Background: an optimization exercise with open tools, aiming at small area, a short achievable clock period and few clock cycles per item. Do not read the settings as production practice.
RTL that was checked went through simulation tests only; none was proved equivalent to the original.
Not every run is shown, and edits may drop behaviour that the tests do not exercise.
No functional check of the RTL was part of runs 9 to 13.

run_1/pins.png
The bar under the picture is 20 um long. Pins as bars across the die edge, other pins in grey.
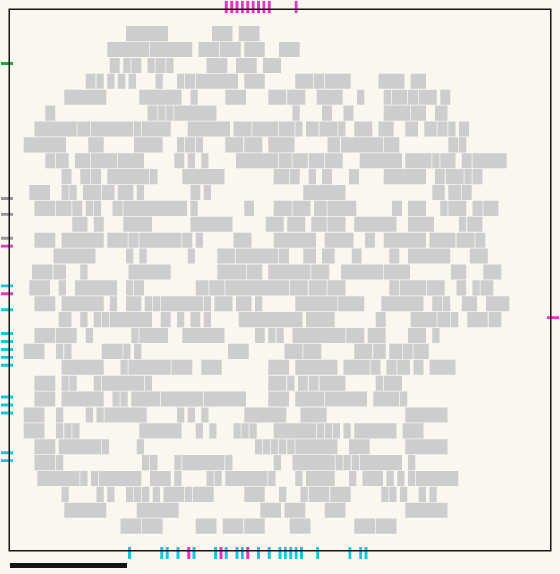
run_1/final_placement.png
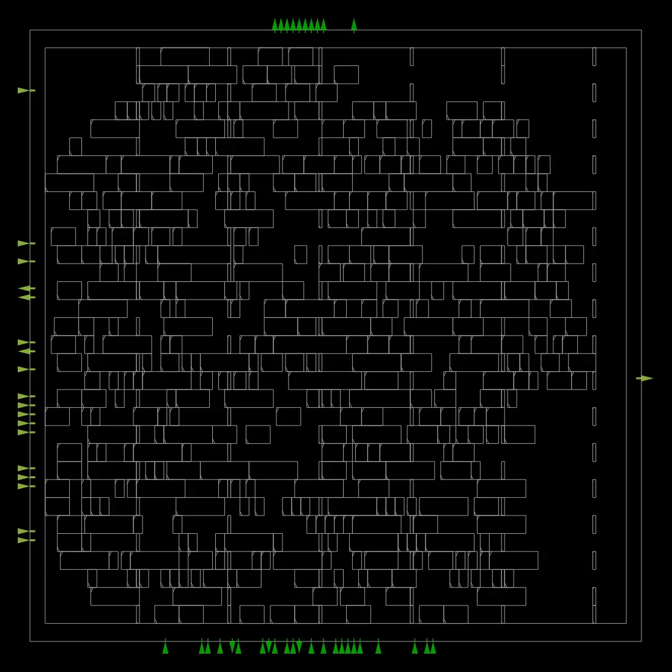
run_1/final_clocks.png
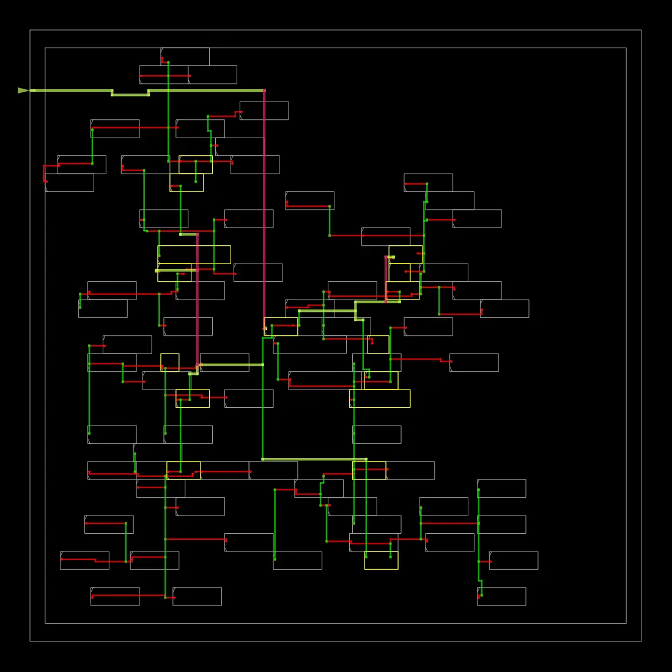
**run.sh**
```bash
#!/bin/bash
# synth_recipe.tcl (not shown) runs the flow's synth.tcl, then flattens the netlist and writes it again
# the make line also repeats each setting of config.mk as NAME=value (left out here)
make -C /OpenROAD-flow-scripts/flow DESIGN_CONFIG=/design/flow/config.mk WORK_HOME=/design/flow/orfs CLKGATE_MAP_FILE= SYNTH_SCRIPT=/design/flow/synth_recipe.tcl finish
```
**constraint.sdc**
```tcl
create_clock -name core_clock -period 8.5 [get_ports {clk}]
set_input_delay 1.7000 -clock core_clock [delete_from_list [all_inputs] [get_ports {clk}]]
set_output_delay 1.7000 -clock core_clock [all_outputs]
set_load 0.01 [all_outputs]
```
**config.mk**
```make
export PLATFORM = sky130hd
export DESIGN_NAME = SquareRoot
export DESIGN_NICKNAME = SquareRoot
export VERILOG_FILES = /design/flow/design.v
export SDC_FILE = /design/flow/constraint.sdc
export NUM_CORES = 4
export LEC_CHECK = 0
export CAP_MARGIN = 20
export CORE_MARGIN = 2
export CORE_UTILIZATION = 40
export SLEW_MARGIN = 20
```
**design.v**
```verilog
`timescale 1ns / 1ps
module SquareRoot(outdata,checkflag,clk,rst,start,indata);
 input wire clk;
 input wire rst;
 input wire start;
 input wire [31:0] indata;
 output reg [15:0] outdata;    
 output reg checkflag;
 reg [27:0] x;       
 reg [15:0] r;       
 reg        neg;     
 reg [3:0]  cnt;     
 wire go = start & (cnt == 4'd0);
 wire [17:0] sum = {r, x[27:26]} + {outdata ^ {16{~neg}}, 2'b11};
 reg [2:0] r0;       
 reg       n0;       
 reg [1:0] q0;
 always @(*) begin
    case (indata[31:28])
    4'd0:  begin r0 = 3'b111; n0 = 1'b1; q0 = 2'd0; end
    4'd1:  begin r0 = 3'd0;   n0 = 1'b0; q0 = 2'd1; end
    4'd2:  begin r0 = 3'd1;   n0 = 1'b0; q0 = 2'd1; end
    4'd3:  begin r0 = 3'd2;   n0 = 1'b0; q0 = 2'd1; end
    4'd4:  begin r0 = 3'b011; n0 = 1'b1; q0 = 2'd2; end
    4'd5:  begin r0 = 3'b100; n0 = 1'b1; q0 = 2'd2; end
    4'd6:  begin r0 = 3'b101; n0 = 1'b1; q0 = 2'd2; end
    4'd7:  begin r0 = 3'b110; n0 = 1'b1; q0 = 2'd2; end
    4'd8:  begin r0 = 3'b111; n0 = 1'b1; q0 = 2'd2; end
    4'd9:  begin r0 = 3'd0;   n0 = 1'b0; q0 = 2'd3; end
    4'd10: begin r0 = 3'd1;   n0 = 1'b0; q0 = 2'd3; end
    4'd11: begin r0 = 3'd2;   n0 = 1'b0; q0 = 2'd3; end
    4'd12: begin r0 = 3'd3;   n0 = 1'b0; q0 = 2'd3; end
    4'd13: begin r0 = 3'd4;   n0 = 1'b0; q0 = 2'd3; end
    4'd14: begin r0 = 3'd5;   n0 = 1'b0; q0 = 2'd3; end
    default: begin r0 = 3'd6; n0 = 1'b0; q0 = 2'd3; end
    endcase
 end
 always @(posedge clk) begin
    if (go) begin
        x       <= indata[27:0];
        r       <= {{13{n0}}, r0};
        neg     <= n0;
        outdata <= {14'd0, q0};
    end else begin
        x       <= {x[25:0], 2'b00};
        r       <= sum[15:0];
        neg     <= sum[17];
        if (cnt != 4'd0)
            outdata <= {outdata[14:0], ~sum[17]};
    end
 end
 always @(posedge clk) begin
    if (rst) begin
        cnt       <= 4'd0;
        checkflag <= 1'b0;
    end else if (go) begin
        cnt       <= 4'd14;
        checkflag <= 1'b0;
    end else if (cnt != 4'd0) begin
        cnt       <= cnt - 4'd1;
        checkflag <= (cnt == 4'd1);
    end
 end
endmodule
```
==> key figures, run 1 <==
Status
  – Status: complete, no violations

Cells and area
  – Proportion of layout cells with a drive suffix above 1: 5.991%
  – Layout Utilization: 51.67%
  – Register area: 0.001341 mm2
  – Multi-input combinational area share: 42.24%
  – Non-Clock Inverter Count: 15
  – ANT cells: 0
  – Multi-input gate area: 0.001669 mm2

Min path
  – Worst hold-check path type: flip-flop to flip-flop
  – Worst Hold End: x[27]$_DFF_P_
  – Hold depth: 2
  – Hold_sp: x[25]$_DFF_P_

Synthesis
  – Most frequent cell after synthesis: nand2_1
  – Post-Synthesis Cells: 382
  – Simple-Gate Fraction of Synth Area: 20.43%
  – Leading area contributor after synthesis: dfxtp_1
  – Synth Net Count: 436
  – Area contributors post-synth: dfxtp_1 41%, nand2_1 14%, ha_1 7.6%
  – Synth top area share: 40.94%

Global routing
  – GR Util All Layers: 16.70%
  – Vias in the first global route: 2431
  – Busiest grt layer: met2

STA
  – Slew Limit Fails: 0
  – Fmax: 0.2860 GHz
  – RSZ-0062 raised after global routing: no

Place
  – DP HPWL: 4934 um

Critical path
  – Reg2Reg Depth: 8
  – CP max stage delay: 540 ps
  – Worst-path fanout max: 17
  – Sequence of cells on the critical path: clkdlybuf4s50_1, clkinv_1, nor2_2, o211ai_1, o21a_1
  – Critical path type: primary input to flip-flop
  – Crit path DAT: 3590 ps

Clocking
  – Clock Path Buffers: 2

Floorplan
  – Initial Util: 40.92%
Testbench counts for the RTL of run 1, summed over its fixed seeds: cycles 30,720, ops 2,048.
About pins.png:
`outdata` -> magenta  # pins 16, direction output, edge 10 top, 3 bottom, 2 left, 1 right
`indata` -> cyan  # pins 32, direction input, edge 20 bottom, 12 left
`clk` -> green  # pins 1, direction input, edge left
all pins by edge = 23 bottom, 18 left, 10 top, 1 right
die width: 92.45 um
Port Buffers: 51
Die Ht: 92.45 um

About final_placement.png:
sequential share of cell area: 33.95%
Final Non-Filler Cells: 536
row count: 32
TAP cells: 102

About final_clocks.png:
Seq Cell Count: 66
Worst-Skew Late Latency: 340 ps
Clock Skew: 7.092 ps
TritonCTS buffer count: 9
CTS sink cnt: 66

==> inputs of run 2 (changes only) <==
--- a/config.mk
+++ b/config.mk
@@ -7,2 +7,3 @@
 export LEC_CHECK = 0
+export ABC_CLOCK_PERIOD_IN_PS = 2500
 export CAP_MARGIN = 20
run_2/met1.png
The bar under the picture is 20 um long. Cells faint in the background.
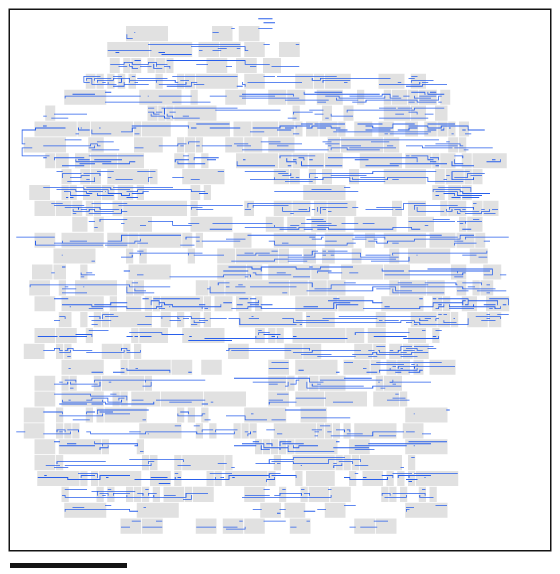
nets with wire on the layer = 439
wire length on this layer = 3340 um
grt met1 use: 22.81%
Routed WL: 6759 um

run_2/met3.png
The bar under the picture is 20 um long. Cells faint in the background.
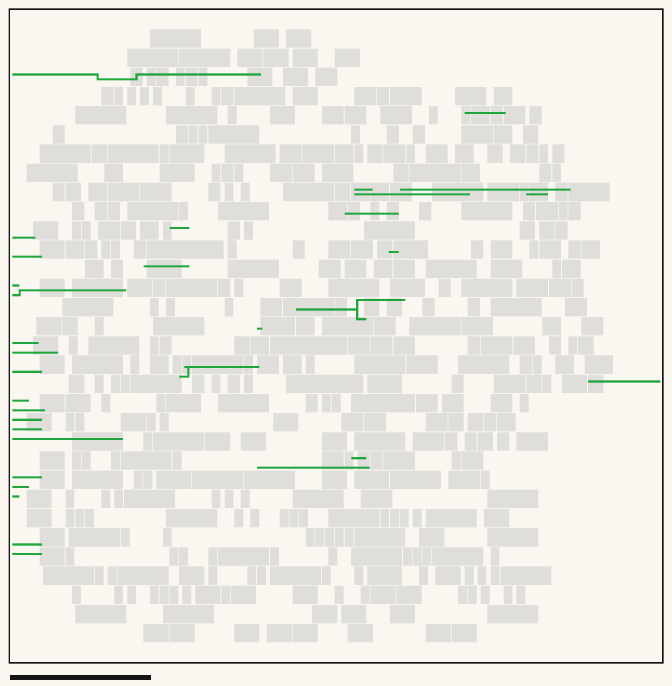
share of all routed wire = 3.6%
nets with wire on the layer = 27
longest straight run = 23.9 um
vias: 2625
met3 Use GR: 2.848%

run_2/met2.png
The bar under the picture is 20 um long. Cells faint in the background.
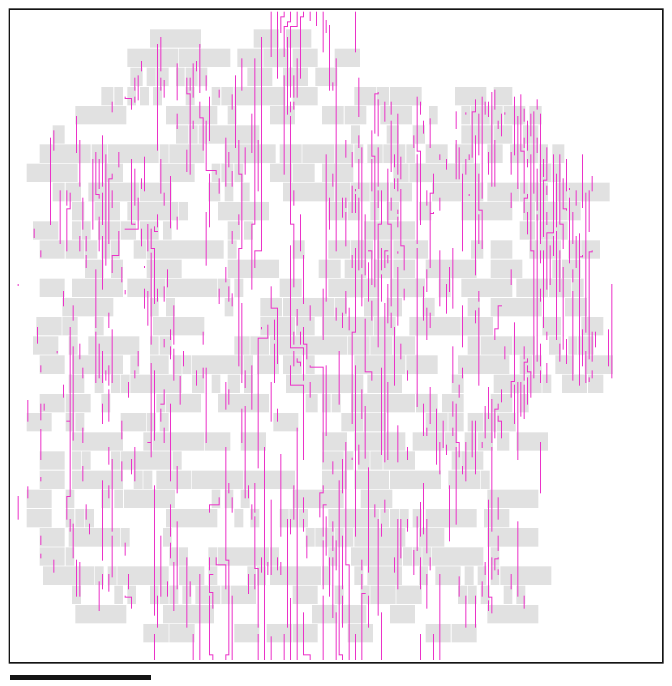
share of all routed wire = 46%
main direction = vertical
longest straight run = 32.8 um
wire length on this layer = 3110 um
met2 usage: 26.03%

==> run 2 against run 1 <==
First-iteration DRC count did not move; setup slack did not move; critical endpoint unchanged.
==> key figures, run 2 <==
Status
  – Status: complete, no violations

Cells and area
  – Clock buffer cells: 12
  – Final Non-Filler Cells: 536
  – Sequential share of cell area: 33.95%
  – ANT cells: 0
  – Seq Cell Count: 66
  – Proportion of layout cells with a drive suffix above 1: 5.991%
  – Non-Clock Inverter Count: 15
  – Layout Utilization: 51.67%
  – Multi-input combinational area share: 42.24%
  – Largest registers: x (28), outdata (16), r (16)
  – Multi-input gate area: 0.001669 mm2
  – Register area: 0.001341 mm2

Place
  – DP HPWL: 4934 um
  – Port Buffers: 51

Clocking
  – Worst-Skew Late Latency: 340 ps
  – Post-CTS resize count: 0
  – Clock Path Buffers: 2
  – CTS sink cnt: 66
  – TritonCTS buffer count: 9

Floorplan
  – Initial Util: 40.92%
  – Die Ht: 92.45 um
  – TAP cells: 102
  – Die width: 92.45 um
  – Row count: 32

Synthesis
  – Leading area contributor after synthesis: dfxtp_1
  – Post-Synthesis Cells: 382
  – Synth Net Count: 436
  – Synth Area per Inst: 8.192 um2
  – Most frequent cell after synthesis: nand2_1
  – Area contributors post-synth: dfxtp_1 41%, nand2_1 14%, ha_1 7.6%
  – Synth top area share: 40.94%
  – Simple-Gate Fraction of Synth Area: 20.43%
  – Largest family of logic cells by synthesized area: simple AND/OR/NAND/NOR gates

STA
  – Fmax: 0.2860 GHz
  – Clock Skew: 7.092 ps
  – Slew Limit Fails: 0

Critical path
  – Worst-path fanout max: 17
  – CP max stage delay: 540 ps
  – Crit path DAT: 3590 ps
  – Critical path type: primary input to flip-flop
  – Sequence of cells on the critical path: clkdlybuf4s50_1, clkinv_1, nor2_2, o211ai_1, o21a_1
  – Reg2Reg Depth: 8

Flow run
  – Max-cap violations: 0

Global routing
  – Vias in the first global route: 2431
  – GR Util All Layers: 16.70%
  – Busiest grt layer: met2

Min path
  – Worst hold-check path type: flip-flop to flip-flop
  – Hold_sp: x[25]$_DFF_P_
  – Worst Hold End: x[27]$_DFF_P_
==> inputs of run 3 (changes only) <==
--- a/config.mk
+++ b/config.mk
@@ -7,3 +7,3 @@
 export LEC_CHECK = 0
-export ABC_CLOCK_PERIOD_IN_PS = 2500
+export ABC_AREA = 1
 export CAP_MARGIN = 20
run_3/met3.png
The bar under the picture is 20 um long. Cells faint in the background.
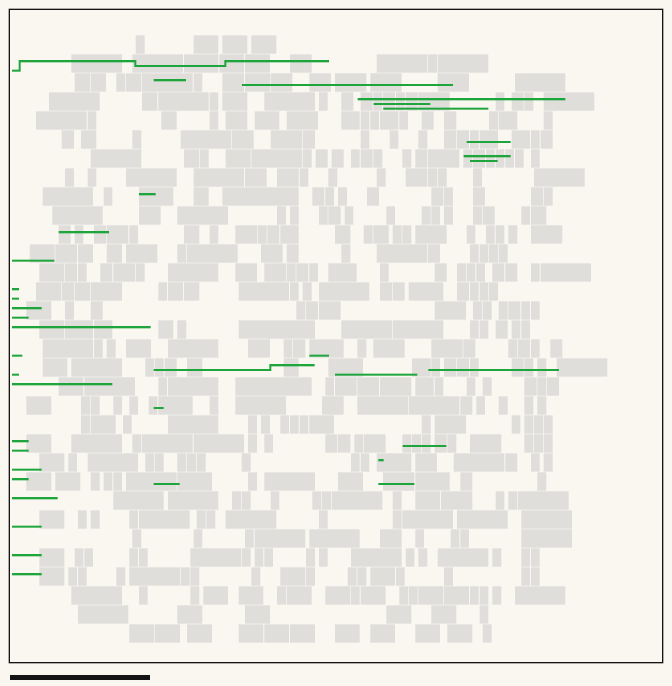
longest straight run = 29.9 um
wire length on this layer = 307 um
nets with wire on the layer = 28
met3 Use GR: 4.512%
vias: 2742

run_3/final_clocks.png
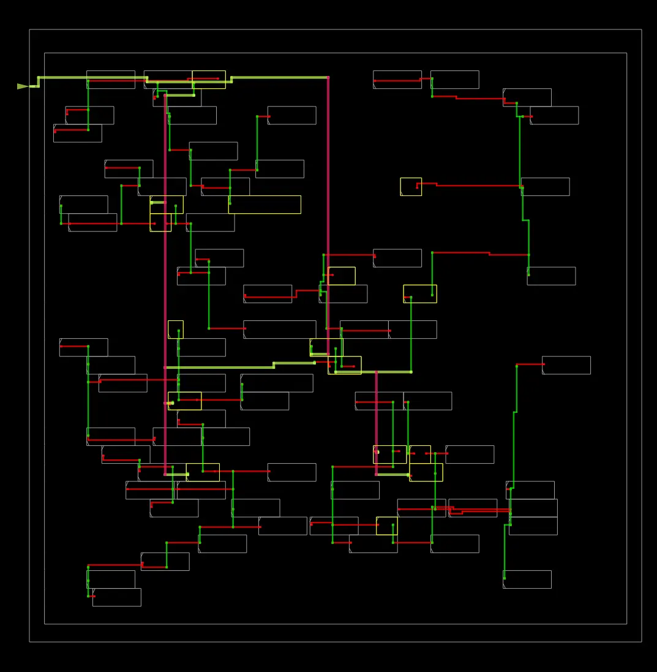
Clock Skew: 8.320 ps
Clock buffer cells: 9

==> run 3 against run 2 <==
Fmax decreased by 5.0%; design area rose by 0.28%; still clean on timing, DRC and antenna; global-route usage rose by 0.51 points; utilization shrank 0.39 points; non-clock buffer count fell by 2; sequential share of layout area is 0.096 points lower; first-iteration DRC count fell by 36%; synthesized cell count rose by 14%; hold slack worse by 1.8 ps; register-to-register slack improved by 270 ps; routed wire length up 2.1%.
==> key figures, run 3 <==
Status
  – Status: complete, no violations

STA
  – RSZ-0062 raised after global routing: no
  – Setup violations, final: 0
  – Fin. Hold Viols: 0
  – Slew Limit Fails: 0

Cells and area
  – Proportion of layout cells with a drive suffix above 1: 4.499%
  – Final Non-Filler Cells: 591
  – ANT cells: 0
  – Multi-input combinational area share: 40.39%
  – Largest registers: x (28), outdata (16), r (16)
  – Seq Cell Count: 66
  – Signal buffers share of area: 12.88%
  – Register area: 0.001341 mm2
  – Multi-input gate area: 0.001600 mm2
  – Non-Clock Inverter Count: 47

Synthesis
  – Synth Net Count: 489
  – Most frequent cell after synthesis: nand2_1
  – Synth Flop Type: dfxtp_1
  – Share of flip-flops with an asynchronous set or reset: 0%
  – Leading area contributor after synthesis: dfxtp_1
  – Synth top area share: 40.13%
  – Post-Synthesis Cells: 435
  – Synth Area per Inst: 7.340 um2
  – Area contributors post-synth: dfxtp_1 40%, nand2_1 19%, ha_1 7.4%
  – Simple-Gate Fraction of Synth Area: 27.66%

Clocking
  – CTS sink cnt: 66
  – Clock Path Buffers: 2
  – Worst-Skew Late Latency: 340 ps
  – TritonCTS buffer count: 9
  – Post CTS Setup Buffer Count: 0
  – Post-CTS resize count: 0

Global routing
  – Vias in the first global route: 2612
  – Initial antenna violation count: 0
  – Met2 usage: 26.62%
  – Grt met1 use: 22.79%
  – GR Util All Layers: 17.21%

Min path
  – Hold depth: 2
  – Worst hold-check path type: flip-flop to flip-flop
  – Worst Hold End: x[14]$_DFF_P_
  – Hold_sp: x[12]$_DFF_P_

Routing
  – Routed WL: 6904 um
  – Highest metal used: met4

Floorplan
  – Die width: 93.35 um
  – Row count: 32
  – Initial Util: 41.32%
  – Die Ht: 93.35 um
  – TAP cells: 102

Critical path
  – WP data required: 8710 ps
  – CP max stage delay: 680 ps
  – Crit path DAT: 3890 ps
  – Reg2Reg Depth: 11
  – Critical path type: primary input to flip-flop
  – Sequence of cells on the critical path: clkdlybuf4s50_1, inv_1, nor2_4, inv_2, or2_0, nand2_1

Flow run
  – Max-cap violations: 0

Place
  – Port Buffers: 51
run_3/final_placement.png
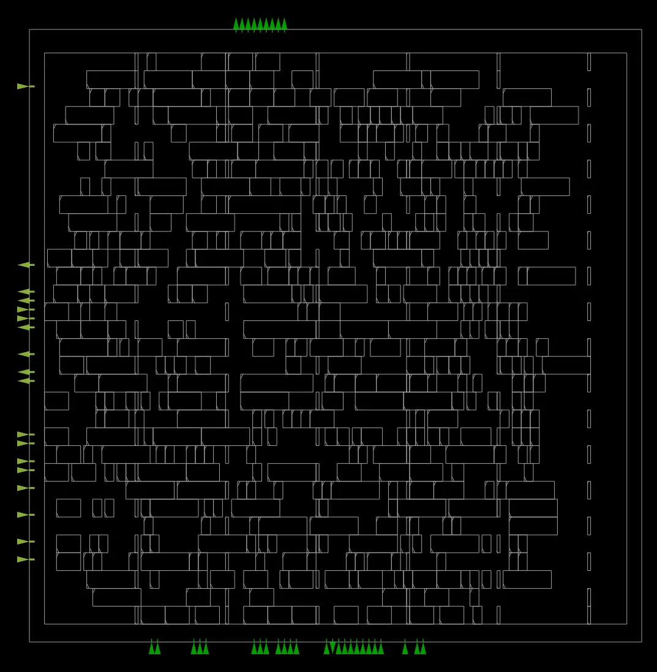
Core ar.: 0.007727 mm2
Layout Utilization: 51.28%
sequential share of cell area: 33.85%

run_3/met2.png
The bar under the picture is 20 um long. Cells faint in the background.
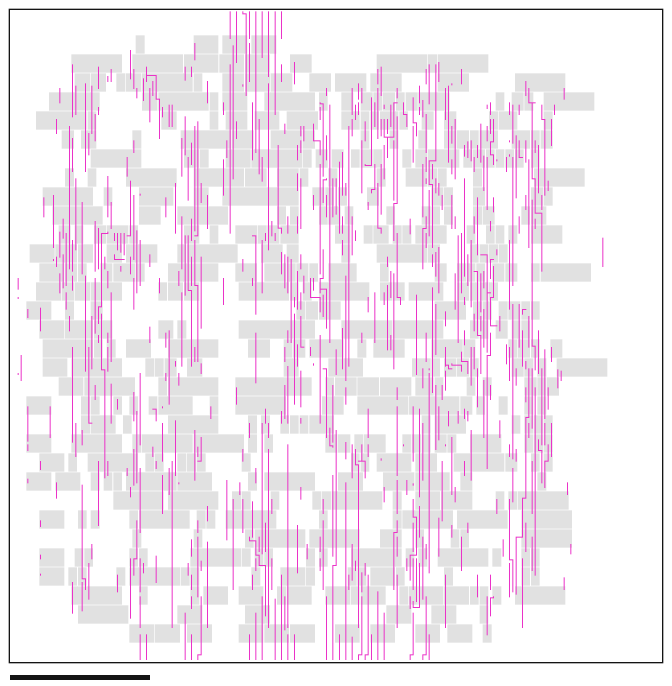

==> inputs of run 4 (changes only) <==
--- a/config.mk
+++ b/config.mk
@@ -7,6 +7,6 @@
 export LEC_CHECK = 0
-export ABC_AREA = 1
 export CAP_MARGIN = 20
 export CORE_MARGIN = 2
-export CORE_UTILIZATION = 40
+export CORE_UTILIZATION = 60
+export SETUP_SLACK_MARGIN = 5
 export SLEW_MARGIN = 20
run_4/met2.png
The bar under the picture is 20 um long. Cells faint in the background.
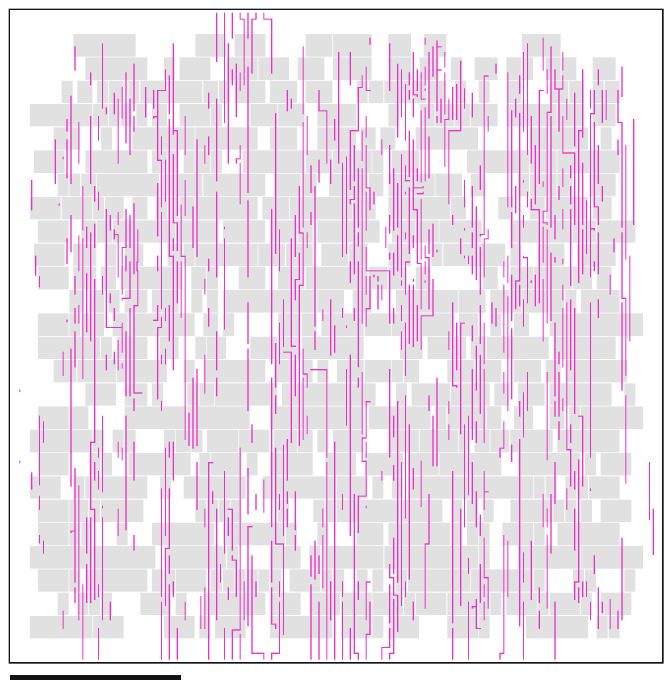
share of all routed wire = 48%
nets with wire on the layer = 380
main direction = vertical
met2 usage: 41.33%
Routed WL: 6710 um
vias: 2663

run_4/final_clocks.png
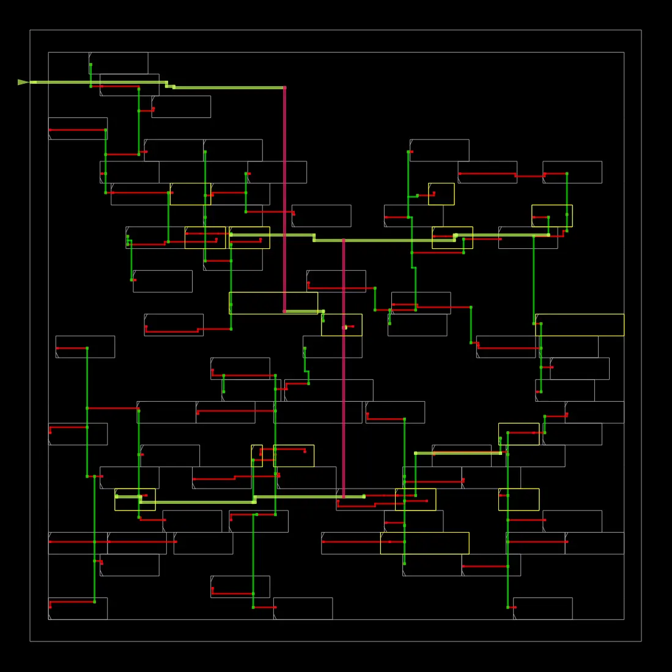
Clock buffer cells: 12
Clock Skew: 10.33 ps

==> run 4 against run 3 <==
Largest cell class unchanged; register-to-register slack worse by 340 ps; clock skew rose by 2.0 ps; utilization is 26 points higher; fmax up 11%; non-clock buffer count rose by 3; synthesized area is 2.0% lower; critical endpoint is now r[15]$_DFF_P_; routed wire length fell by 2.8%.
==> key figures, run 4 <==
Synthesis
  – Post-Synthesis Cells: 382
  – Synth Net Count: 436
  – Synth top area share: 40.94%
  – Area contributors post-synth: dfxtp_1 41%, nand2_1 14%, ha_1 7.6%
  – Simple-Gate Fraction of Synth Area: 20.43%
  – Synth Area per Inst: 8.192 um2
  – Share of flip-flops with an asynchronous set or reset: 0%
  – Largest family of logic cells by synthesized area: simple AND/OR/NAND/NOR gates

Critical path
  – Critical path type: primary input to flip-flop
  – Worst-path fanout max: 44
  – Crit path DAT: 3520 ps
  – Reg2Reg Depth: 8
  – WP data required: 8710 ps

Floorplan
  – Core ar.: 0.005075 mm2
  – TAP cells: 70

Place
  – DP HPWL: 4698 um
  – Port Buffers: 51

Cells and area
  – ANT cells: 0
  – Proportion of layout cells with a drive suffix above 1: 6.207%
  – Seq Cell Count: 66
  – Layout Utilization: 77.74%
  – Register area: 0.001341 mm2
  – Final Non-Filler Cells: 505
  – Largest registers: x (28), outdata (16), r (16)
  – Non-Clock Inverter Count: 15
  – Multi-input combinational area share: 42.31%
  – Multi-input gate area: 0.001669 mm2
  – Signal buffers share of area: 13.51%

STA
  – RSZ-0062 raised after global routing: no
  – Setup violations, final: 0
  – Fmax: 0.3020 GHz

Status
  – Status: complete, no violations

Global routing
  – GR Util All Layers: 25.04%
  – Initial antenna violation count: 0
  – Met3 Use GR: 7.938%
  – Grt met1 use: 32.06%
  – Vias in the first global route: 2498

Min path
  – Hold_sp: x[8]$_DFF_P_
  – Worst Hold End: x[10]$_DFF_P_
  – Hold depth: 2
  – Worst hold-check path type: flip-flop to flip-flop

Routing
  – Highest metal used: met4

Flow run
  – Max-cap violations: 0

Clocking
  – Clock Path Buffers: 2
  – Post-CTS resize count: 0
  – TritonCTS buffer count: 9
  – Worst-Skew Late Latency: 340 ps
  – Post CTS Setup Buffer Count: 0
run_4/pins.png
The bar under the picture is 20 um long. Pins as bars across the die edge, other pins in grey.
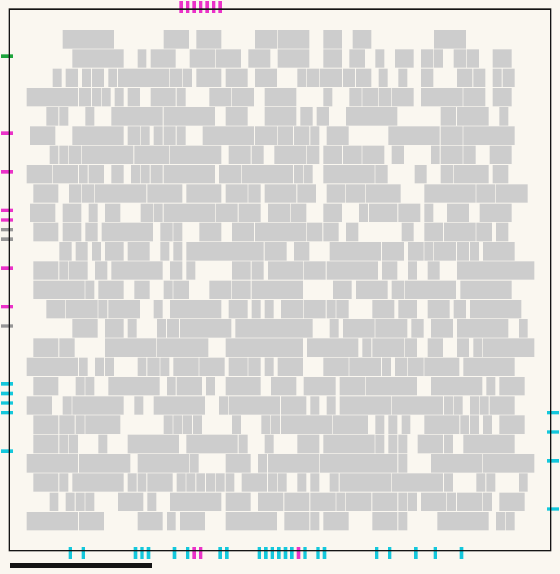
`outdata` -> magenta  # pins 16, direction output, edge 7 top, 6 left, 3 bottom
`indata` -> cyan  # pins 32, direction input, edge 23 bottom, 5 left, 4 right
`clk` -> green  # pins 1, direction input, edge left
all pins by edge = 26 bottom, 15 left, 7 top, 4 right
Die Ht: 76.22 um
die width: 76.22 um

run_4/final_placement.png
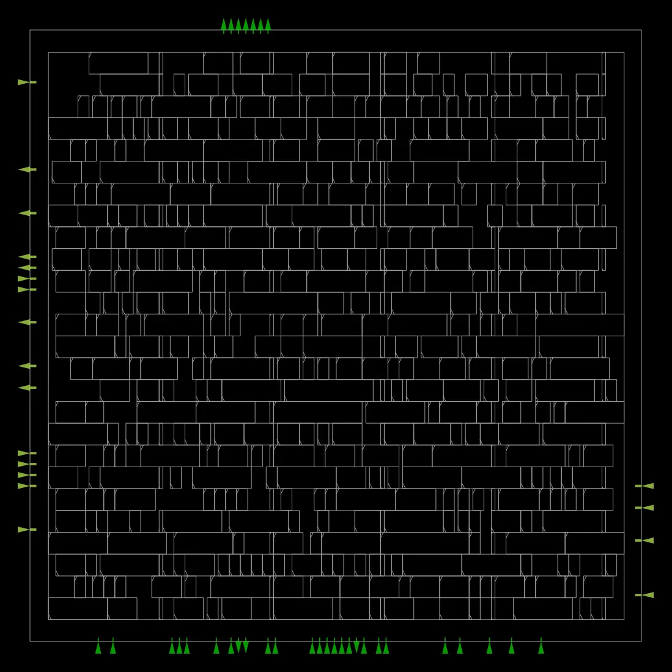

==> inputs of run 5 (changes only) <==
--- a/design.v
+++ b/design.v
@@ -38,14 +38,17 @@
  always @(posedge clk) begin
-    if (go) begin
-        x       <= indata[27:0];
-        r       <= {{13{n0}}, r0};
-        neg     <= n0;
+    if (cnt == 4'd0) begin
+        x   <= indata[27:0];
+        r   <= {{13{n0}}, r0};
+        neg <= n0;
+    end else begin
+        x   <= {x[25:0], 2'b00};
+        r   <= sum[15:0];
+        neg <= sum[17];
+    end
+ end
+ always @(posedge clk) begin
+    if (cnt != 4'd0)
+        outdata <= {outdata[14:0], ~sum[17]};
+    else if (start)
         outdata <= {14'd0, q0};
-    end else begin
-        x       <= {x[25:0], 2'b00};
-        r       <= sum[15:0];
-        neg     <= sum[17];
-        if (cnt != 4'd0)
-            outdata <= {outdata[14:0], ~sum[17]};
-    end
  end
run_5/final_placement.png
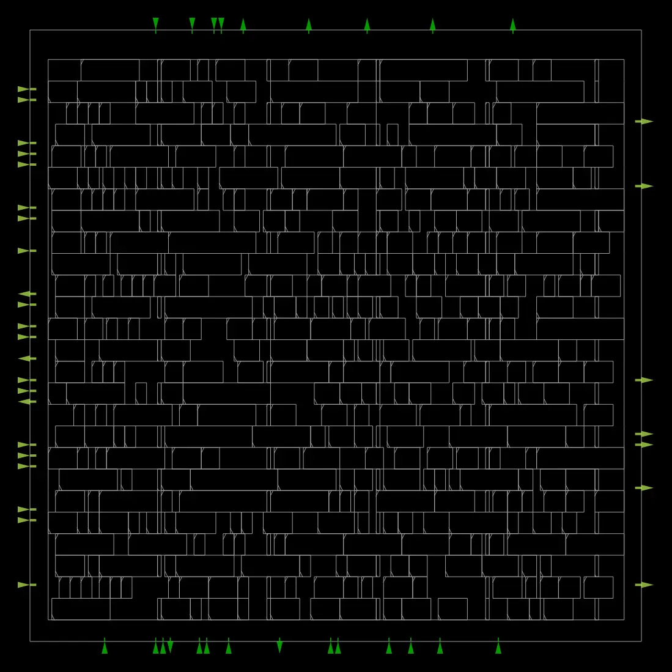
TAP cells: 70
sequential share of cell area: 37.61%

run_5/met2.png
The bar under the picture is 20 um long. Cells faint in the background.
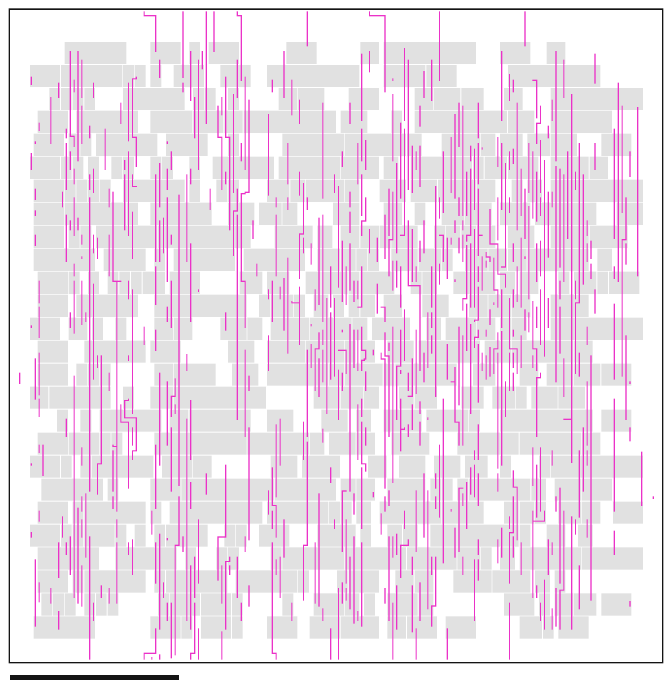
main direction = vertical
longest straight run = 43.5 um
share of all routed wire = 49%
nets with wire on the layer = 387
met2 usage: 40.00%
Routed WL: 6211 um

==> run 5 against run 4 <==
Critical path type unchanged; fmax shrank 0.61%; synthesized cell count shrank 7.1%; hold slack gained 2.3 ps; critical endpoint is now outdata[0]$_DFFE_PP_; still clean on timing, DRC and antenna; non-clock buffer count is the same; critical path depth grew 2; design area shrank 0.16%; routed wire length shrank 7.4%.
==> key figures, run 5 <==
Floorplan
  – Die Ht: 77.17 um
  – Die width: 77.17 um
  – Row count: 26

Global routing
  – Initial antenna violation count: 0
  – Busiest grt layer: met2

Cells and area
  – Multi-input combinational area share: 40.85%
  – Register area: 0.001481 mm2
  – ANT cells: 0
  – Final Non-Filler Cells: 480
  – Largest registers: x (28), outdata (16), r (16)
  – Proportion of layout cells with a drive suffix above 1: 5.854%
  – Signal buffers share of area: 13.53%

STA
  – Fin. Hold Viols: 0
  – RSZ-0062 raised after global routing: no
  – Slew Limit Fails: 0

Synthesis
  – Most frequent cell after synthesis: nand2_1
  – Largest family of logic cells by synthesized area: simple AND/OR/NAND/NOR gates
  – Area contributors post-synth: dfxtp_1 31%, edfxtp_1 15%, nand2_1 11%
  – Synth Area per Inst: 9.047 um2
  – Post-Synthesis Cells: 355
  – Synth Net Count: 410
  – Share of flip-flops with an asynchronous set or reset: 0%

Critical path
  – Crit path DAT: 3520 ps
  – CP max stage delay: 560 ps
  – Sequence of cells on the critical path: clkdlybuf4s50_1, inv_1, ha_1, nor2b_1, o21ai_4, inv_1, or4_1, o211ai_1

Min path
  – Hold depth: 2
  – Hold_sp: x[0]$_SDFF_PN0_
  – Worst Hold End: x[2]$_DFF_P_
  – Worst hold-check path type: flip-flop to flip-flop

Clocking
  – Post-CTS resize count: 1
  – Post CTS Setup Buffer Count: 1
  – Clock Path Buffers: 2

Routing
  – Vias: 2564

Status
  – Status: complete, no violations

Place
  – DP HPWL: 4295 um
Testbench counts for the RTL of run 5, summed over its fixed seeds: cycles 30,720, ops 2,048.
run_5/final_clocks.png
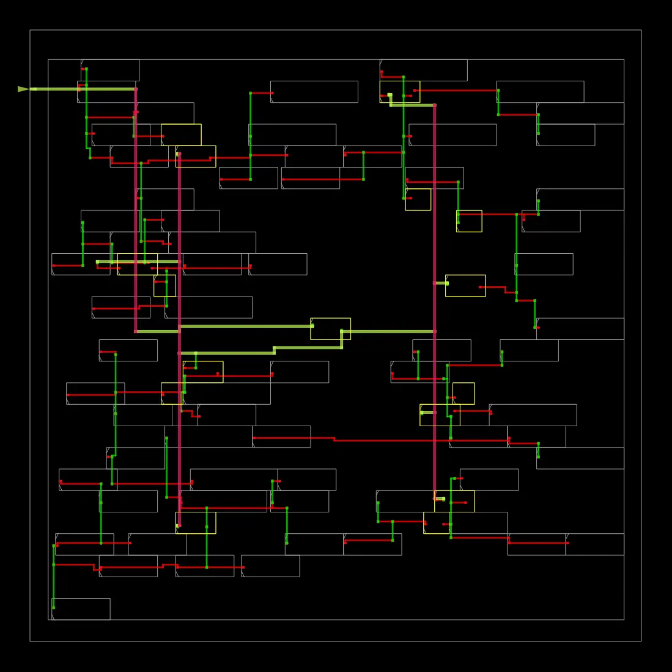
Clock Skew: 8.325 ps
Clock buffer cells: 10

run_5/met3.png
The bar under the picture is 20 um long. Cells faint in the background.
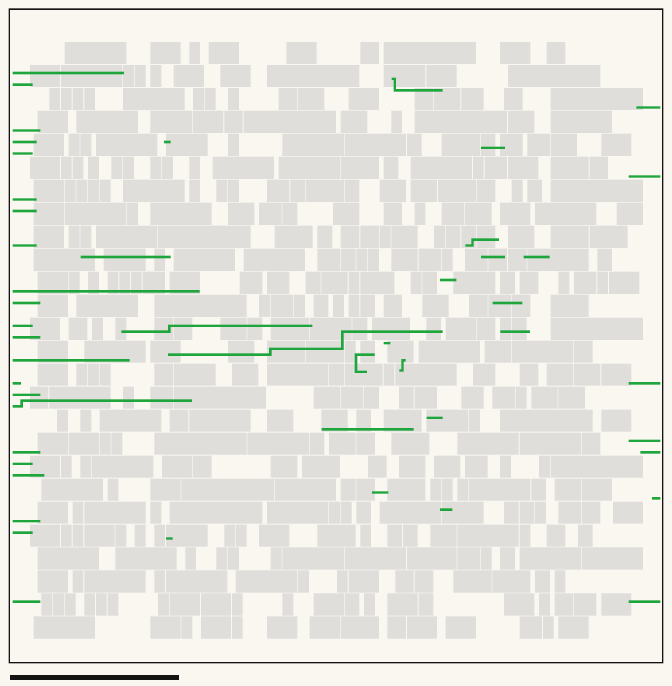

==> inputs of run 6 (changes only) <==
==> flow/run.sh (new file) <==
#!/bin/bash
set -euo pipefail
MARGIN=$(cat flow/margin.txt)
bash standard.sh "BUFFER_PORTS_ARGS=-buffer_cell sky130_fd_sc_hd__buf_2" \
  "SETUP_SLACK_MARGIN=$MARGIN" finish > standard.log 2>&1
==> flow/margin.txt (new file) <==
6.0
==> standard.sh (new file) <==
#!/bin/bash
# synth_recipe.tcl (not shown) runs the flow's synth.tcl, then flattens the netlist and writes it again
# the make line also repeats each setting of config.mk as NAME=value (left out here)
make -C /OpenROAD-flow-scripts/flow DESIGN_CONFIG=/design/flow/config.mk WORK_HOME=/design/flow/orfs CLKGATE_MAP_FILE= SYNTH_SCRIPT=/design/flow/synth_recipe.tcl "${@:-finish}"
removed: run.sh
run_6/met3.png
The bar under the picture is 20 um long. Cells faint in the background.
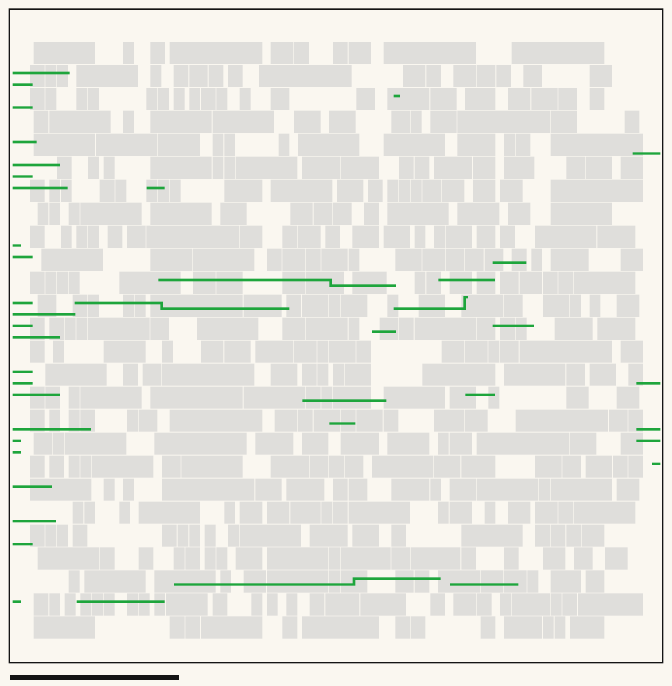
longest straight run = 21.2 um
wire length on this layer = 238 um
share of all routed wire = 3.7%
Routed WL: 6470 um
vias: 2617

run_6/met1.png
The bar under the picture is 20 um long. Cells faint in the background.
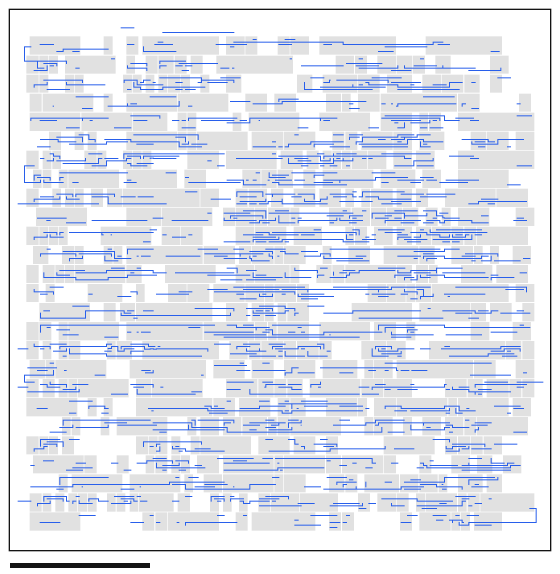
main direction = horizontal
share of all routed wire = 46%
longest straight run = 24.8 um
nets with wire on the layer = 437
grt met1 use: 27.92%

==> run 6 against run 5 <==
Clock-buffer cell count shrank 1; hold slack lost 4.9 ps; cell count rose by 5.0%; non-clock buffer count increased by 24; sequential share of layout area barely moved; global-route usage is 0.15 points lower; utilization is 0.29 points higher.
==> key figures, run 6 <==
Cells and area
  – Layout Utilization: 76.92%
  – Clock buffer cells: 9
  – Sequential share of cell area: 37.60%
  – Multi-input combinational area share: 41.58%
  – Multi-input gate area: 0.001644 mm2

Critical path
  – Reg2Reg Depth: 7
  – Sequence of cells on the critical path: buf_2
  – CP max stage delay: 430 ps
  – WP data required: 6800 ps
  – Crit path DAT: 940 ps
  – Critical path type: flip-flop to output pin

Floorplan
  – Core ar.: 0.005140 mm2
  – TAP cells: 70
  – Row count: 26
  – Die Ht: 77.17 um

Global routing
  – Initial antenna violation count: 0
  – Met3 Use GR: 4.588%
  – Vias in the first global route: 2559
  – GR Util All Layers: 23.10%

STA
  – Slew Limit Fails: 0
  – Fin. Hold Viols: 0
  – RSZ-0062 raised after global routing: yes
  – Clock Skew: 6.079 ps

Synthesis
  – Most frequent cell after synthesis: nand2_1
  – Area contributors post-synth: dfxtp_1 31%, edfxtp_1 15%, nand2_1 11%
  – Synth Area per Inst: 9.047 um2
  – Post-Synthesis Cells: 355
  – Share of flip-flops with an asynchronous set or reset: 0%
  – Synth top area share: 31.16%
  – Largest family of logic cells by synthesized area: simple AND/OR/NAND/NOR gates
  – Leading area contributor after synthesis: dfxtp_1
  – Synth Net Count: 410

Status
  – Status: complete, no violations

Clocking
  – CTS sink cnt: 66
  – Post-CTS resize count: 10
  – Clock Path Buffers: 2
  – Worst-Skew Late Latency: 350 ps
  – Post CTS Setup Buffer Count: 15

Min path
  – Hold depth: 2
  – Worst Hold End: x[9]$_DFF_P_
  – Worst hold-check path type: flip-flop to flip-flop

Routing
  – Highest metal used: met4

Flow run
  – Max-cap violations: 0
run_6/met2.png
The bar under the picture is 20 um long. Cells faint in the background.
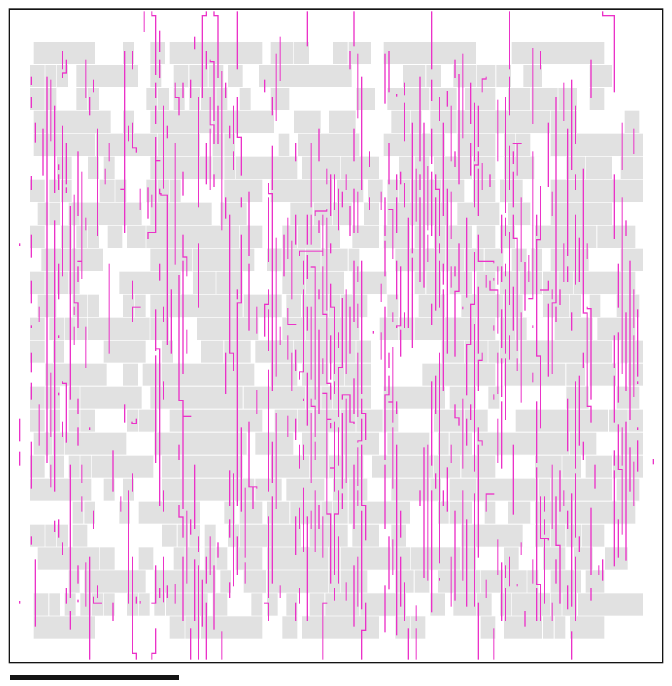
nets with wire on the layer = 388
share of all routed wire = 49%
wire length on this layer = 3160 um
met2 usage: 39.30%

run_6/final_clocks.png
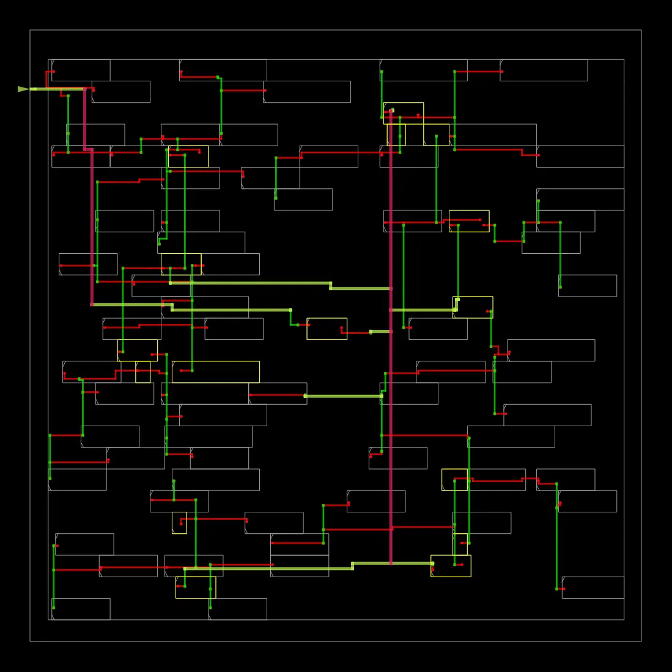

==> inputs of run 7 (changes only) <==
==> flow/margin.txt (replaced) <==
5.8
run_7/final_clocks.png
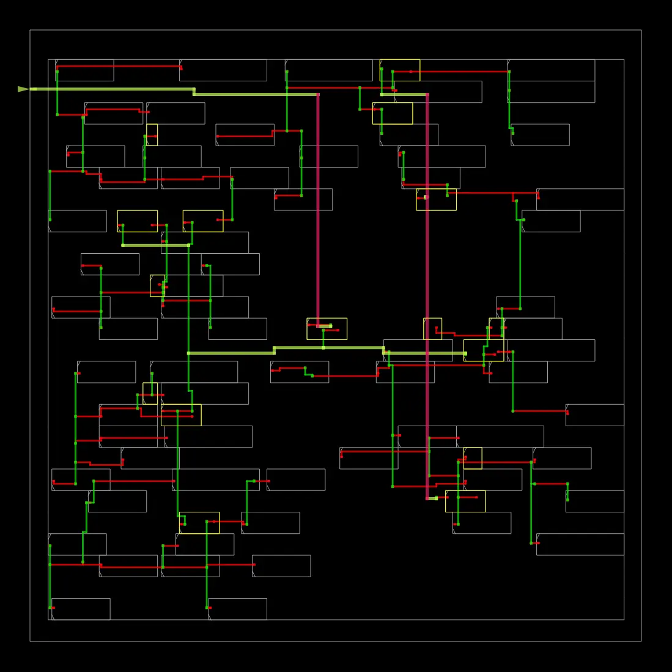
Clock buffer cells: 11
Clock Skew: 7.610 ps

run_7/met3.png
The bar under the picture is 20 um long. Cells faint in the background.
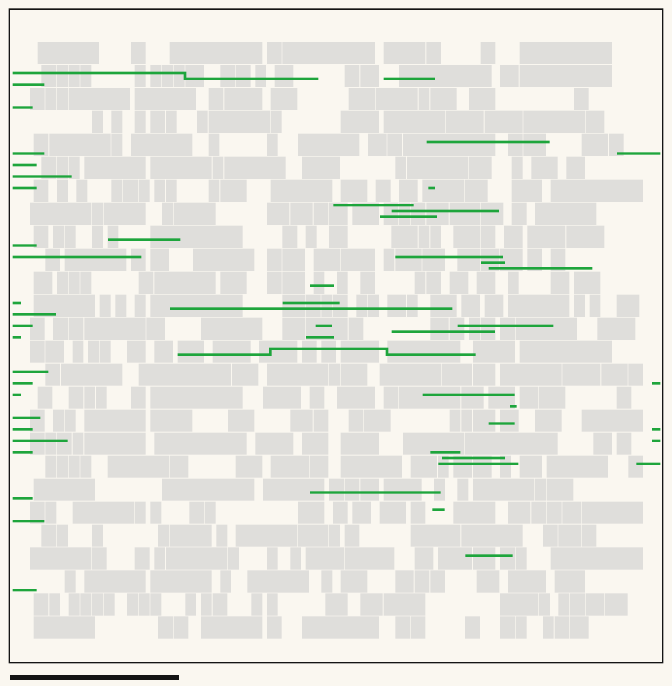
wire length on this layer = 365 um
main direction = horizontal
share of all routed wire = 5.7%
longest straight run = 33.1 um
met3 Use GR: 4.471%
Routed WL: 6435 um
vias: 2553

==> run 7 against run 6 <==
Design area is 5.2% lower; routed wire length decreased by 0.54%; synthesized area unchanged; critical path type is now primary input to flip-flop.
==> key figures, run 7 <==
Place
  – DP HPWL: 4237 um
  – Port Buffers: 51

STA
  – Fmax: 0.3716 GHz
  – Slew Limit Fails: 0
  – Setup violations, final: 0
  – RSZ-0062 raised after global routing: yes

Cells and area
  – Seq Cell Count: 66
  – Largest registers: x (28), outdata (16), r (16)
  – Signal buffers share of area: 8.280%
  – ANT cells: 0
  – Multi-input gate area: 0.001633 mm2
  – Non-Clock Inverter Count: 11

Critical path
  – Critical path type: primary input to flip-flop
  – Worst-path fanout max: 3
  – CP max stage delay: 430 ps
  – WP data required: 8680 ps

Synthesis
  – Largest family of logic cells by synthesized area: simple AND/OR/NAND/NOR gates
  – Synth Flop Type: dfxtp_1
  – Simple-Gate Fraction of Synth Area: 21.46%
  – Leading area contributor after synthesis: dfxtp_1
  – Post-Synthesis Cells: 355
  – Share of flip-flops with an asynchronous set or reset: 0%
  – Synth top area share: 31.16%

Routing
  – Highest metal used: met4

Flow run
  – Max-cap violations: 0

Clocking
  – Worst-Skew Late Latency: 340 ps
  – TritonCTS buffer count: 9
  – CTS sink cnt: 66

Floorplan
  – TAP cells: 70
  – Row count: 26
  – Core ar.: 0.005140 mm2

Min path
  – Worst hold-check path type: flip-flop to flip-flop
  – Worst Hold End: x[2]$_DFF_P_

Global routing
  – Initial antenna violation count: 0

Status
  – Status: complete, no violations
run_7/met2.png
The bar under the picture is 20 um long. Cells faint in the background.
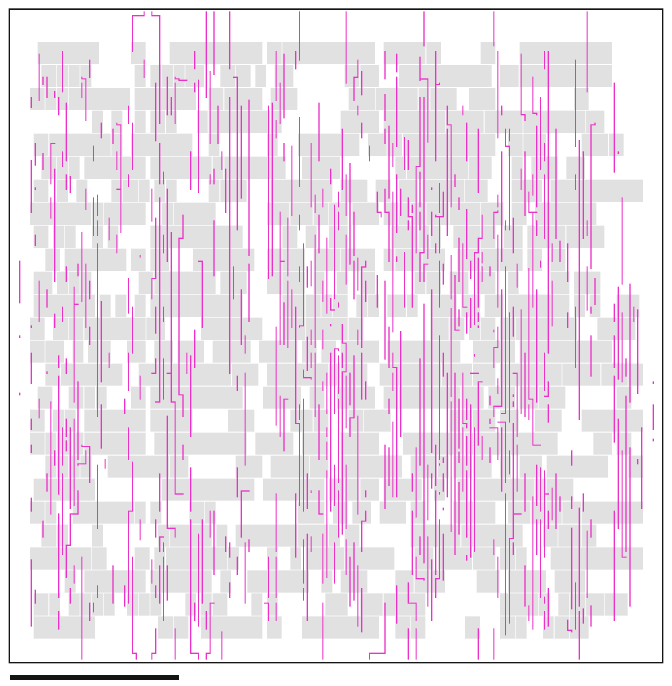
share of all routed wire = 49%
longest straight run = 35.7 um
met2 usage: 41.74%

run_7/met1.png
The bar under the picture is 20 um long. Cells faint in the background.
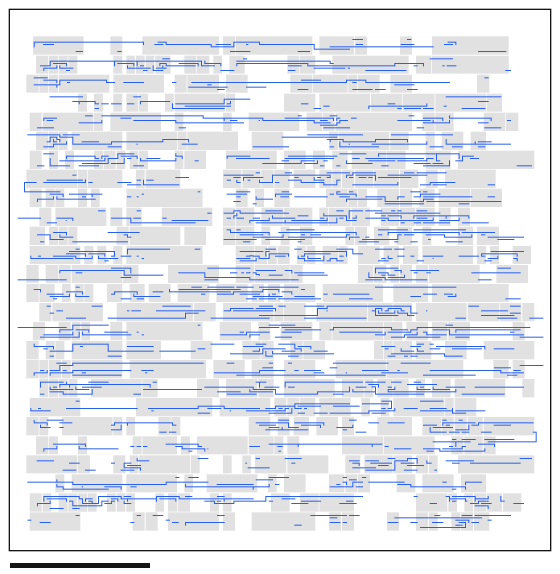

==> inputs of run 8 (changes only) <==
==> flow/run.sh (replaced) <==
#!/bin/bash
set -euo pipefail
MARGIN=$(cat flow/margin.txt)
bash standard.sh "BUFFER_PORTS_ARGS=-buffer_cell sky130_fd_sc_hd__buf_1" \
  "SETUP_SLACK_MARGIN=$MARGIN" finish > standard.log 2>&1
--- a/config.mk
+++ b/config.mk
@@ -9,3 +9,3 @@
 export CORE_MARGIN = 2
-export CORE_UTILIZATION = 60
+export CORE_UTILIZATION = 75
 export SETUP_SLACK_MARGIN = 5
run_8/met1.png
The bar under the picture is 20 um long. Cells faint in the background.
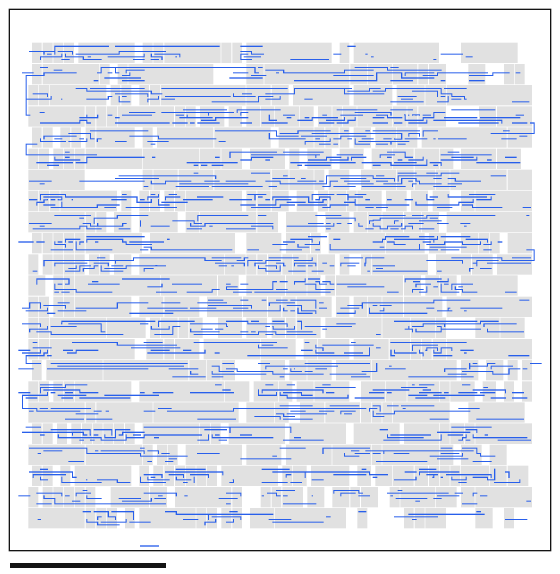
main direction = horizontal
longest straight run = 19.8 um
vias: 2674
grt met1 use: 36.25%
Routed WL: 7247 um

run_8/met4.png
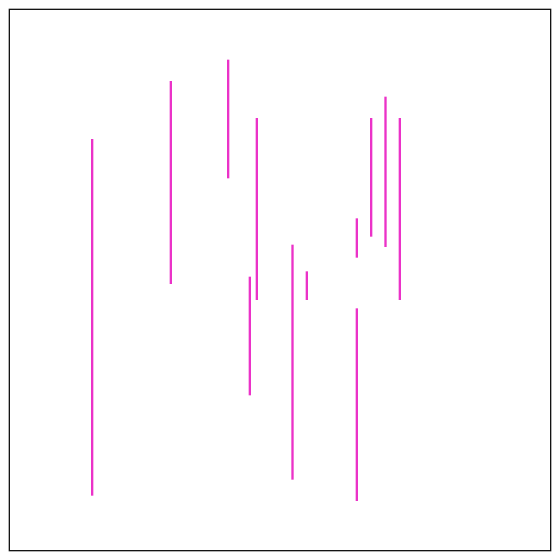
longest straight run = 45.6 um
share of all routed wire = 3.4%
wire length on this layer = 244 um
main direction = vertical

run_8/met2.png
The bar under the picture is 20 um long. Cells faint in the background.
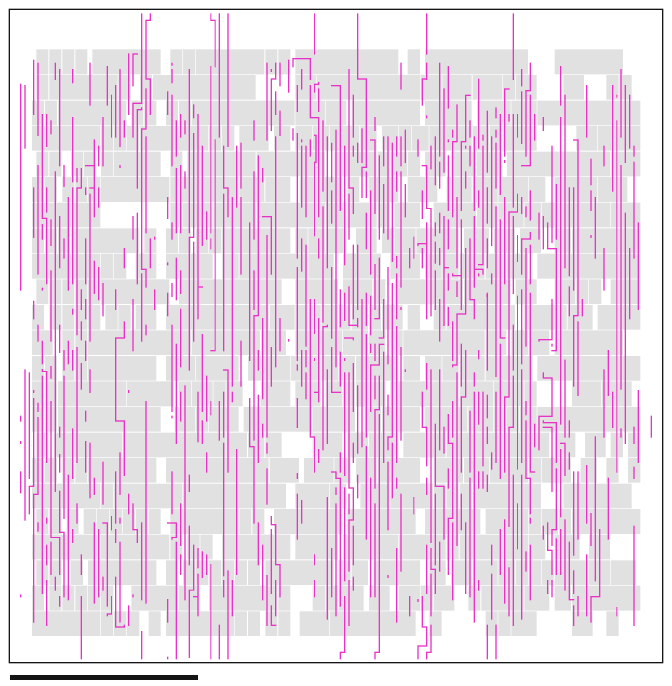
main direction = vertical
share of all routed wire = 51%
longest straight run = 37.4 um
nets with wire on the layer = 392
wire length on this layer = 3720 um
met2 usage: 55.24%

==> run 8 against run 7 <==
Global-route usage rose by 8.3 points; clock-buffer cell count fell by 1; still clean on timing, DRC and antenna; sequential share of layout area rose by 0.63 points; via count rose by 4.7%; routed wire length rose by 13%; critical path depth did not move; largest cell class unchanged; highest routed layer unchanged; hold slack improved by 5.7 ps.
==> key figures, run 8 <==
Floorplan
  – Row count: 23
  – Die width: 69.44 um

Synthesis
  – Synth Flop Type: dfxtp_1
  – Area contributors post-synth: dfxtp_1 31%, edfxtp_1 15%, nand2_1 11%
  – Largest family of logic cells by synthesized area: simple AND/OR/NAND/NOR gates
  – Leading area contributor after synthesis: dfxtp_1
  – Synth Net Count: 410
  – Most frequent cell after synthesis: nand2_1

STA
  – RSZ-0062 raised after global routing: no
  – Fmax: 0.3755 GHz
  – Setup violations, final: 0
  – Fin. Hold Viols: 0
  – Slew Limit Fails: 0

Cells and area
  – Non-Clock Inverter Count: 11
  – Layout Utilization: 90.90%
  – Multi-input gate area: 0.001633 mm2
  – Signal buffers share of area: 6.309%
  – Multi-input combinational area share: 44.27%
  – ANT cells: 0
  – Clock buffer cells: 10
  – Final Non-Filler Cells: 461

Min path
  – Hold_sp: x[18]$_DFF_P_
  – Worst Hold End: x[20]$_DFF_P_
  – Hold depth: 2

Global routing
  – GR Util All Layers: 31.54%
  – Met3 Use GR: 5.959%
  – Vias in the first global route: 2603
  – Busiest grt layer: met2

Status
  – Status: complete, no violations

Clocking
  – CTS sink cnt: 66
  – Worst-Skew Late Latency: 350 ps

Place
  – DP HPWL: 4493 um
  – Port Buffers: 51

Critical path
  – Worst-path fanout max: 2
run_8/final_placement.png
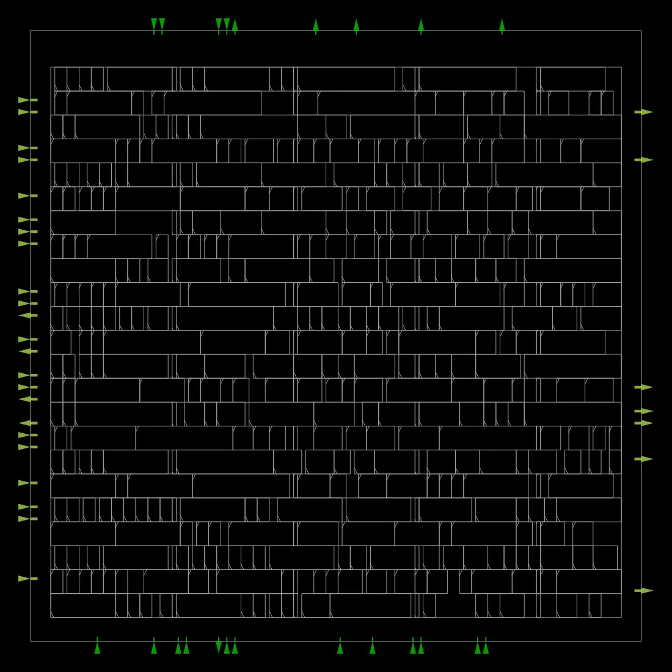

==> inputs of run 9 (changes only) <==
--- a/design.v
+++ b/design.v
@@ -8,3 +8,3 @@
  output reg checkflag;
- reg [27:0] x;       
+ reg [13:0] h;       
  reg [15:0] r;       
@@ -12,4 +12,10 @@
  reg [3:0]  cnt;     
- wire go = start & (cnt == 4'd0);
- wire [17:0] sum = {r, x[27:26]} + {outdata ^ {16{~neg}}, 2'b11};
+ wire idle = (cnt == 4'd0);
+ reg [15:0] q;
+ integer k;
+ always @(*) begin
+    for (k = 0; k < 16; k = k + 1)
+        q[k] = outdata[k] & (cnt <= 15 - k);
+ end
+ wire [17:0] sum = {r, h[13], outdata[15]} + {q ^ {16{~neg}}, 2'b11};
  reg [2:0] r0;       
@@ -37,5 +43,12 @@
  end
+ reg [13:0] hi_in, lo_in;
+ always @(*) begin
+    for (k = 0; k < 14; k = k + 1) begin
+        hi_in[k] = indata[2*k+1];
+        lo_in[k] = indata[2*k];
+    end
+ end
  always @(posedge clk) begin
-    if (cnt == 4'd0) begin
-        x   <= indata[27:0];
+    if (idle) begin
+        h   <= hi_in;
         r   <= {{13{n0}}, r0};
@@ -43,3 +56,3 @@
     end else begin
-        x   <= {x[25:0], 2'b00};
+        h   <= {h[12:0], 1'b0};
         r   <= sum[15:0];
@@ -49,6 +62,6 @@
  always @(posedge clk) begin
-    if (cnt != 4'd0)
+    if (!idle)
         outdata <= {outdata[14:0], ~sum[17]};
     else if (start)
-        outdata <= {14'd0, q0};
+        outdata <= {lo_in, q0};
  end
@@ -58,6 +71,6 @@
         checkflag <= 1'b0;
-    end else if (go) begin
+    end else if (start & idle) begin
         cnt       <= 4'd14;
         checkflag <= 1'b0;
-    end else if (cnt != 4'd0) begin
+    end else if (!idle) begin
         cnt       <= cnt - 4'd1;
==> flow/run.sh (replaced) <==
#!/bin/bash
set -euo pipefail
MARGIN=$(cat flow/margin.txt)
bash standard.sh "BUFFER_PORTS_ARGS=-buffer_cell sky130_fd_sc_hd__buf_2" \
  "SETUP_SLACK_MARGIN=$MARGIN" finish > standard.log 2>&1
--- a/config.mk
+++ b/config.mk
@@ -9,3 +9,3 @@
 export CORE_MARGIN = 2
-export CORE_UTILIZATION = 75
+export CORE_UTILIZATION = 60
 export SETUP_SLACK_MARGIN = 5
run_9/final_placement.png
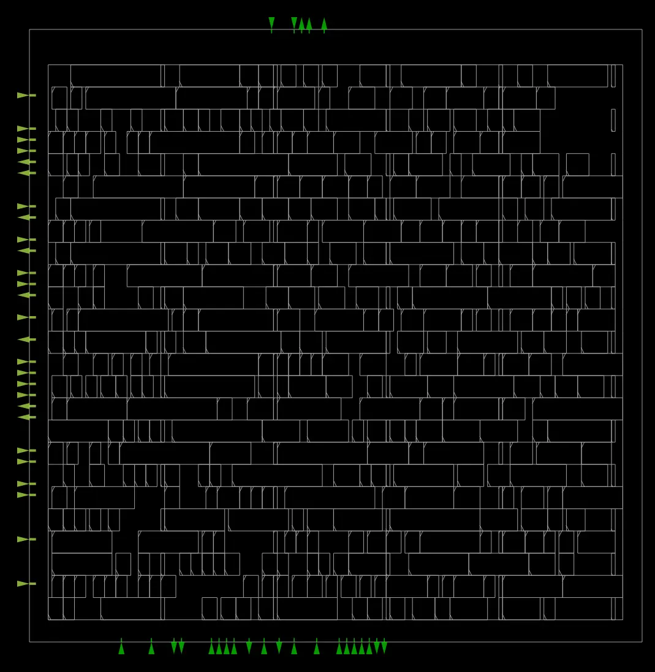
Final Non-Filler Cells: 492
Layout fillers: 324

run_9/met2.png
The bar under the picture is 20 um long. Cells faint in the background.
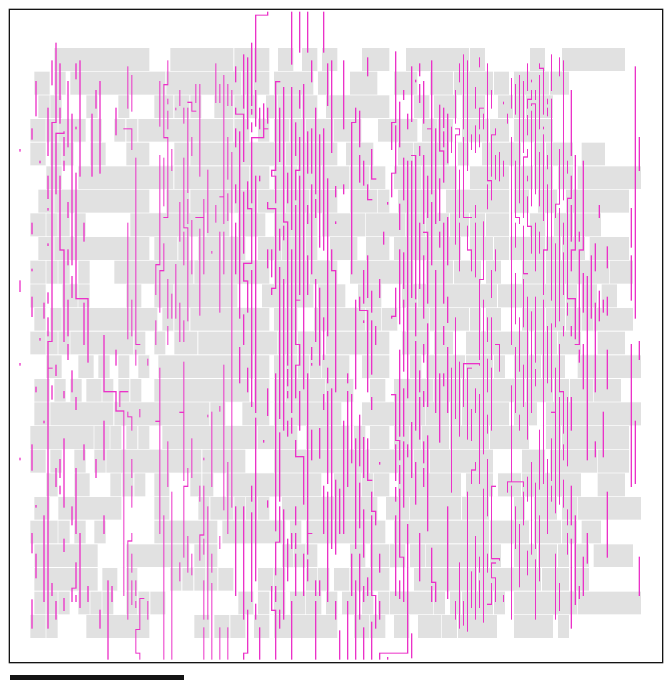
longest straight run = 40.8 um
wire length on this layer = 3580 um
main direction = vertical
nets with wire on the layer = 395
Routed WL: 7407 um
vias: 2740
met2 usage: 43.96%

==> run 9 against run 8 <==
Hold slack hardly changed; die area rose by 17%; non-clock buffer count is 22 higher; fmax down 0.38%; synthesized cell count shrank 0.28%; via count increased by 2.5%; routed wire length rose by 2.2%.
==> key figures, run 9 <==
Critical path
  – WP data required: 6800 ps
  – Worst-path fanout max: 5
  – Critical path type: flip-flop to output pin
  – CP max stage delay: 480 ps

Global routing
  – GR Util All Layers: 26.43%
  – Vias in the first global route: 2654
  – Initial antenna violation count: 0
  – Met3 Use GR: 4.819%

Synthesis
  – Synth top area share: 23.79%
  – Simple-Gate Fraction of Synth Area: 21.19%
  – Leading area contributor after synthesis: dfxtp_1
  – Post-Synthesis Cells: 354
  – Synth Net Count: 413
  – Area contributors post-synth: dfxtp_1 24%, edfxtp_1 16%, nand2_1 13%
  – Share of flip-flops with an asynchronous set or reset: 0%
  – Synth Area per Inst: 8.557 um2
  – Most frequent cell after synthesis: nand2_1
  – Synth Flop Type: dfxtp_1
  – Largest family of logic cells by synthesized area: simple AND/OR/NAND/NOR gates

Place
  – Port Buffers: 51
  – DP HPWL: 4870 um

Floorplan
  – Core ar.: 0.004786 mm2
  – Die Ht: 75.06 um
  – Die width: 75.06 um
  – Row count: 25
  – TAP cells: 67

Cells and area
  – Seq Cell Count: 52
  – Register area: 0.001217 mm2
  – Non-Clock Inverter Count: 10
  – Largest registers: outdata (16), r (16), h (14)

Min path
  – Worst Hold End: h[7]$_DFF_P_
  – Worst hold-check path type: flip-flop to flip-flop
  – Hold depth: 2

STA
  – RSZ-0062 raised after global routing: yes
  – Setup violations, final: 0
  – Fin. Hold Viols: 0

Clocking
  – Clock Path Buffers: 2

Routing
  – Highest metal used: met4

Status
  – Status: complete, no violations

Flow run
  – Max-cap violations: 0
run_9/final_clocks.png
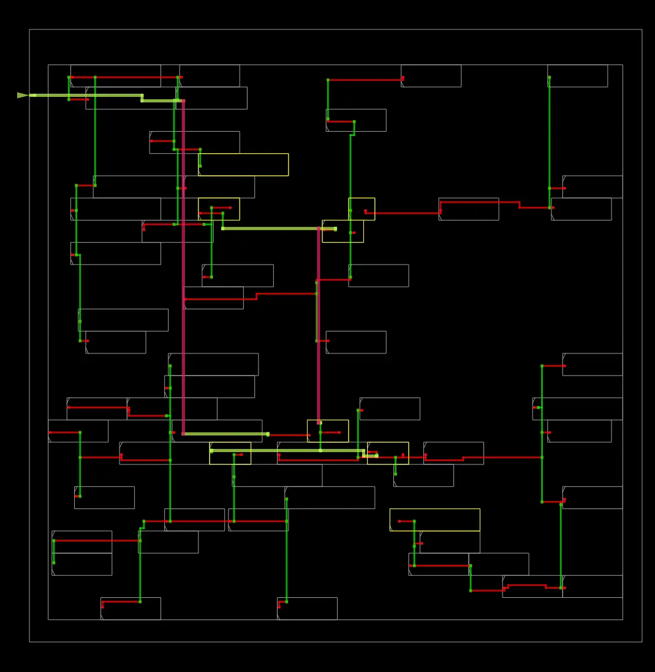
Clock Skew: 5.216 ps
Clock buffer cells: 5
Worst-Skew Late Latency: 300 ps

run_9/met3.png
The bar under the picture is 20 um long. Cells faint in the background.
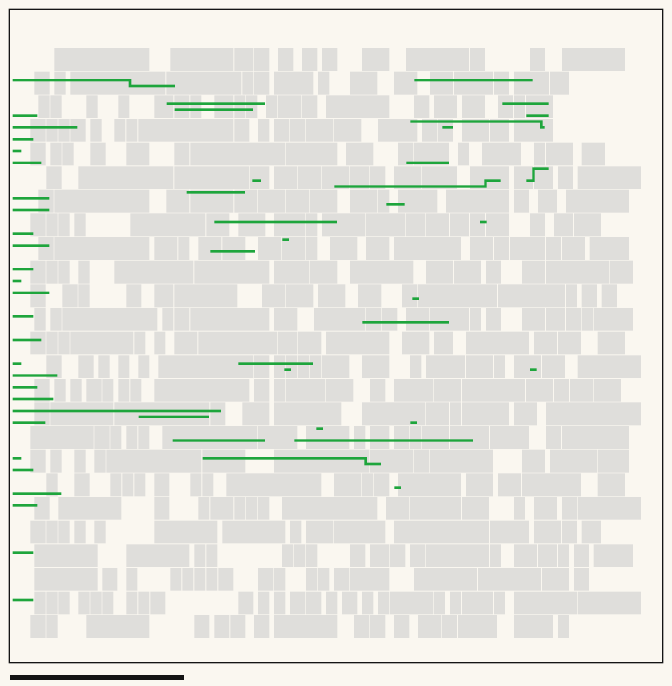

==> inputs of run 10 (changes only) <==
--- a/design.v
+++ b/design.v
@@ -8,14 +8,10 @@
  output reg checkflag;
- reg [13:0] h;       
+ reg [27:0] x;       
  reg [15:0] r;       
  reg        neg;     
- reg [3:0]  cnt;     
- wire idle = (cnt == 4'd0);
- reg [15:0] q;
- integer k;
- always @(*) begin
-    for (k = 0; k < 16; k = k + 1)
-        q[k] = outdata[k] & (cnt <= 15 - k);
- end
- wire [17:0] sum = {r, h[13], outdata[15]} + {q ^ {16{~neg}}, 2'b11};
+ reg [2:0]  cnt;     
+ wire go = start & (cnt == 3'd0);
+ wire [17:0] sa = {r, x[27:26]} + {outdata ^ {16{~neg}}, 2'b11};
+ wire [15:0] qa = {outdata[14:0], ~sa[17]};
+ wire [17:0] sum = {sa[15:0], x[25:24]} + {qa ^ {16{~sa[17]}}, 2'b11};
  reg [2:0] r0;       
@@ -43,7 +39,14 @@
  end
- reg [13:0] hi_in, lo_in;
- always @(*) begin
-    for (k = 0; k < 14; k = k + 1) begin
-        hi_in[k] = indata[2*k+1];
-        lo_in[k] = indata[2*k];
+ always @(posedge clk) begin
+    if (go) begin
+        x       <= indata[27:0];
+        r       <= {{13{n0}}, r0};
+        neg     <= n0;
+        outdata <= {14'd0, q0};
+    end else begin
+        x       <= {x[23:0], 4'b0000};
+        r       <= sum[15:0];
+        neg     <= sum[17];
+        if (cnt != 3'd0)
+            outdata <= {qa[14:0], ~sum[17]};
     end
@@ -51,28 +54,11 @@
  always @(posedge clk) begin
-    if (idle) begin
-        h   <= hi_in;
-        r   <= {{13{n0}}, r0};
-        neg <= n0;
-    end else begin
-        h   <= {h[12:0], 1'b0};
-        r   <= sum[15:0];
-        neg <= sum[17];
-    end
- end
- always @(posedge clk) begin
-    if (!idle)
-        outdata <= {outdata[14:0], ~sum[17]};
-    else if (start)
-        outdata <= {lo_in, q0};
- end
- always @(posedge clk) begin
     if (rst) begin
-        cnt       <= 4'd0;
+        cnt       <= 3'd0;
         checkflag <= 1'b0;
-    end else if (start & idle) begin
-        cnt       <= 4'd14;
+    end else if (go) begin
+        cnt       <= 3'd7;
         checkflag <= 1'b0;
-    end else if (!idle) begin
-        cnt       <= cnt - 4'd1;
-        checkflag <= (cnt == 4'd1);
+    end else if (cnt != 3'd0) begin
+        cnt       <= cnt - 3'd1;
+        checkflag <= (cnt == 3'd1);
     end
==> run.sh (new file) <==
#!/bin/bash
# synth_recipe.tcl (not shown) runs the flow's synth.tcl, then flattens the netlist and writes it again
# the make line also repeats each setting of config.mk as NAME=value (left out here)
make -C /OpenROAD-flow-scripts/flow DESIGN_CONFIG=/design/flow/config.mk WORK_HOME=/design/flow/orfs CLKGATE_MAP_FILE= SYNTH_SCRIPT=/design/flow/synth_recipe.tcl finish
--- a/config.mk
+++ b/config.mk
@@ -9,4 +9,3 @@
 export CORE_MARGIN = 2
-export CORE_UTILIZATION = 60
-export SETUP_SLACK_MARGIN = 5
+export CORE_UTILIZATION = 40
 export SLEW_MARGIN = 20
removed: flow/run.sh
removed: flow/margin.txt
removed: standard.sh
run_10/met3.png
The bar under the picture is 20 um long. Cells faint in the background.
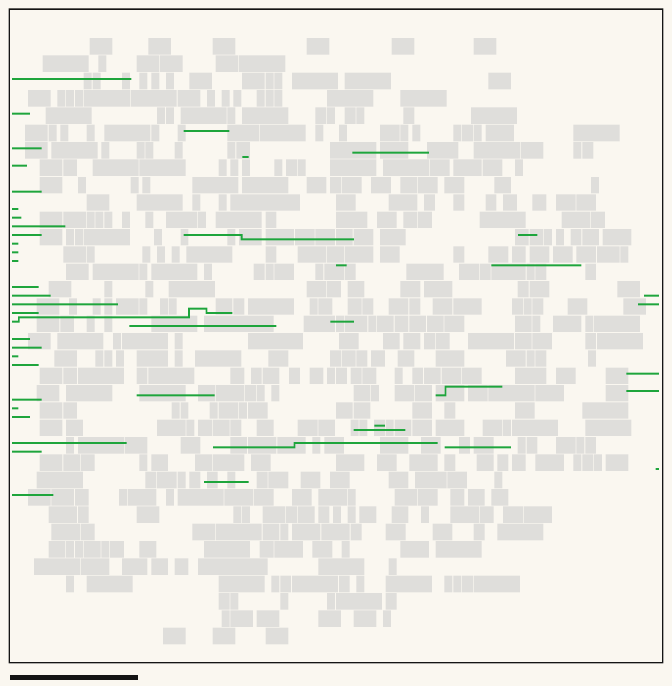
wire length on this layer = 353 um
nets with wire on the layer = 40
share of all routed wire = 4.0%
main direction = horizontal
longest straight run = 26.7 um
met3 Use GR: 6.977%
vias: 3275
Routed WL: 8899 um

run_10/final_clocks.png
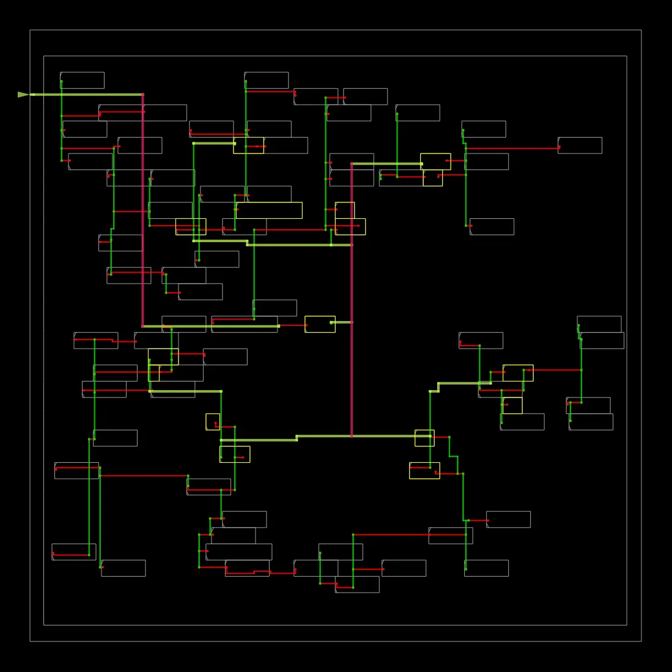
Clock Skew: 10.06 ps
Worst-Skew Late Latency: 360 ps

==> run 10 against run 9 <==
Synthesized area grew 28%; first-iteration DRC count down 28%; setup slack lost 3000 ps; die area increased by 86%; clock skew increased by 4.8 ps; critical path type is now flip-flop to flip-flop; critical endpoint is now outdata[0]$_DFFE_PP_.
==> key figures, run 10 <==
Status
  – Status: complete, no violations

Synthesis
  – Share of flip-flops with an asynchronous set or reset: 0%
  – Area contributors post-synth: dfxtp_1 33%, ha_1 12%, nand2_1 11%
  – Synth Area per Inst: 8.236 um2
  – Leading area contributor after synthesis: dfxtp_1

Global routing
  – Vias in the first global route: 3179

Flow run
  – Max-cap violations: 0

Cells and area
  – Non-Clock Inverter Count: 12
  – Sequential share of cell area: 28.13%
  – Layout fillers: 939
  – Seq Cell Count: 65
  – Layout Utilization: 50.59%
  – Register area: 0.001321 mm2
  – Largest registers: x (28), outdata (16), r (16)

Clocking
  – Clock Path Buffers: 2
  – Post CTS Setup Buffer Count: 0
  – Post-CTS resize count: 0
  – CTS sink cnt: 65

Critical path
  – Critical path type: flip-flop to flip-flop

Floorplan
  – TAP cells: 129
  – Core ar.: 0.009284 mm2

Min path
  – Worst hold-check path type: flip-flop to flip-flop
  – Worst Hold End: x[19]$_DFF_P_

STA
  – RSZ-0062 raised after global routing: no
  – Setup violations, final: 0
run_10/pins.png
The bar under the picture is 20 um long. Pins as bars across the die edge, other pins in grey.
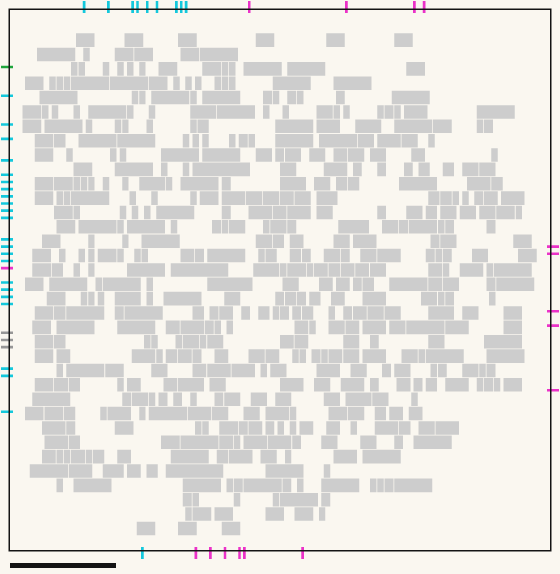
`outdata` -> magenta  # pins 16, direction output, edge 6 bottom, 5 right, 4 top, 1 left
`indata` -> cyan  # pins 32, direction input, edge 22 left, 9 top, 1 bottom
`clk` -> green  # pins 1, direction input, edge left
die width: 102.3 um
Die Ht: 102.3 um

run_10/met1.png
The bar under the picture is 20 um long. Cells faint in the background.
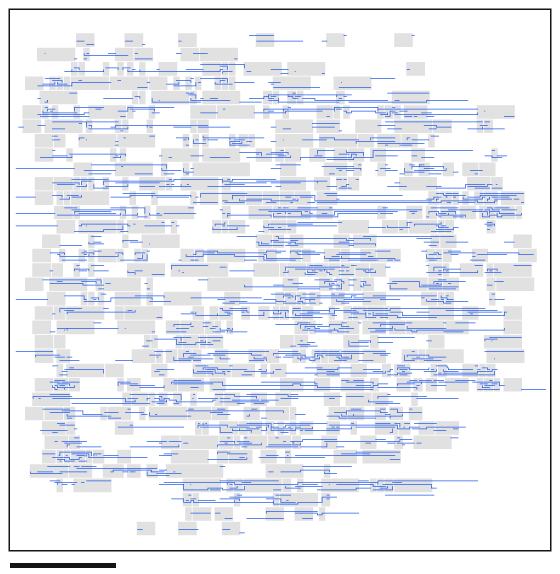

==> inputs of run 11 (changes only) <==
--- a/design.v
+++ b/design.v
@@ -8,3 +8,3 @@
  output reg checkflag;
- reg [27:0] x;       
+ reg [13:0] h;       
  reg [15:0] r;       
@@ -12,11 +12,21 @@
  reg [2:0]  cnt;     
- wire go = start & (cnt == 3'd0);
- wire [17:0] sa = {r, x[27:26]} + {outdata ^ {16{~neg}}, 2'b11};
- wire [15:0] qa = {outdata[14:0], ~sa[17]};
- wire [17:0] sum = {sa[15:0], x[25:24]} + {qa ^ {16{~sa[17]}}, 2'b11};
- reg [2:0] r0;       
- reg       n0;       
- reg [1:0] q0;
- always @(*) begin
-    case (indata[31:28])
+ wire idle = (cnt == 3'd0);
+ wire [15:0] qa, qb;
+ wire [15:0] za = {outdata[14:0], ~sa[17]};
+ genvar k;
+ generate
+    for (k = 0; k < 16; k = k + 1) begin : mask
+        assign qa[k] = outdata[k] & (2 * cnt <= 15 - k);
+        assign qb[k] = za[k] & (2 * cnt <= 16 - k);
+    end
+ endgenerate
+ wire [17:0] sa = {r, h[13], outdata[15]} + {qa ^ {16{~neg}}, 2'b11};
+ wire [17:0] sum = {sa[15:0], h[12], outdata[14]} + {qb ^ {16{~sa[17]}}, 2'b11};
+ function [5:0] first2;
+    input [3:0] n;
+    reg [2:0] r0;
+    reg       n0;
+    reg [1:0] q0;
+    begin
+    case (n)
     4'd0:  begin r0 = 3'b111; n0 = 1'b1; q0 = 2'd0; end
@@ -38,16 +48,32 @@
     endcase
+    first2 = {n0, r0, q0};
+    end
+ endfunction
+ wire [2:0] r0;
+ wire       n0;
+ wire [1:0] q0;
+ assign {n0, r0, q0} = first2(indata[31:28]);
+ wire [13:0] hi_in, lo_in;
+ generate
+    for (k = 0; k < 14; k = k + 1) begin : split
+        assign hi_in[k] = indata[2*k+1];
+        assign lo_in[k] = indata[2*k];
+    end
+ endgenerate
+ always @(posedge clk) begin
+    if (idle) begin
+        h   <= hi_in;
+        r   <= {{13{n0}}, r0};
+        neg <= n0;
+    end else begin
+        h   <= {h[11:0], 2'b00};
+        r   <= sum[15:0];
+        neg <= sum[17];
+    end
  end
  always @(posedge clk) begin
-    if (go) begin
-        x       <= indata[27:0];
-        r       <= {{13{n0}}, r0};
-        neg     <= n0;
-        outdata <= {14'd0, q0};
-    end else begin
-        x       <= {x[23:0], 4'b0000};
-        r       <= sum[15:0];
-        neg     <= sum[17];
-        if (cnt != 3'd0)
-            outdata <= {qa[14:0], ~sum[17]};
-    end
+    if (!idle)
+        outdata <= {za[14:0], ~sum[17]};
+    else if (start)
+        outdata <= {lo_in, q0};
  end
@@ -57,6 +83,6 @@
         checkflag <= 1'b0;
-    end else if (go) begin
+    end else if (start & idle) begin
         cnt       <= 3'd7;
         checkflag <= 1'b0;
-    end else if (cnt != 3'd0) begin
+    end else if (!idle) begin
         cnt       <= cnt - 3'd1;
--- a/config.mk
+++ b/config.mk
@@ -9,3 +9,4 @@
 export CORE_MARGIN = 2
-export CORE_UTILIZATION = 40
+export CORE_UTILIZATION = 60
+export SETUP_SLACK_MARGIN = 5
 export SLEW_MARGIN = 20
run_11/met1.png
The bar under the picture is 20 um long. Cells faint in the background.
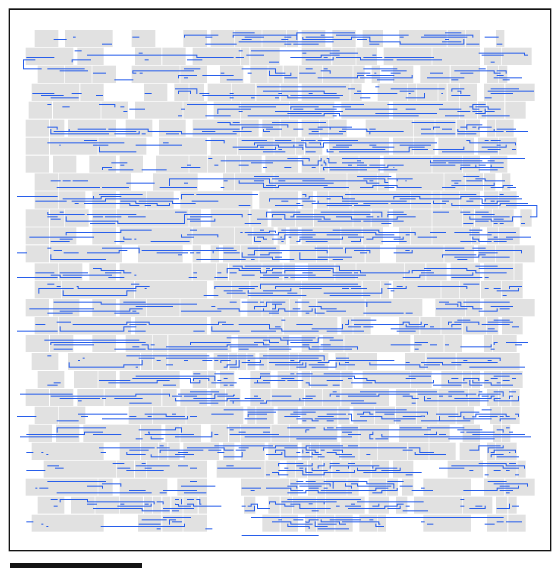
wire length on this layer = 4310 um
share of all routed wire = 42%
longest straight run = 38.2 um
main direction = horizontal
nets with wire on the layer = 505
vias: 3303
grt met1 use: 38.14%
Routed WL: 10360 um

run_11/met2.png
The bar under the picture is 20 um long. Cells faint in the background.
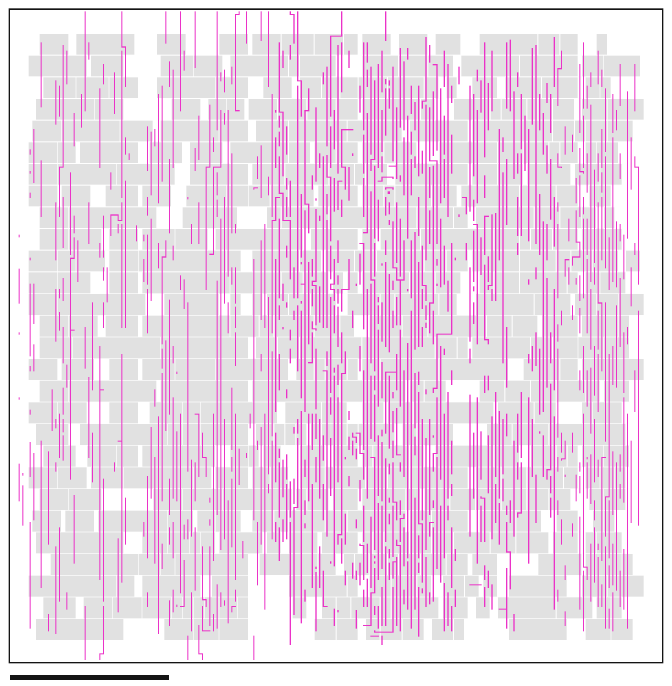
share of all routed wire = 48%
nets with wire on the layer = 484
main direction = vertical
wire length on this layer = 4980 um
longest straight run = 41.5 um
met2 usage: 52.44%

run_11/met4.png
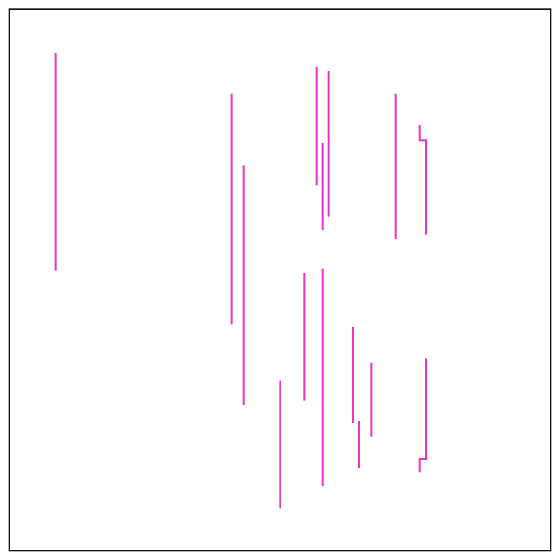
share of all routed wire = 3.0%
nets with wire on the layer = 15
main direction = vertical
wire length on this layer = 315 um
longest straight run = 36.0 um

==> run 11 against run 10 <==
Still clean; setup slack gained 1200 ps; utilization grew 36 points; clock skew shrank 3.6 ps; synthesized area shrank 5.9%; sequential share of layout area shrank 4.7 points; critical endpoint unchanged.
==> key figures, run 11 <==
Cells and area
  – Proportion of layout cells with a drive suffix above 1: 31.78%
  – Multi-input combinational area share: 53.81%
  – Sequential share of cell area: 23.40%
  – Register area: 0.001196 mm2
  – Non-Clock Inverter Count: 18
  – Multi-input gate area: 0.002750 mm2
  – Seq Cell Count: 51
  – ANT cells: 0
  – Largest registers: outdata (16), r (16), h (14)
  – Layout fillers: 273

Routing
  – Highest metal used: met4

Min path
  – Hold depth: 1
  – Worst Hold End: h[10]$_DFF_P_
  – Hold_sp: h[8]$_DFF_P_

STA
  – Clock Skew: 6.500 ps
  – Slew Limit Fails: 0

Clocking
  – Post-CTS resize count: 31
  – Worst-Skew Late Latency: 310 ps
  – Clock Path Buffers: 2

Synthesis
  – Simple-Gate Fraction of Synth Area: 9.466%
  – Synth Net Count: 454
  – Largest family of logic cells by synthesized area: compound AO/OA/AOI/OAI gates

Place
  – DP HPWL: 6593 um
  – Port Buffers: 51

Floorplan
  – Core ar.: 0.005886 mm2
  – Die width: 81.83 um

Critical path
  – Worst-path fanout max: 9
  – Sequence of cells on the critical path: ha_4, o311ai_4, xor2_1, ha_1, nand2_1, o31ai_4, o221ai_4, xnor2_4, buf_12, xor2_1, ha_1, a21oi_2, o21ai_2, o21ai_2, a31oi_2, a31oi_1, xnor3_1, o21a_1

Global routing
  – Vias in the first global route: 3152
  – Met3 Use GR: 6.264%
  – Initial antenna violation count: 0
  – GR Util All Layers: 30.04%
  – Busiest grt layer: met2

Status
  – Status: complete, no violations
run_11/met3.png
The bar under the picture is 20 um long. Cells faint in the background.
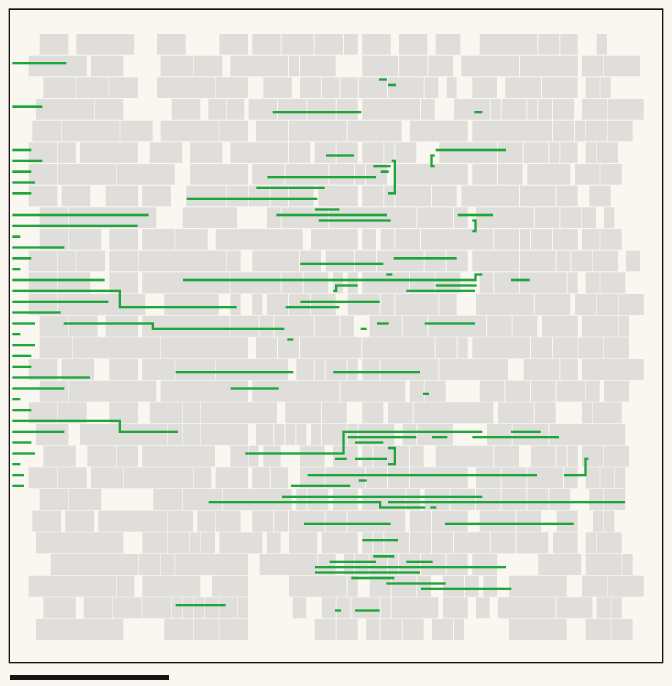

==> inputs of run 12 (changes only) <==
==> flow/run.sh (new file) <==
#!/bin/bash
set -euo pipefail
MARGIN=$(cat flow/margin.txt)
bash standard.sh "BUFFER_PORTS_ARGS=-buffer_cell sky130_fd_sc_hd__buf_2" \
  "SETUP_SLACK_MARGIN=$MARGIN" finish > standard.log 2>&1
==> flow/margin.txt (new file) <==
5.0
==> standard.sh (new file) <==
#!/bin/bash
# synth_recipe.tcl (not shown) runs the flow's synth.tcl, then flattens the netlist and writes it again
# the make line also repeats each setting of config.mk as NAME=value (left out here)
make -C /OpenROAD-flow-scripts/flow DESIGN_CONFIG=/design/flow/config.mk WORK_HOME=/design/flow/orfs CLKGATE_MAP_FILE= SYNTH_SCRIPT=/design/flow/synth_recipe.tcl "${@:-finish}"
removed: run.sh
run_12/met3.png
The bar under the picture is 20 um long. Cells faint in the background.
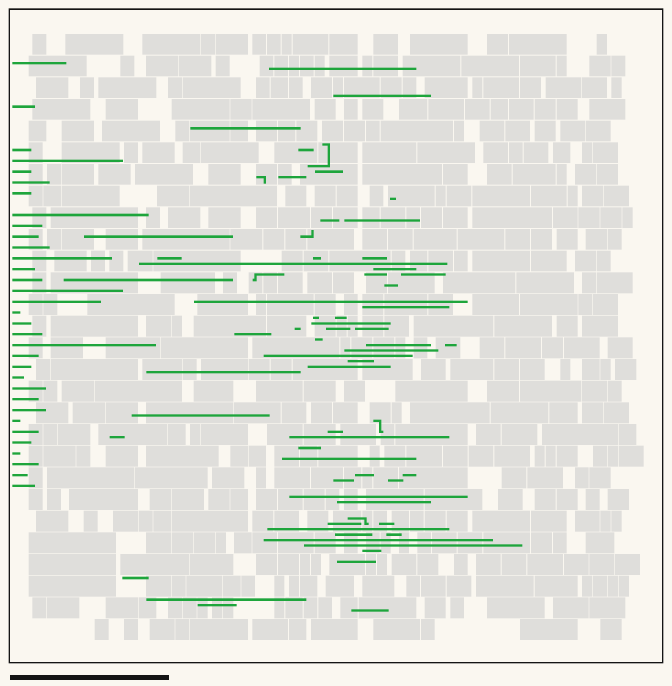
main direction = horizontal
wire length on this layer = 705 um
nets with wire on the layer = 77
share of all routed wire = 6.9%
met3 Use GR: 5.055%
vias: 3249
Routed WL: 10260 um

run_12/met2.png
The bar under the picture is 20 um long. Cells faint in the background.
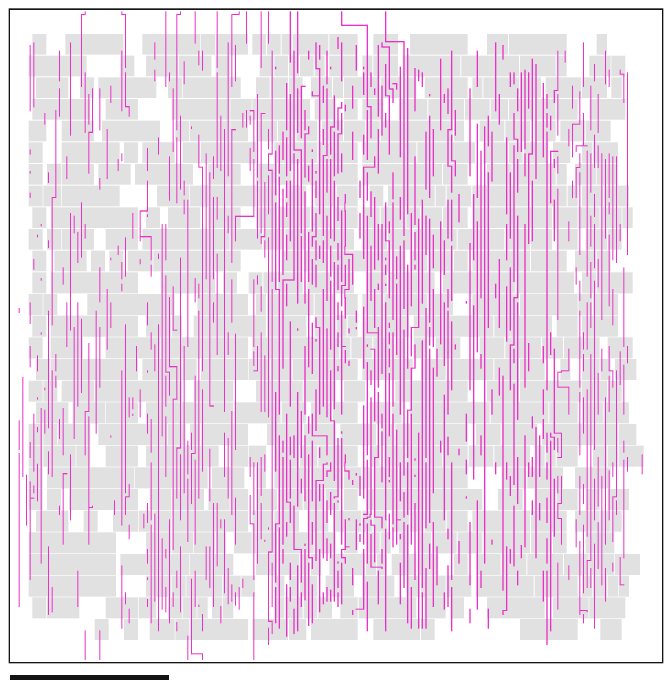
longest straight run = 54.7 um
main direction = vertical
share of all routed wire = 48%
nets with wire on the layer = 482
wire length on this layer = 4940 um
met2 usage: 46.91%

==> run 12 against run 11 <==
Setup slack gained 23 ps; design area shrank 1.6%; via count decreased by 1.6%; fmax up 0.53%; first-iteration DRC count shrank 27%; sequential cell count unchanged.
==> key figures, run 12 <==
Synthesis
  – Synth Net Count: 454
  – Largest family of logic cells by synthesized area: compound AO/OA/AOI/OAI gates
  – Simple-Gate Fraction of Synth Area: 9.466%
  – Synth Flop Type: dfxtp_1
  – Share of flip-flops with an asynchronous set or reset: 0%
  – Leading area contributor after synthesis: dfxtp_1

Global routing
  – Initial antenna violation count: 0

Min path
  – Hold depth: 1

Floorplan
  – TAP cells: 75
  – Die Ht: 81.83 um

Cells and area
  – Layout Utilization: 85.42%
  – Signal buffers share of area: 14.61%
  – Clock buffer cells: 5
  – Largest registers: outdata (16), r (16), h (14)
  – Multi-input combinational area share: 56.35%
  – Seq Cell Count: 51
  – Final Non-Filler Cells: 557

STA
  – Clock Skew: 17.16 ps
  – RSZ-0062 raised after global routing: yes
  – Fmax: 0.2283 GHz
  – Fin. Hold Viols: 0

Critical path
  – Critical path type: flip-flop to flip-flop
  – Reg2Reg Depth: 24
  – Crit path DAT: 4470 ps
  – Sequence of cells on the critical path: inv_4, ha_4, inv_2, ha_4, nor2b_4, xnor2_1, ha_1, nand2_2, o21ai_2, nand3_2, o31ai_4, o221ai_4, xnor2_4, buf_6, buf_16, xor2_1, ha_2, o21ai_4, nor3_4, o21ai_2, a31oi_1, a31oi_1, xnor3_1, o21a_1

Status
  – Status: complete, no violations

Flow run
  – Max-cap violations: 0

Routing
  – Highest metal used: met4

Clocking
  – TritonCTS buffer count: 5
  – Post-CTS resize count: 35
  – Clock Path Buffers: 2
run_12/met4.png
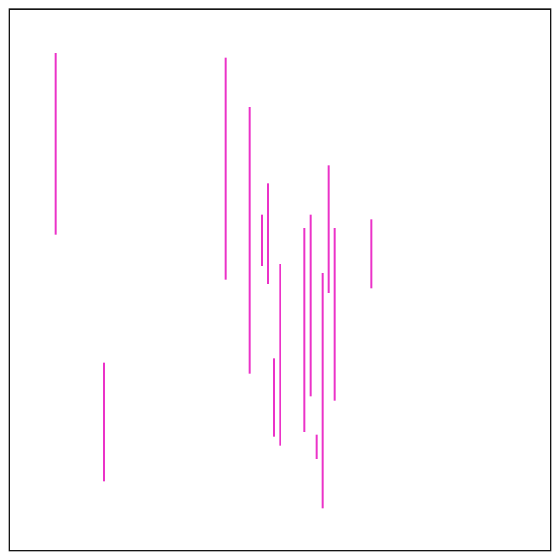
main direction = vertical
share of all routed wire = 3.2%

run_12/final_clocks.png
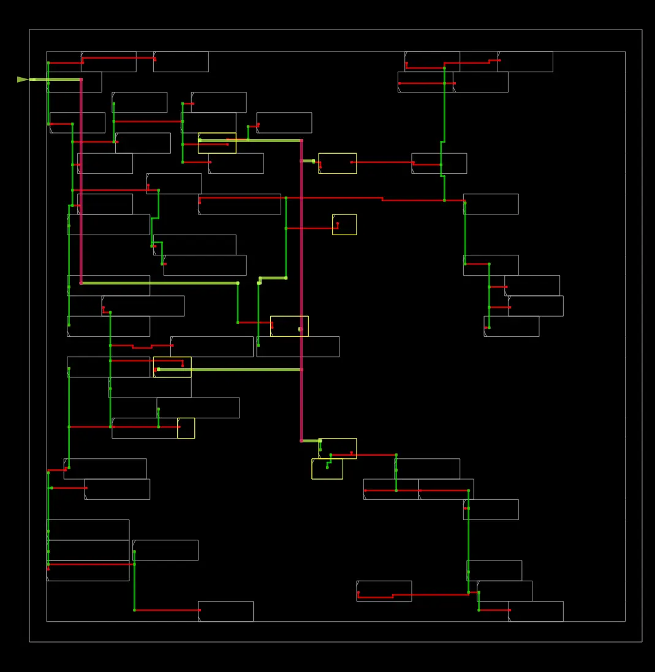

==> inputs of run 13 (changes only) <==
--- a/design.v
+++ b/design.v
@@ -11,15 +11,30 @@
  reg        neg;     
- reg [2:0]  cnt;     
- wire idle = (cnt == 3'd0);
- wire [15:0] qa, qb;
- wire [15:0] za = {outdata[14:0], ~sa[17]};
+ reg [3:0]  cnt;     
+ wire idle = (cnt == 4'd0);
+ function [15:0] qmask;
+    input [3:0] c;
+    begin
+    case (c)
+    4'd0: qmask = 16'b1111111111111111;
+    4'd1: qmask = 16'b0111111111111111;
+    4'd2: qmask = 16'b0011111111111111;
+    4'd3: qmask = 16'b0001111111111111;
+    4'd4: qmask = 16'b0000111111111111;
+    4'd5: qmask = 16'b0000011111111111;
+    4'd6: qmask = 16'b0000001111111111;
+    4'd7: qmask = 16'b0000000111111111;
+    4'd8: qmask = 16'b0000000011111111;
+    4'd9: qmask = 16'b0000000001111111;
+    4'd10: qmask = 16'b0000000000111111;
+    4'd11: qmask = 16'b0000000000011111;
+    4'd12: qmask = 16'b0000000000001111;
+    4'd13: qmask = 16'b0000000000000111;
+    4'd14: qmask = 16'b0000000000000011;
+    default: qmask = 16'b0;
+    endcase
+    end
+ endfunction
+ wire [15:0] q = outdata & qmask(cnt);
  genvar k;
- generate
-    for (k = 0; k < 16; k = k + 1) begin : mask
-        assign qa[k] = outdata[k] & (2 * cnt <= 15 - k);
-        assign qb[k] = za[k] & (2 * cnt <= 16 - k);
-    end
- endgenerate
- wire [17:0] sa = {r, h[13], outdata[15]} + {qa ^ {16{~neg}}, 2'b11};
- wire [17:0] sum = {sa[15:0], h[12], outdata[14]} + {qb ^ {16{~sa[17]}}, 2'b11};
+ wire [17:0] sum = {r, h[13], outdata[15]} + {q ^ {16{~neg}}, 2'b11};
  function [5:0] first2;
@@ -68,3 +83,3 @@
     end else begin
-        h   <= {h[11:0], 2'b00};
+        h   <= {h[12:0], 1'b0};
         r   <= sum[15:0];
@@ -75,3 +90,3 @@
     if (!idle)
-        outdata <= {za[14:0], ~sum[17]};
+        outdata <= {outdata[14:0], ~sum[17]};
     else if (start)
@@ -81,10 +96,10 @@
     if (rst) begin
-        cnt       <= 3'd0;
+        cnt       <= 4'd0;
         checkflag <= 1'b0;
     end else if (start & idle) begin
-        cnt       <= 3'd7;
+        cnt       <= 4'd14;
         checkflag <= 1'b0;
     end else if (!idle) begin
-        cnt       <= cnt - 3'd1;
-        checkflag <= (cnt == 3'd1);
+        cnt       <= cnt - 4'd1;
+        checkflag <= (cnt == 4'd1);
     end
==> flow/margin.txt (replaced) <==
5.8
run_13/final_clocks.png
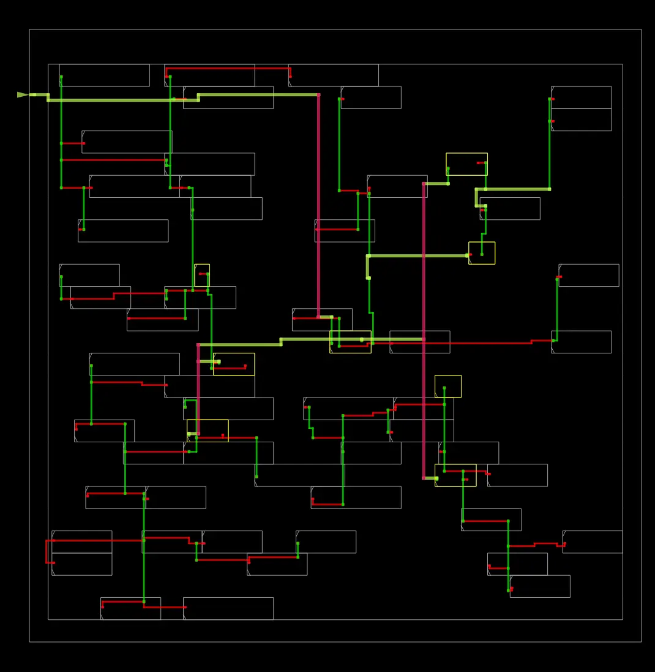
Worst-Skew Late Latency: 320 ps
TritonCTS buffer count: 5
Seq Cell Count: 52

run_13/final_placement.png
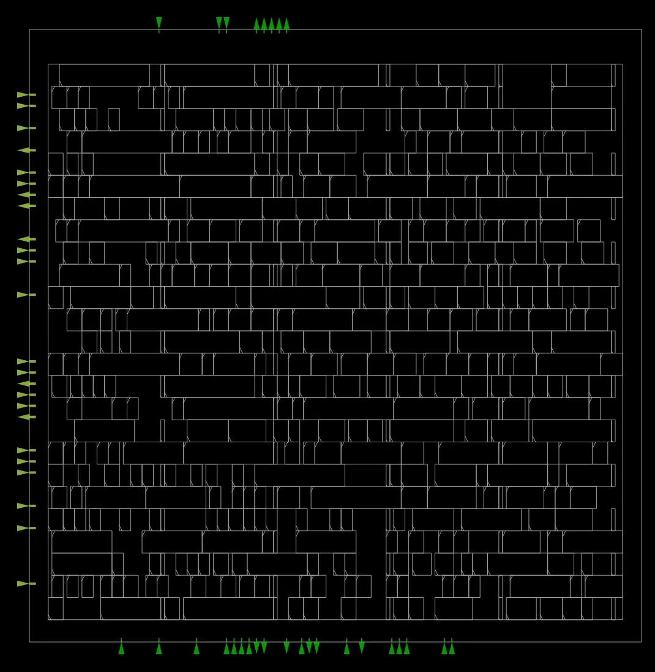
Layout fillers: 341
Final Non-Filler Cells: 493

==> run 13 against run 12 <==
Fmax up 54%; synthesized area down 17%; first-iteration DRC count down 21%; clock skew down 4.8 ps; utilization down 6.8 points; cell count down 11%; non-clock buffer count down 31; die area down 16%; critical endpoint unchanged; largest cell class unchanged; highest routed layer unchanged.
==> key figures, run 13 <==
Cells and area
  – Largest registers: outdata (16), r (16), h (14)
  – Multi-input gate area: 0.001863 mm2
  – Signal buffers share of area: 11.97%
  – Sequential share of cell area: 32.36%
  – Non-Clock Inverter Count: 13
  – Proportion of layout cells with a drive suffix above 1: 29.58%
  – ANT cells: 0
  – Register area: 0.001217 mm2

Synthesis
  – Post-Synthesis Cells: 357
  – Synth Area per Inst: 8.468 um2
  – Largest family of logic cells by synthesized area: simple AND/OR/NAND/NOR gates
  – Synth top area share: 23.84%
  – Leading area contributor after synthesis: dfxtp_1
  – Simple-Gate Fraction of Synth Area: 22.60%
  – Area contributors post-synth: dfxtp_1 24%, edfxtp_1 16%, nand2_1 13%
  – Most frequent cell after synthesis: nand2_1
  – Synth Flop Type: dfxtp_1

Status
  – Status: complete, no violations

Routing
  – Highest metal used: met4
  – Routed WL: 7404 um

STA
  – Slew Limit Fails: 0
  – Setup violations, final: 0
  – Clock Skew: 12.35 ps
  – RSZ-0062 raised after global routing: yes

Critical path
  – Critical path type: flip-flop to flip-flop
  – Reg2Reg Depth: 10
  – Sequence of cells on the critical path: ha_1, nand2_1, and3_1, xnor2_1, ha_2, nand2_1, o21ai_1, a221o_1, a2111o_1, and3_1
  – Worst-path fanout max: 8
  – WP data required: 8570 ps
  – Crit path DAT: 2910 ps

Global routing
  – Met3 Use GR: 4.418%
  – Initial antenna violation count: 0

Place
  – Port Buffers: 51

Floorplan
  – TAP cells: 67
  – Row count: 25
  – Die width: 74.98 um
  – Core ar.: 0.004786 mm2

Clocking
  – Clock Path Buffers: 2
  – CTS sink cnt: 52
  – Post-CTS resize count: 19

Flow run
  – Max-cap violations: 0

Min path
  – Worst Hold End: h[8]$_DFF_P_
  – Worst hold-check path type: flip-flop to flip-flop
run_13/met2.png
The bar under the picture is 20 um long. Cells faint in the background.
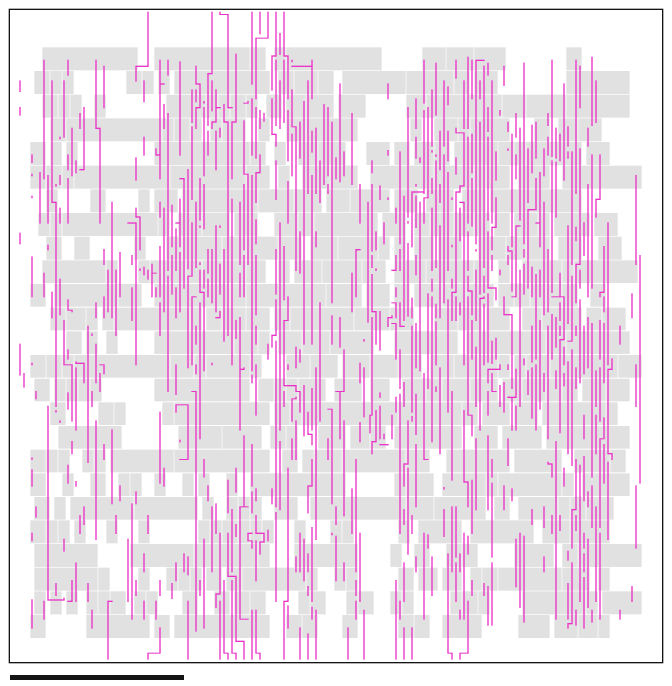
share of all routed wire = 47%
nets with wire on the layer = 378
vias: 2755
met2 usage: 42.01%

run_13/met3.png
The bar under the picture is 20 um long. Cells faint in the background.
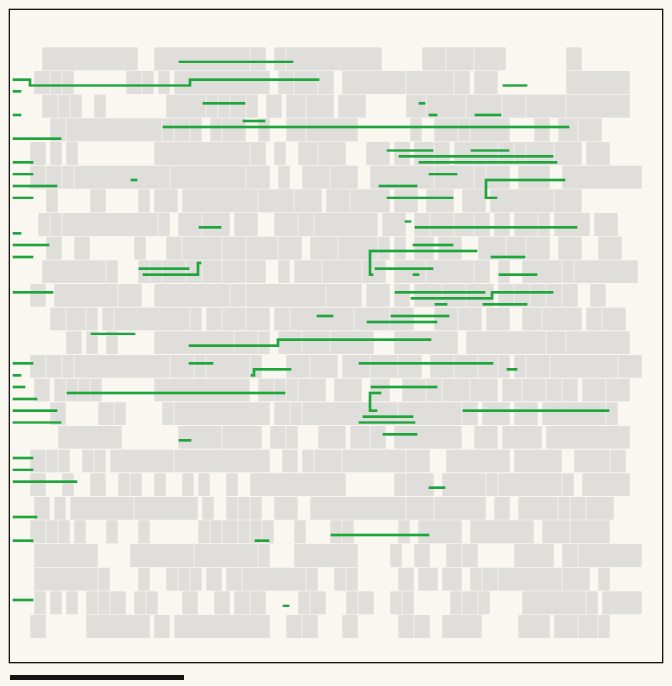

==> inputs of run 14 (changes only) <==
==> design.v (replaced) <==
`timescale 1ns / 1ps
module SquareRoot(outdata,checkflag,clk,rst,start,indata);
 input wire clk;
 input wire rst;
 input wire start;
 input wire [31:0] indata;
 output reg [15:0] outdata;    
 output reg checkflag;
 reg [27:0] x;       
 reg [15:0] r;       
 reg        neg;     
 reg [3:0]  cnt;     
 wire idle = (cnt == 4'd0);
 wire [17:0] sum = {r, x[27:26]} + {outdata ^ {16{~neg}}, 2'b11};
 function [4:0] first2;
    input [3:0] n;
    begin
    case (n)
    4'd0:  first2 = {2'd0, 3'd0};
    4'd1:  first2 = {2'd1, 3'd0};
    4'd2:  first2 = {2'd1, 3'd1};
    4'd3:  first2 = {2'd1, 3'd2};
    4'd4:  first2 = {2'd2, 3'd0};
    4'd5:  first2 = {2'd2, 3'd1};
    4'd6:  first2 = {2'd2, 3'd2};
    4'd7:  first2 = {2'd2, 3'd3};
    4'd8:  first2 = {2'd2, 3'd4};
    4'd9:  first2 = {2'd3, 3'd0};
    4'd10: first2 = {2'd3, 3'd1};
    4'd11: first2 = {2'd3, 3'd2};
    4'd12: first2 = {2'd3, 3'd3};
    4'd13: first2 = {2'd3, 3'd4};
    4'd14: first2 = {2'd3, 3'd5};
    default: first2 = {2'd3, 3'd6};
    endcase
    end
 endfunction
 wire [1:0] q0;
 wire [2:0] r0;
 assign {q0, r0} = first2(indata[31:28]);
 always @(posedge clk) begin
    if (idle) begin
        x   <= indata[27:0];
        r   <= {13'd0, r0};
        neg <= 1'b0;
    end else begin
        x   <= {x[25:0], 2'b00};
        r   <= sum[15:0];
        neg <= sum[17];
    end
 end
 always @(posedge clk) begin
    if (!idle)
        outdata <= {outdata[14:0], ~sum[17]};
    else if (start)
        outdata <= {14'd0, q0};
 end
 always @(posedge clk) begin
    if (rst) begin
        cnt       <= 4'd0;
        checkflag <= 1'b0;
    end else if (start & idle) begin
        cnt       <= 4'd14;
        checkflag <= 1'b0;
    end else if (!idle) begin
        cnt       <= cnt - 4'd1;
        checkflag <= (cnt == 4'd1);
    end
 end
endmodule
==> flow/run.sh (replaced) <==
#!/bin/bash
set -euo pipefail
MARGIN=$(cat flow/margin.txt)
bash standard.sh "BUFFER_PORTS_ARGS=-buffer_cell sky130_fd_sc_hd__buf_1" \
  "SETUP_SLACK_MARGIN=$MARGIN" finish > standard.log 2>&1
==> flow/margin.txt (replaced) <==
5.7
--- a/config.mk
+++ b/config.mk
@@ -9,3 +9,3 @@
 export CORE_MARGIN = 2
-export CORE_UTILIZATION = 60
+export CORE_UTILIZATION = 75
 export SETUP_SLACK_MARGIN = 5
run_14/met3.png
The bar under the picture is 20 um long. Cells faint in the background.
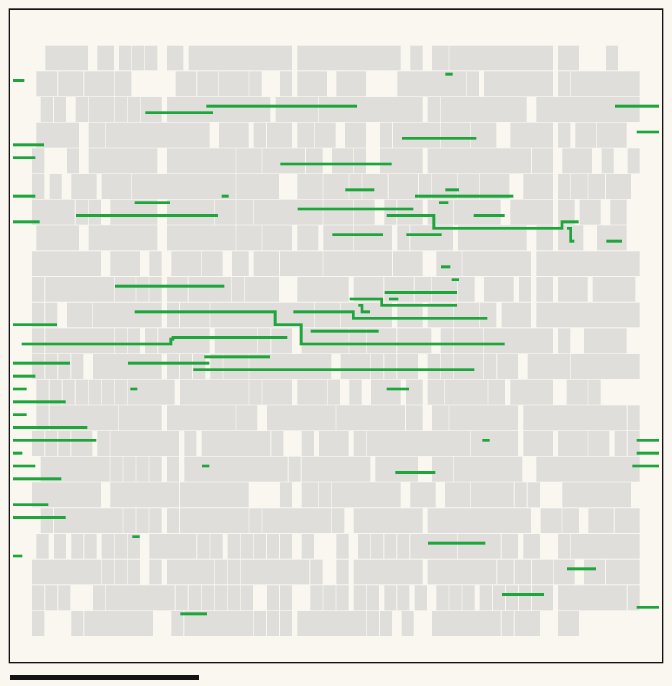
longest straight run = 29.4 um
wire length on this layer = 401 um
share of all routed wire = 5.4%
main direction = horizontal
nets with wire on the layer = 48
met3 Use GR: 6.140%
Routed WL: 7410 um

run_14/final_placement.png
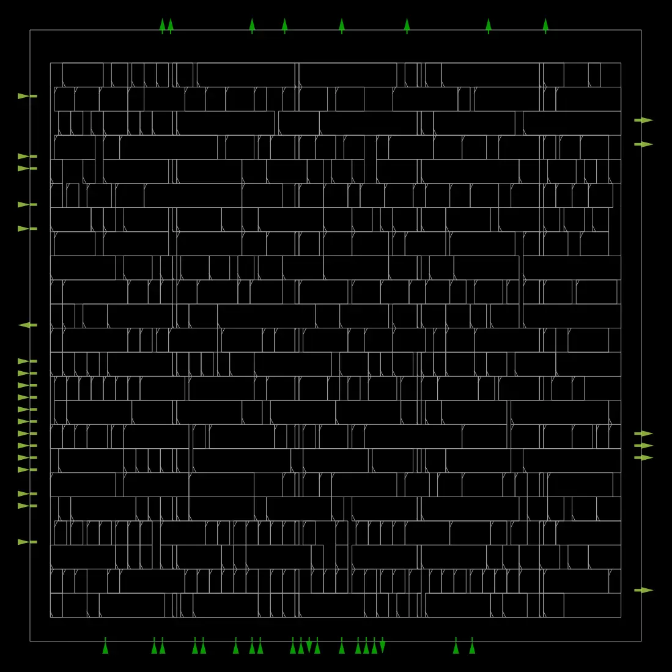
Core ar.: 0.004029 mm2
Layout Utilization: 89.84%
TAP cells: 50

==> run 14 against run 13 <==
Still clean on timing, DRC and antenna; utilization increased by 11 points; design area down 3.8%; via count decreased by 4.8%; clock-buffer cell count up 6; die area decreased by 15%; fmax increased by 6.2%; hold slack got worse by 5.6 ps; synthesized area is 4.8% higher; clock skew down 7.1 ps; critical path type is now primary input to flip-flop.
==> key figures, run 14 <==
Status
  – Status: complete, no violations

Cells and area
  – Clock buffer cells: 11
  – Register area: 0.001485 mm2
  – Multi-input combinational area share: 44.59%
  – Multi-input gate area: 0.001614 mm2
  – Non-Clock Inverter Count: 8
  – Largest registers: x (28), outdata (16), r (16)
  – Sequential share of cell area: 41.03%
  – Seq Cell Count: 66
  – Proportion of layout cells with a drive suffix above 1: 6.965%
  – ANT cells: 0
  – Layout fillers: 195
  – Final Non-Filler Cells: 452

STA
  – RSZ-0062 raised after global routing: no
  – Slew Limit Fails: 0
  – Clock Skew: 5.261 ps
  – Setup violations, final: 0
  – Fin. Hold Viols: 0

Critical path
  – Worst-path fanout max: 17
  – Reg2Reg Depth: 8
  – Sequence of cells on the critical path: buf_1, nand2b_1
  – Critical path type: primary input to flip-flop
  – Buf/Inv on CP: 1
  – CP max stage delay: 740 ps
  – WP data required: 8470 ps
  – Crit path DAT: 2640 ps

Min path
  – Worst Hold End: x[3]$_DFF_P_
  – Hold_sp: x[1]$_SDFF_PN0_
  – Worst hold-check path type: flip-flop to flip-flop
  – Hold depth: 2

Synthesis
  – Largest family of logic cells by synthesized area: simple AND/OR/NAND/NOR gates
  – Share of flip-flops with an asynchronous set or reset: 0%
  – Most frequent cell after synthesis: nand2_1
  – Post-Synthesis Cells: 346
  – Synth Net Count: 403
  – Simple-Gate Fraction of Synth Area: 20.53%
  – Synth Area per Inst: 9.160 um2

Place
  – Port Buffers: 51

Clocking
  – Clock Path Buffers: 2
  – Post CTS Setup Buffer Count: 0
  – Worst-Skew Late Latency: 340 ps
  – Post-CTS resize count: 1
  – CTS sink cnt: 66

Routing
  – Highest metal used: met4
  – Met2 wire len: 3816 um

Floorplan
  – Die Ht: 69.01 um
  – Initial Util: 78.66%
  – Row count: 23
  – Die width: 69.01 um

Global routing
  – Vias in the first global route: 2706
  – Initial antenna violation count: 0
  – GR Util All Layers: 32.07%
  – Busiest grt layer: met2
Testbench counts for the RTL of run 14, summed over its fixed seeds: cycles 30,720, ops 2,048.
run_14/met2.png
The bar under the picture is 20 um long. Cells faint in the background.
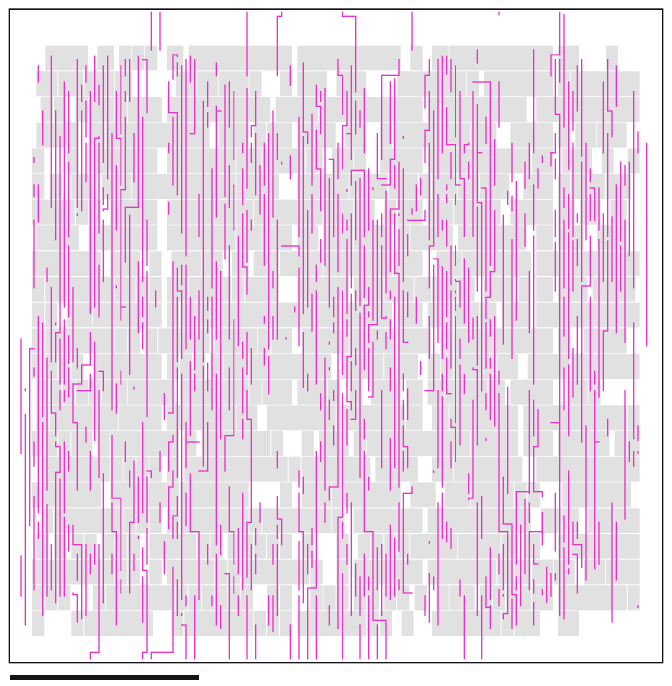
nets with wire on the layer = 395
main direction = vertical
longest straight run = 53.0 um
vias: 2624
met2 usage: 56.62%


==> layout pictures side by side <==
Pin map.
The bar under the picture is 20 um long. Pins as bars across the die edge, other pins in grey.
image #1
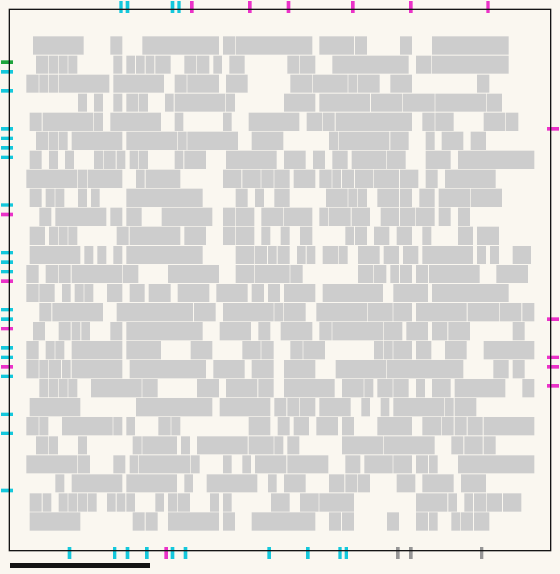
image #2
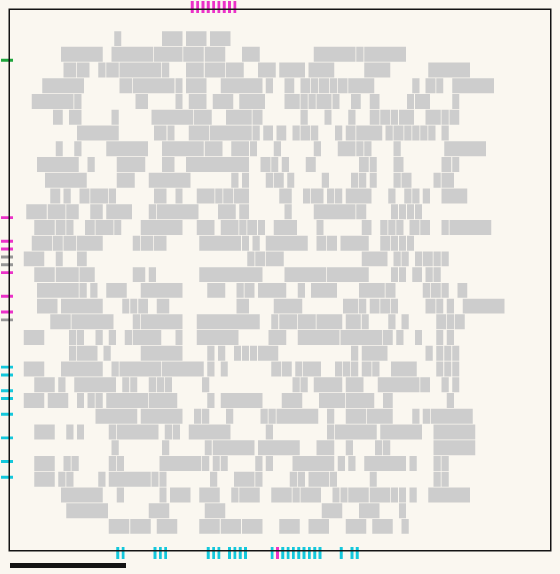
image #2 -> run 3
image #1 -> run 7
The one with the largest die is image #2.

Key to image #1:
`indata` -> cyan  # pins 32, direction input, edge 18 left, 10 bottom, 4 top
`outdata` -> magenta  # pins 16, direction output, edge 6 top, 5 right, 4 left, 1 bottom
`clk` -> green  # pins 1, direction input, edge left
all pins by edge = 23 left, 14 bottom, 10 top, 5 right


## Gallery

Clock nets.
Plate I
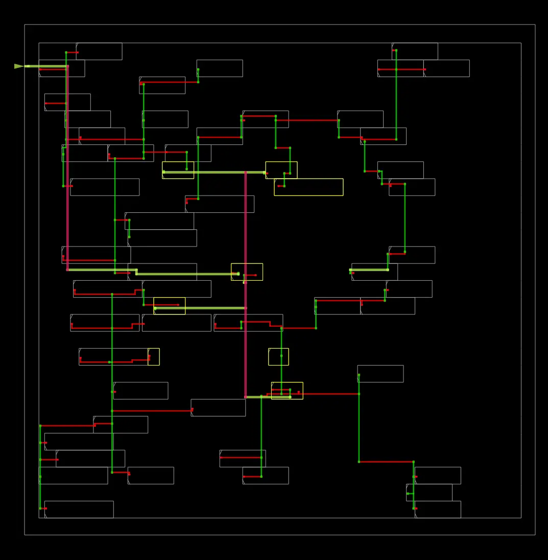
Plate II
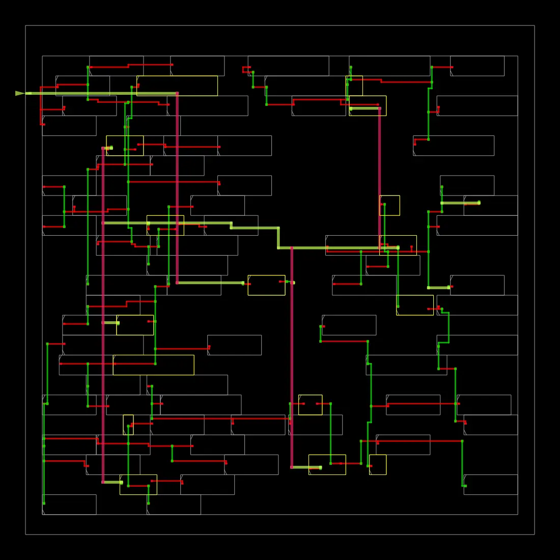
Plate III
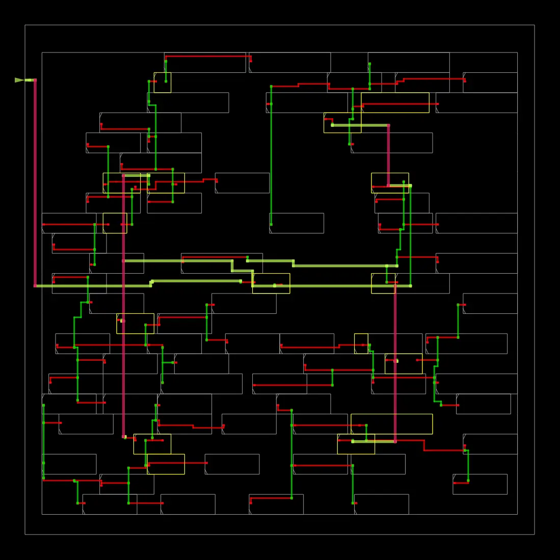
Of these, fewest sequential cells: Plate I
- run 14 = Plate III
- run 11 = Plate I
- run 8 = Plate II

## static timing again, ports no longer ideal
In the flow no input, the clock included, has a driving cell. The finished layouts below were timed again as built, in two steps.
Step 1, drivers: a clkbuf_16 drives clk and a buf_2 each remaining input, both assumed.
Step 2 moves the port delays by t, midway between the first and last clock arrival at a register: inputs arrive t later, outputs are due t later. That takes back most of the time a late clock gives input paths.
a / b / c = no drivers / after step 1 / after step 2; a / b = the first two.
| run | t (ns) | setup WS [ns] | worst setup path at the end | worst slew at a driven data input, ns | pins driven straight from the clock port |
|---|---|---|---|---|---|
| run 1 | 0.363 | 5.004 / 5.010 / 4.647 | input to register | 0.04 | 1 |
| run 2 | 0.363 | 5.004 / 5.010 / 4.647 | input to register | 0.04 | 1 |
| run 3 | 0.373 | 4.822 / 4.835 / 4.461 | input to register | 0.04 | 1 |
| run 4 | 0.363 | 5.189 / 5.196 / 4.833 | input to register | 0.04 | 1 |
| run 5 | 0.370 | 5.169 / 5.174 / 4.803 | input to register | 0.03 | 1 |
| run 6 | 0.374 | 5.858 / 5.829 / 5.496 | input to register | 0.05 | 1 |
| run 7 | 0.364 | 5.809 / 5.809 / 5.445 | input to register | 0.03 | 1 |
| run 8 | 0.374 | 5.837 / 5.809 / 5.438 | input to register | 0.05 | 1 |
| run 9 | 0.332 | 5.827 / 5.796 / 5.587 | input to register | 0.03 | 1 |
| run 10 | 0.385 | 2.870 / 2.870 / 2.870 | register to register | 0.04 | 1 |
| run 11 | 0.337 | 4.096 / 4.096 / 4.096 | register to register | 0.05 | 1 |
| run 12 | 0.337 | 4.120 / 4.120 / 4.120 | register to register | 0.04 | 1 |
| run 13 | 0.339 | 5.663 / 5.663 / 5.628 | input to register | 0.03 | 1 |
| run 14 | 0.367 | 5.829 / 5.808 / 5.465 | input to register | 0.04 | 1 |
After both steps every run listed still meets setup and hold. The setup slack of run 8, which loses most, moves by -0.028 ns with the drivers and by -0.399 ns with both steps.
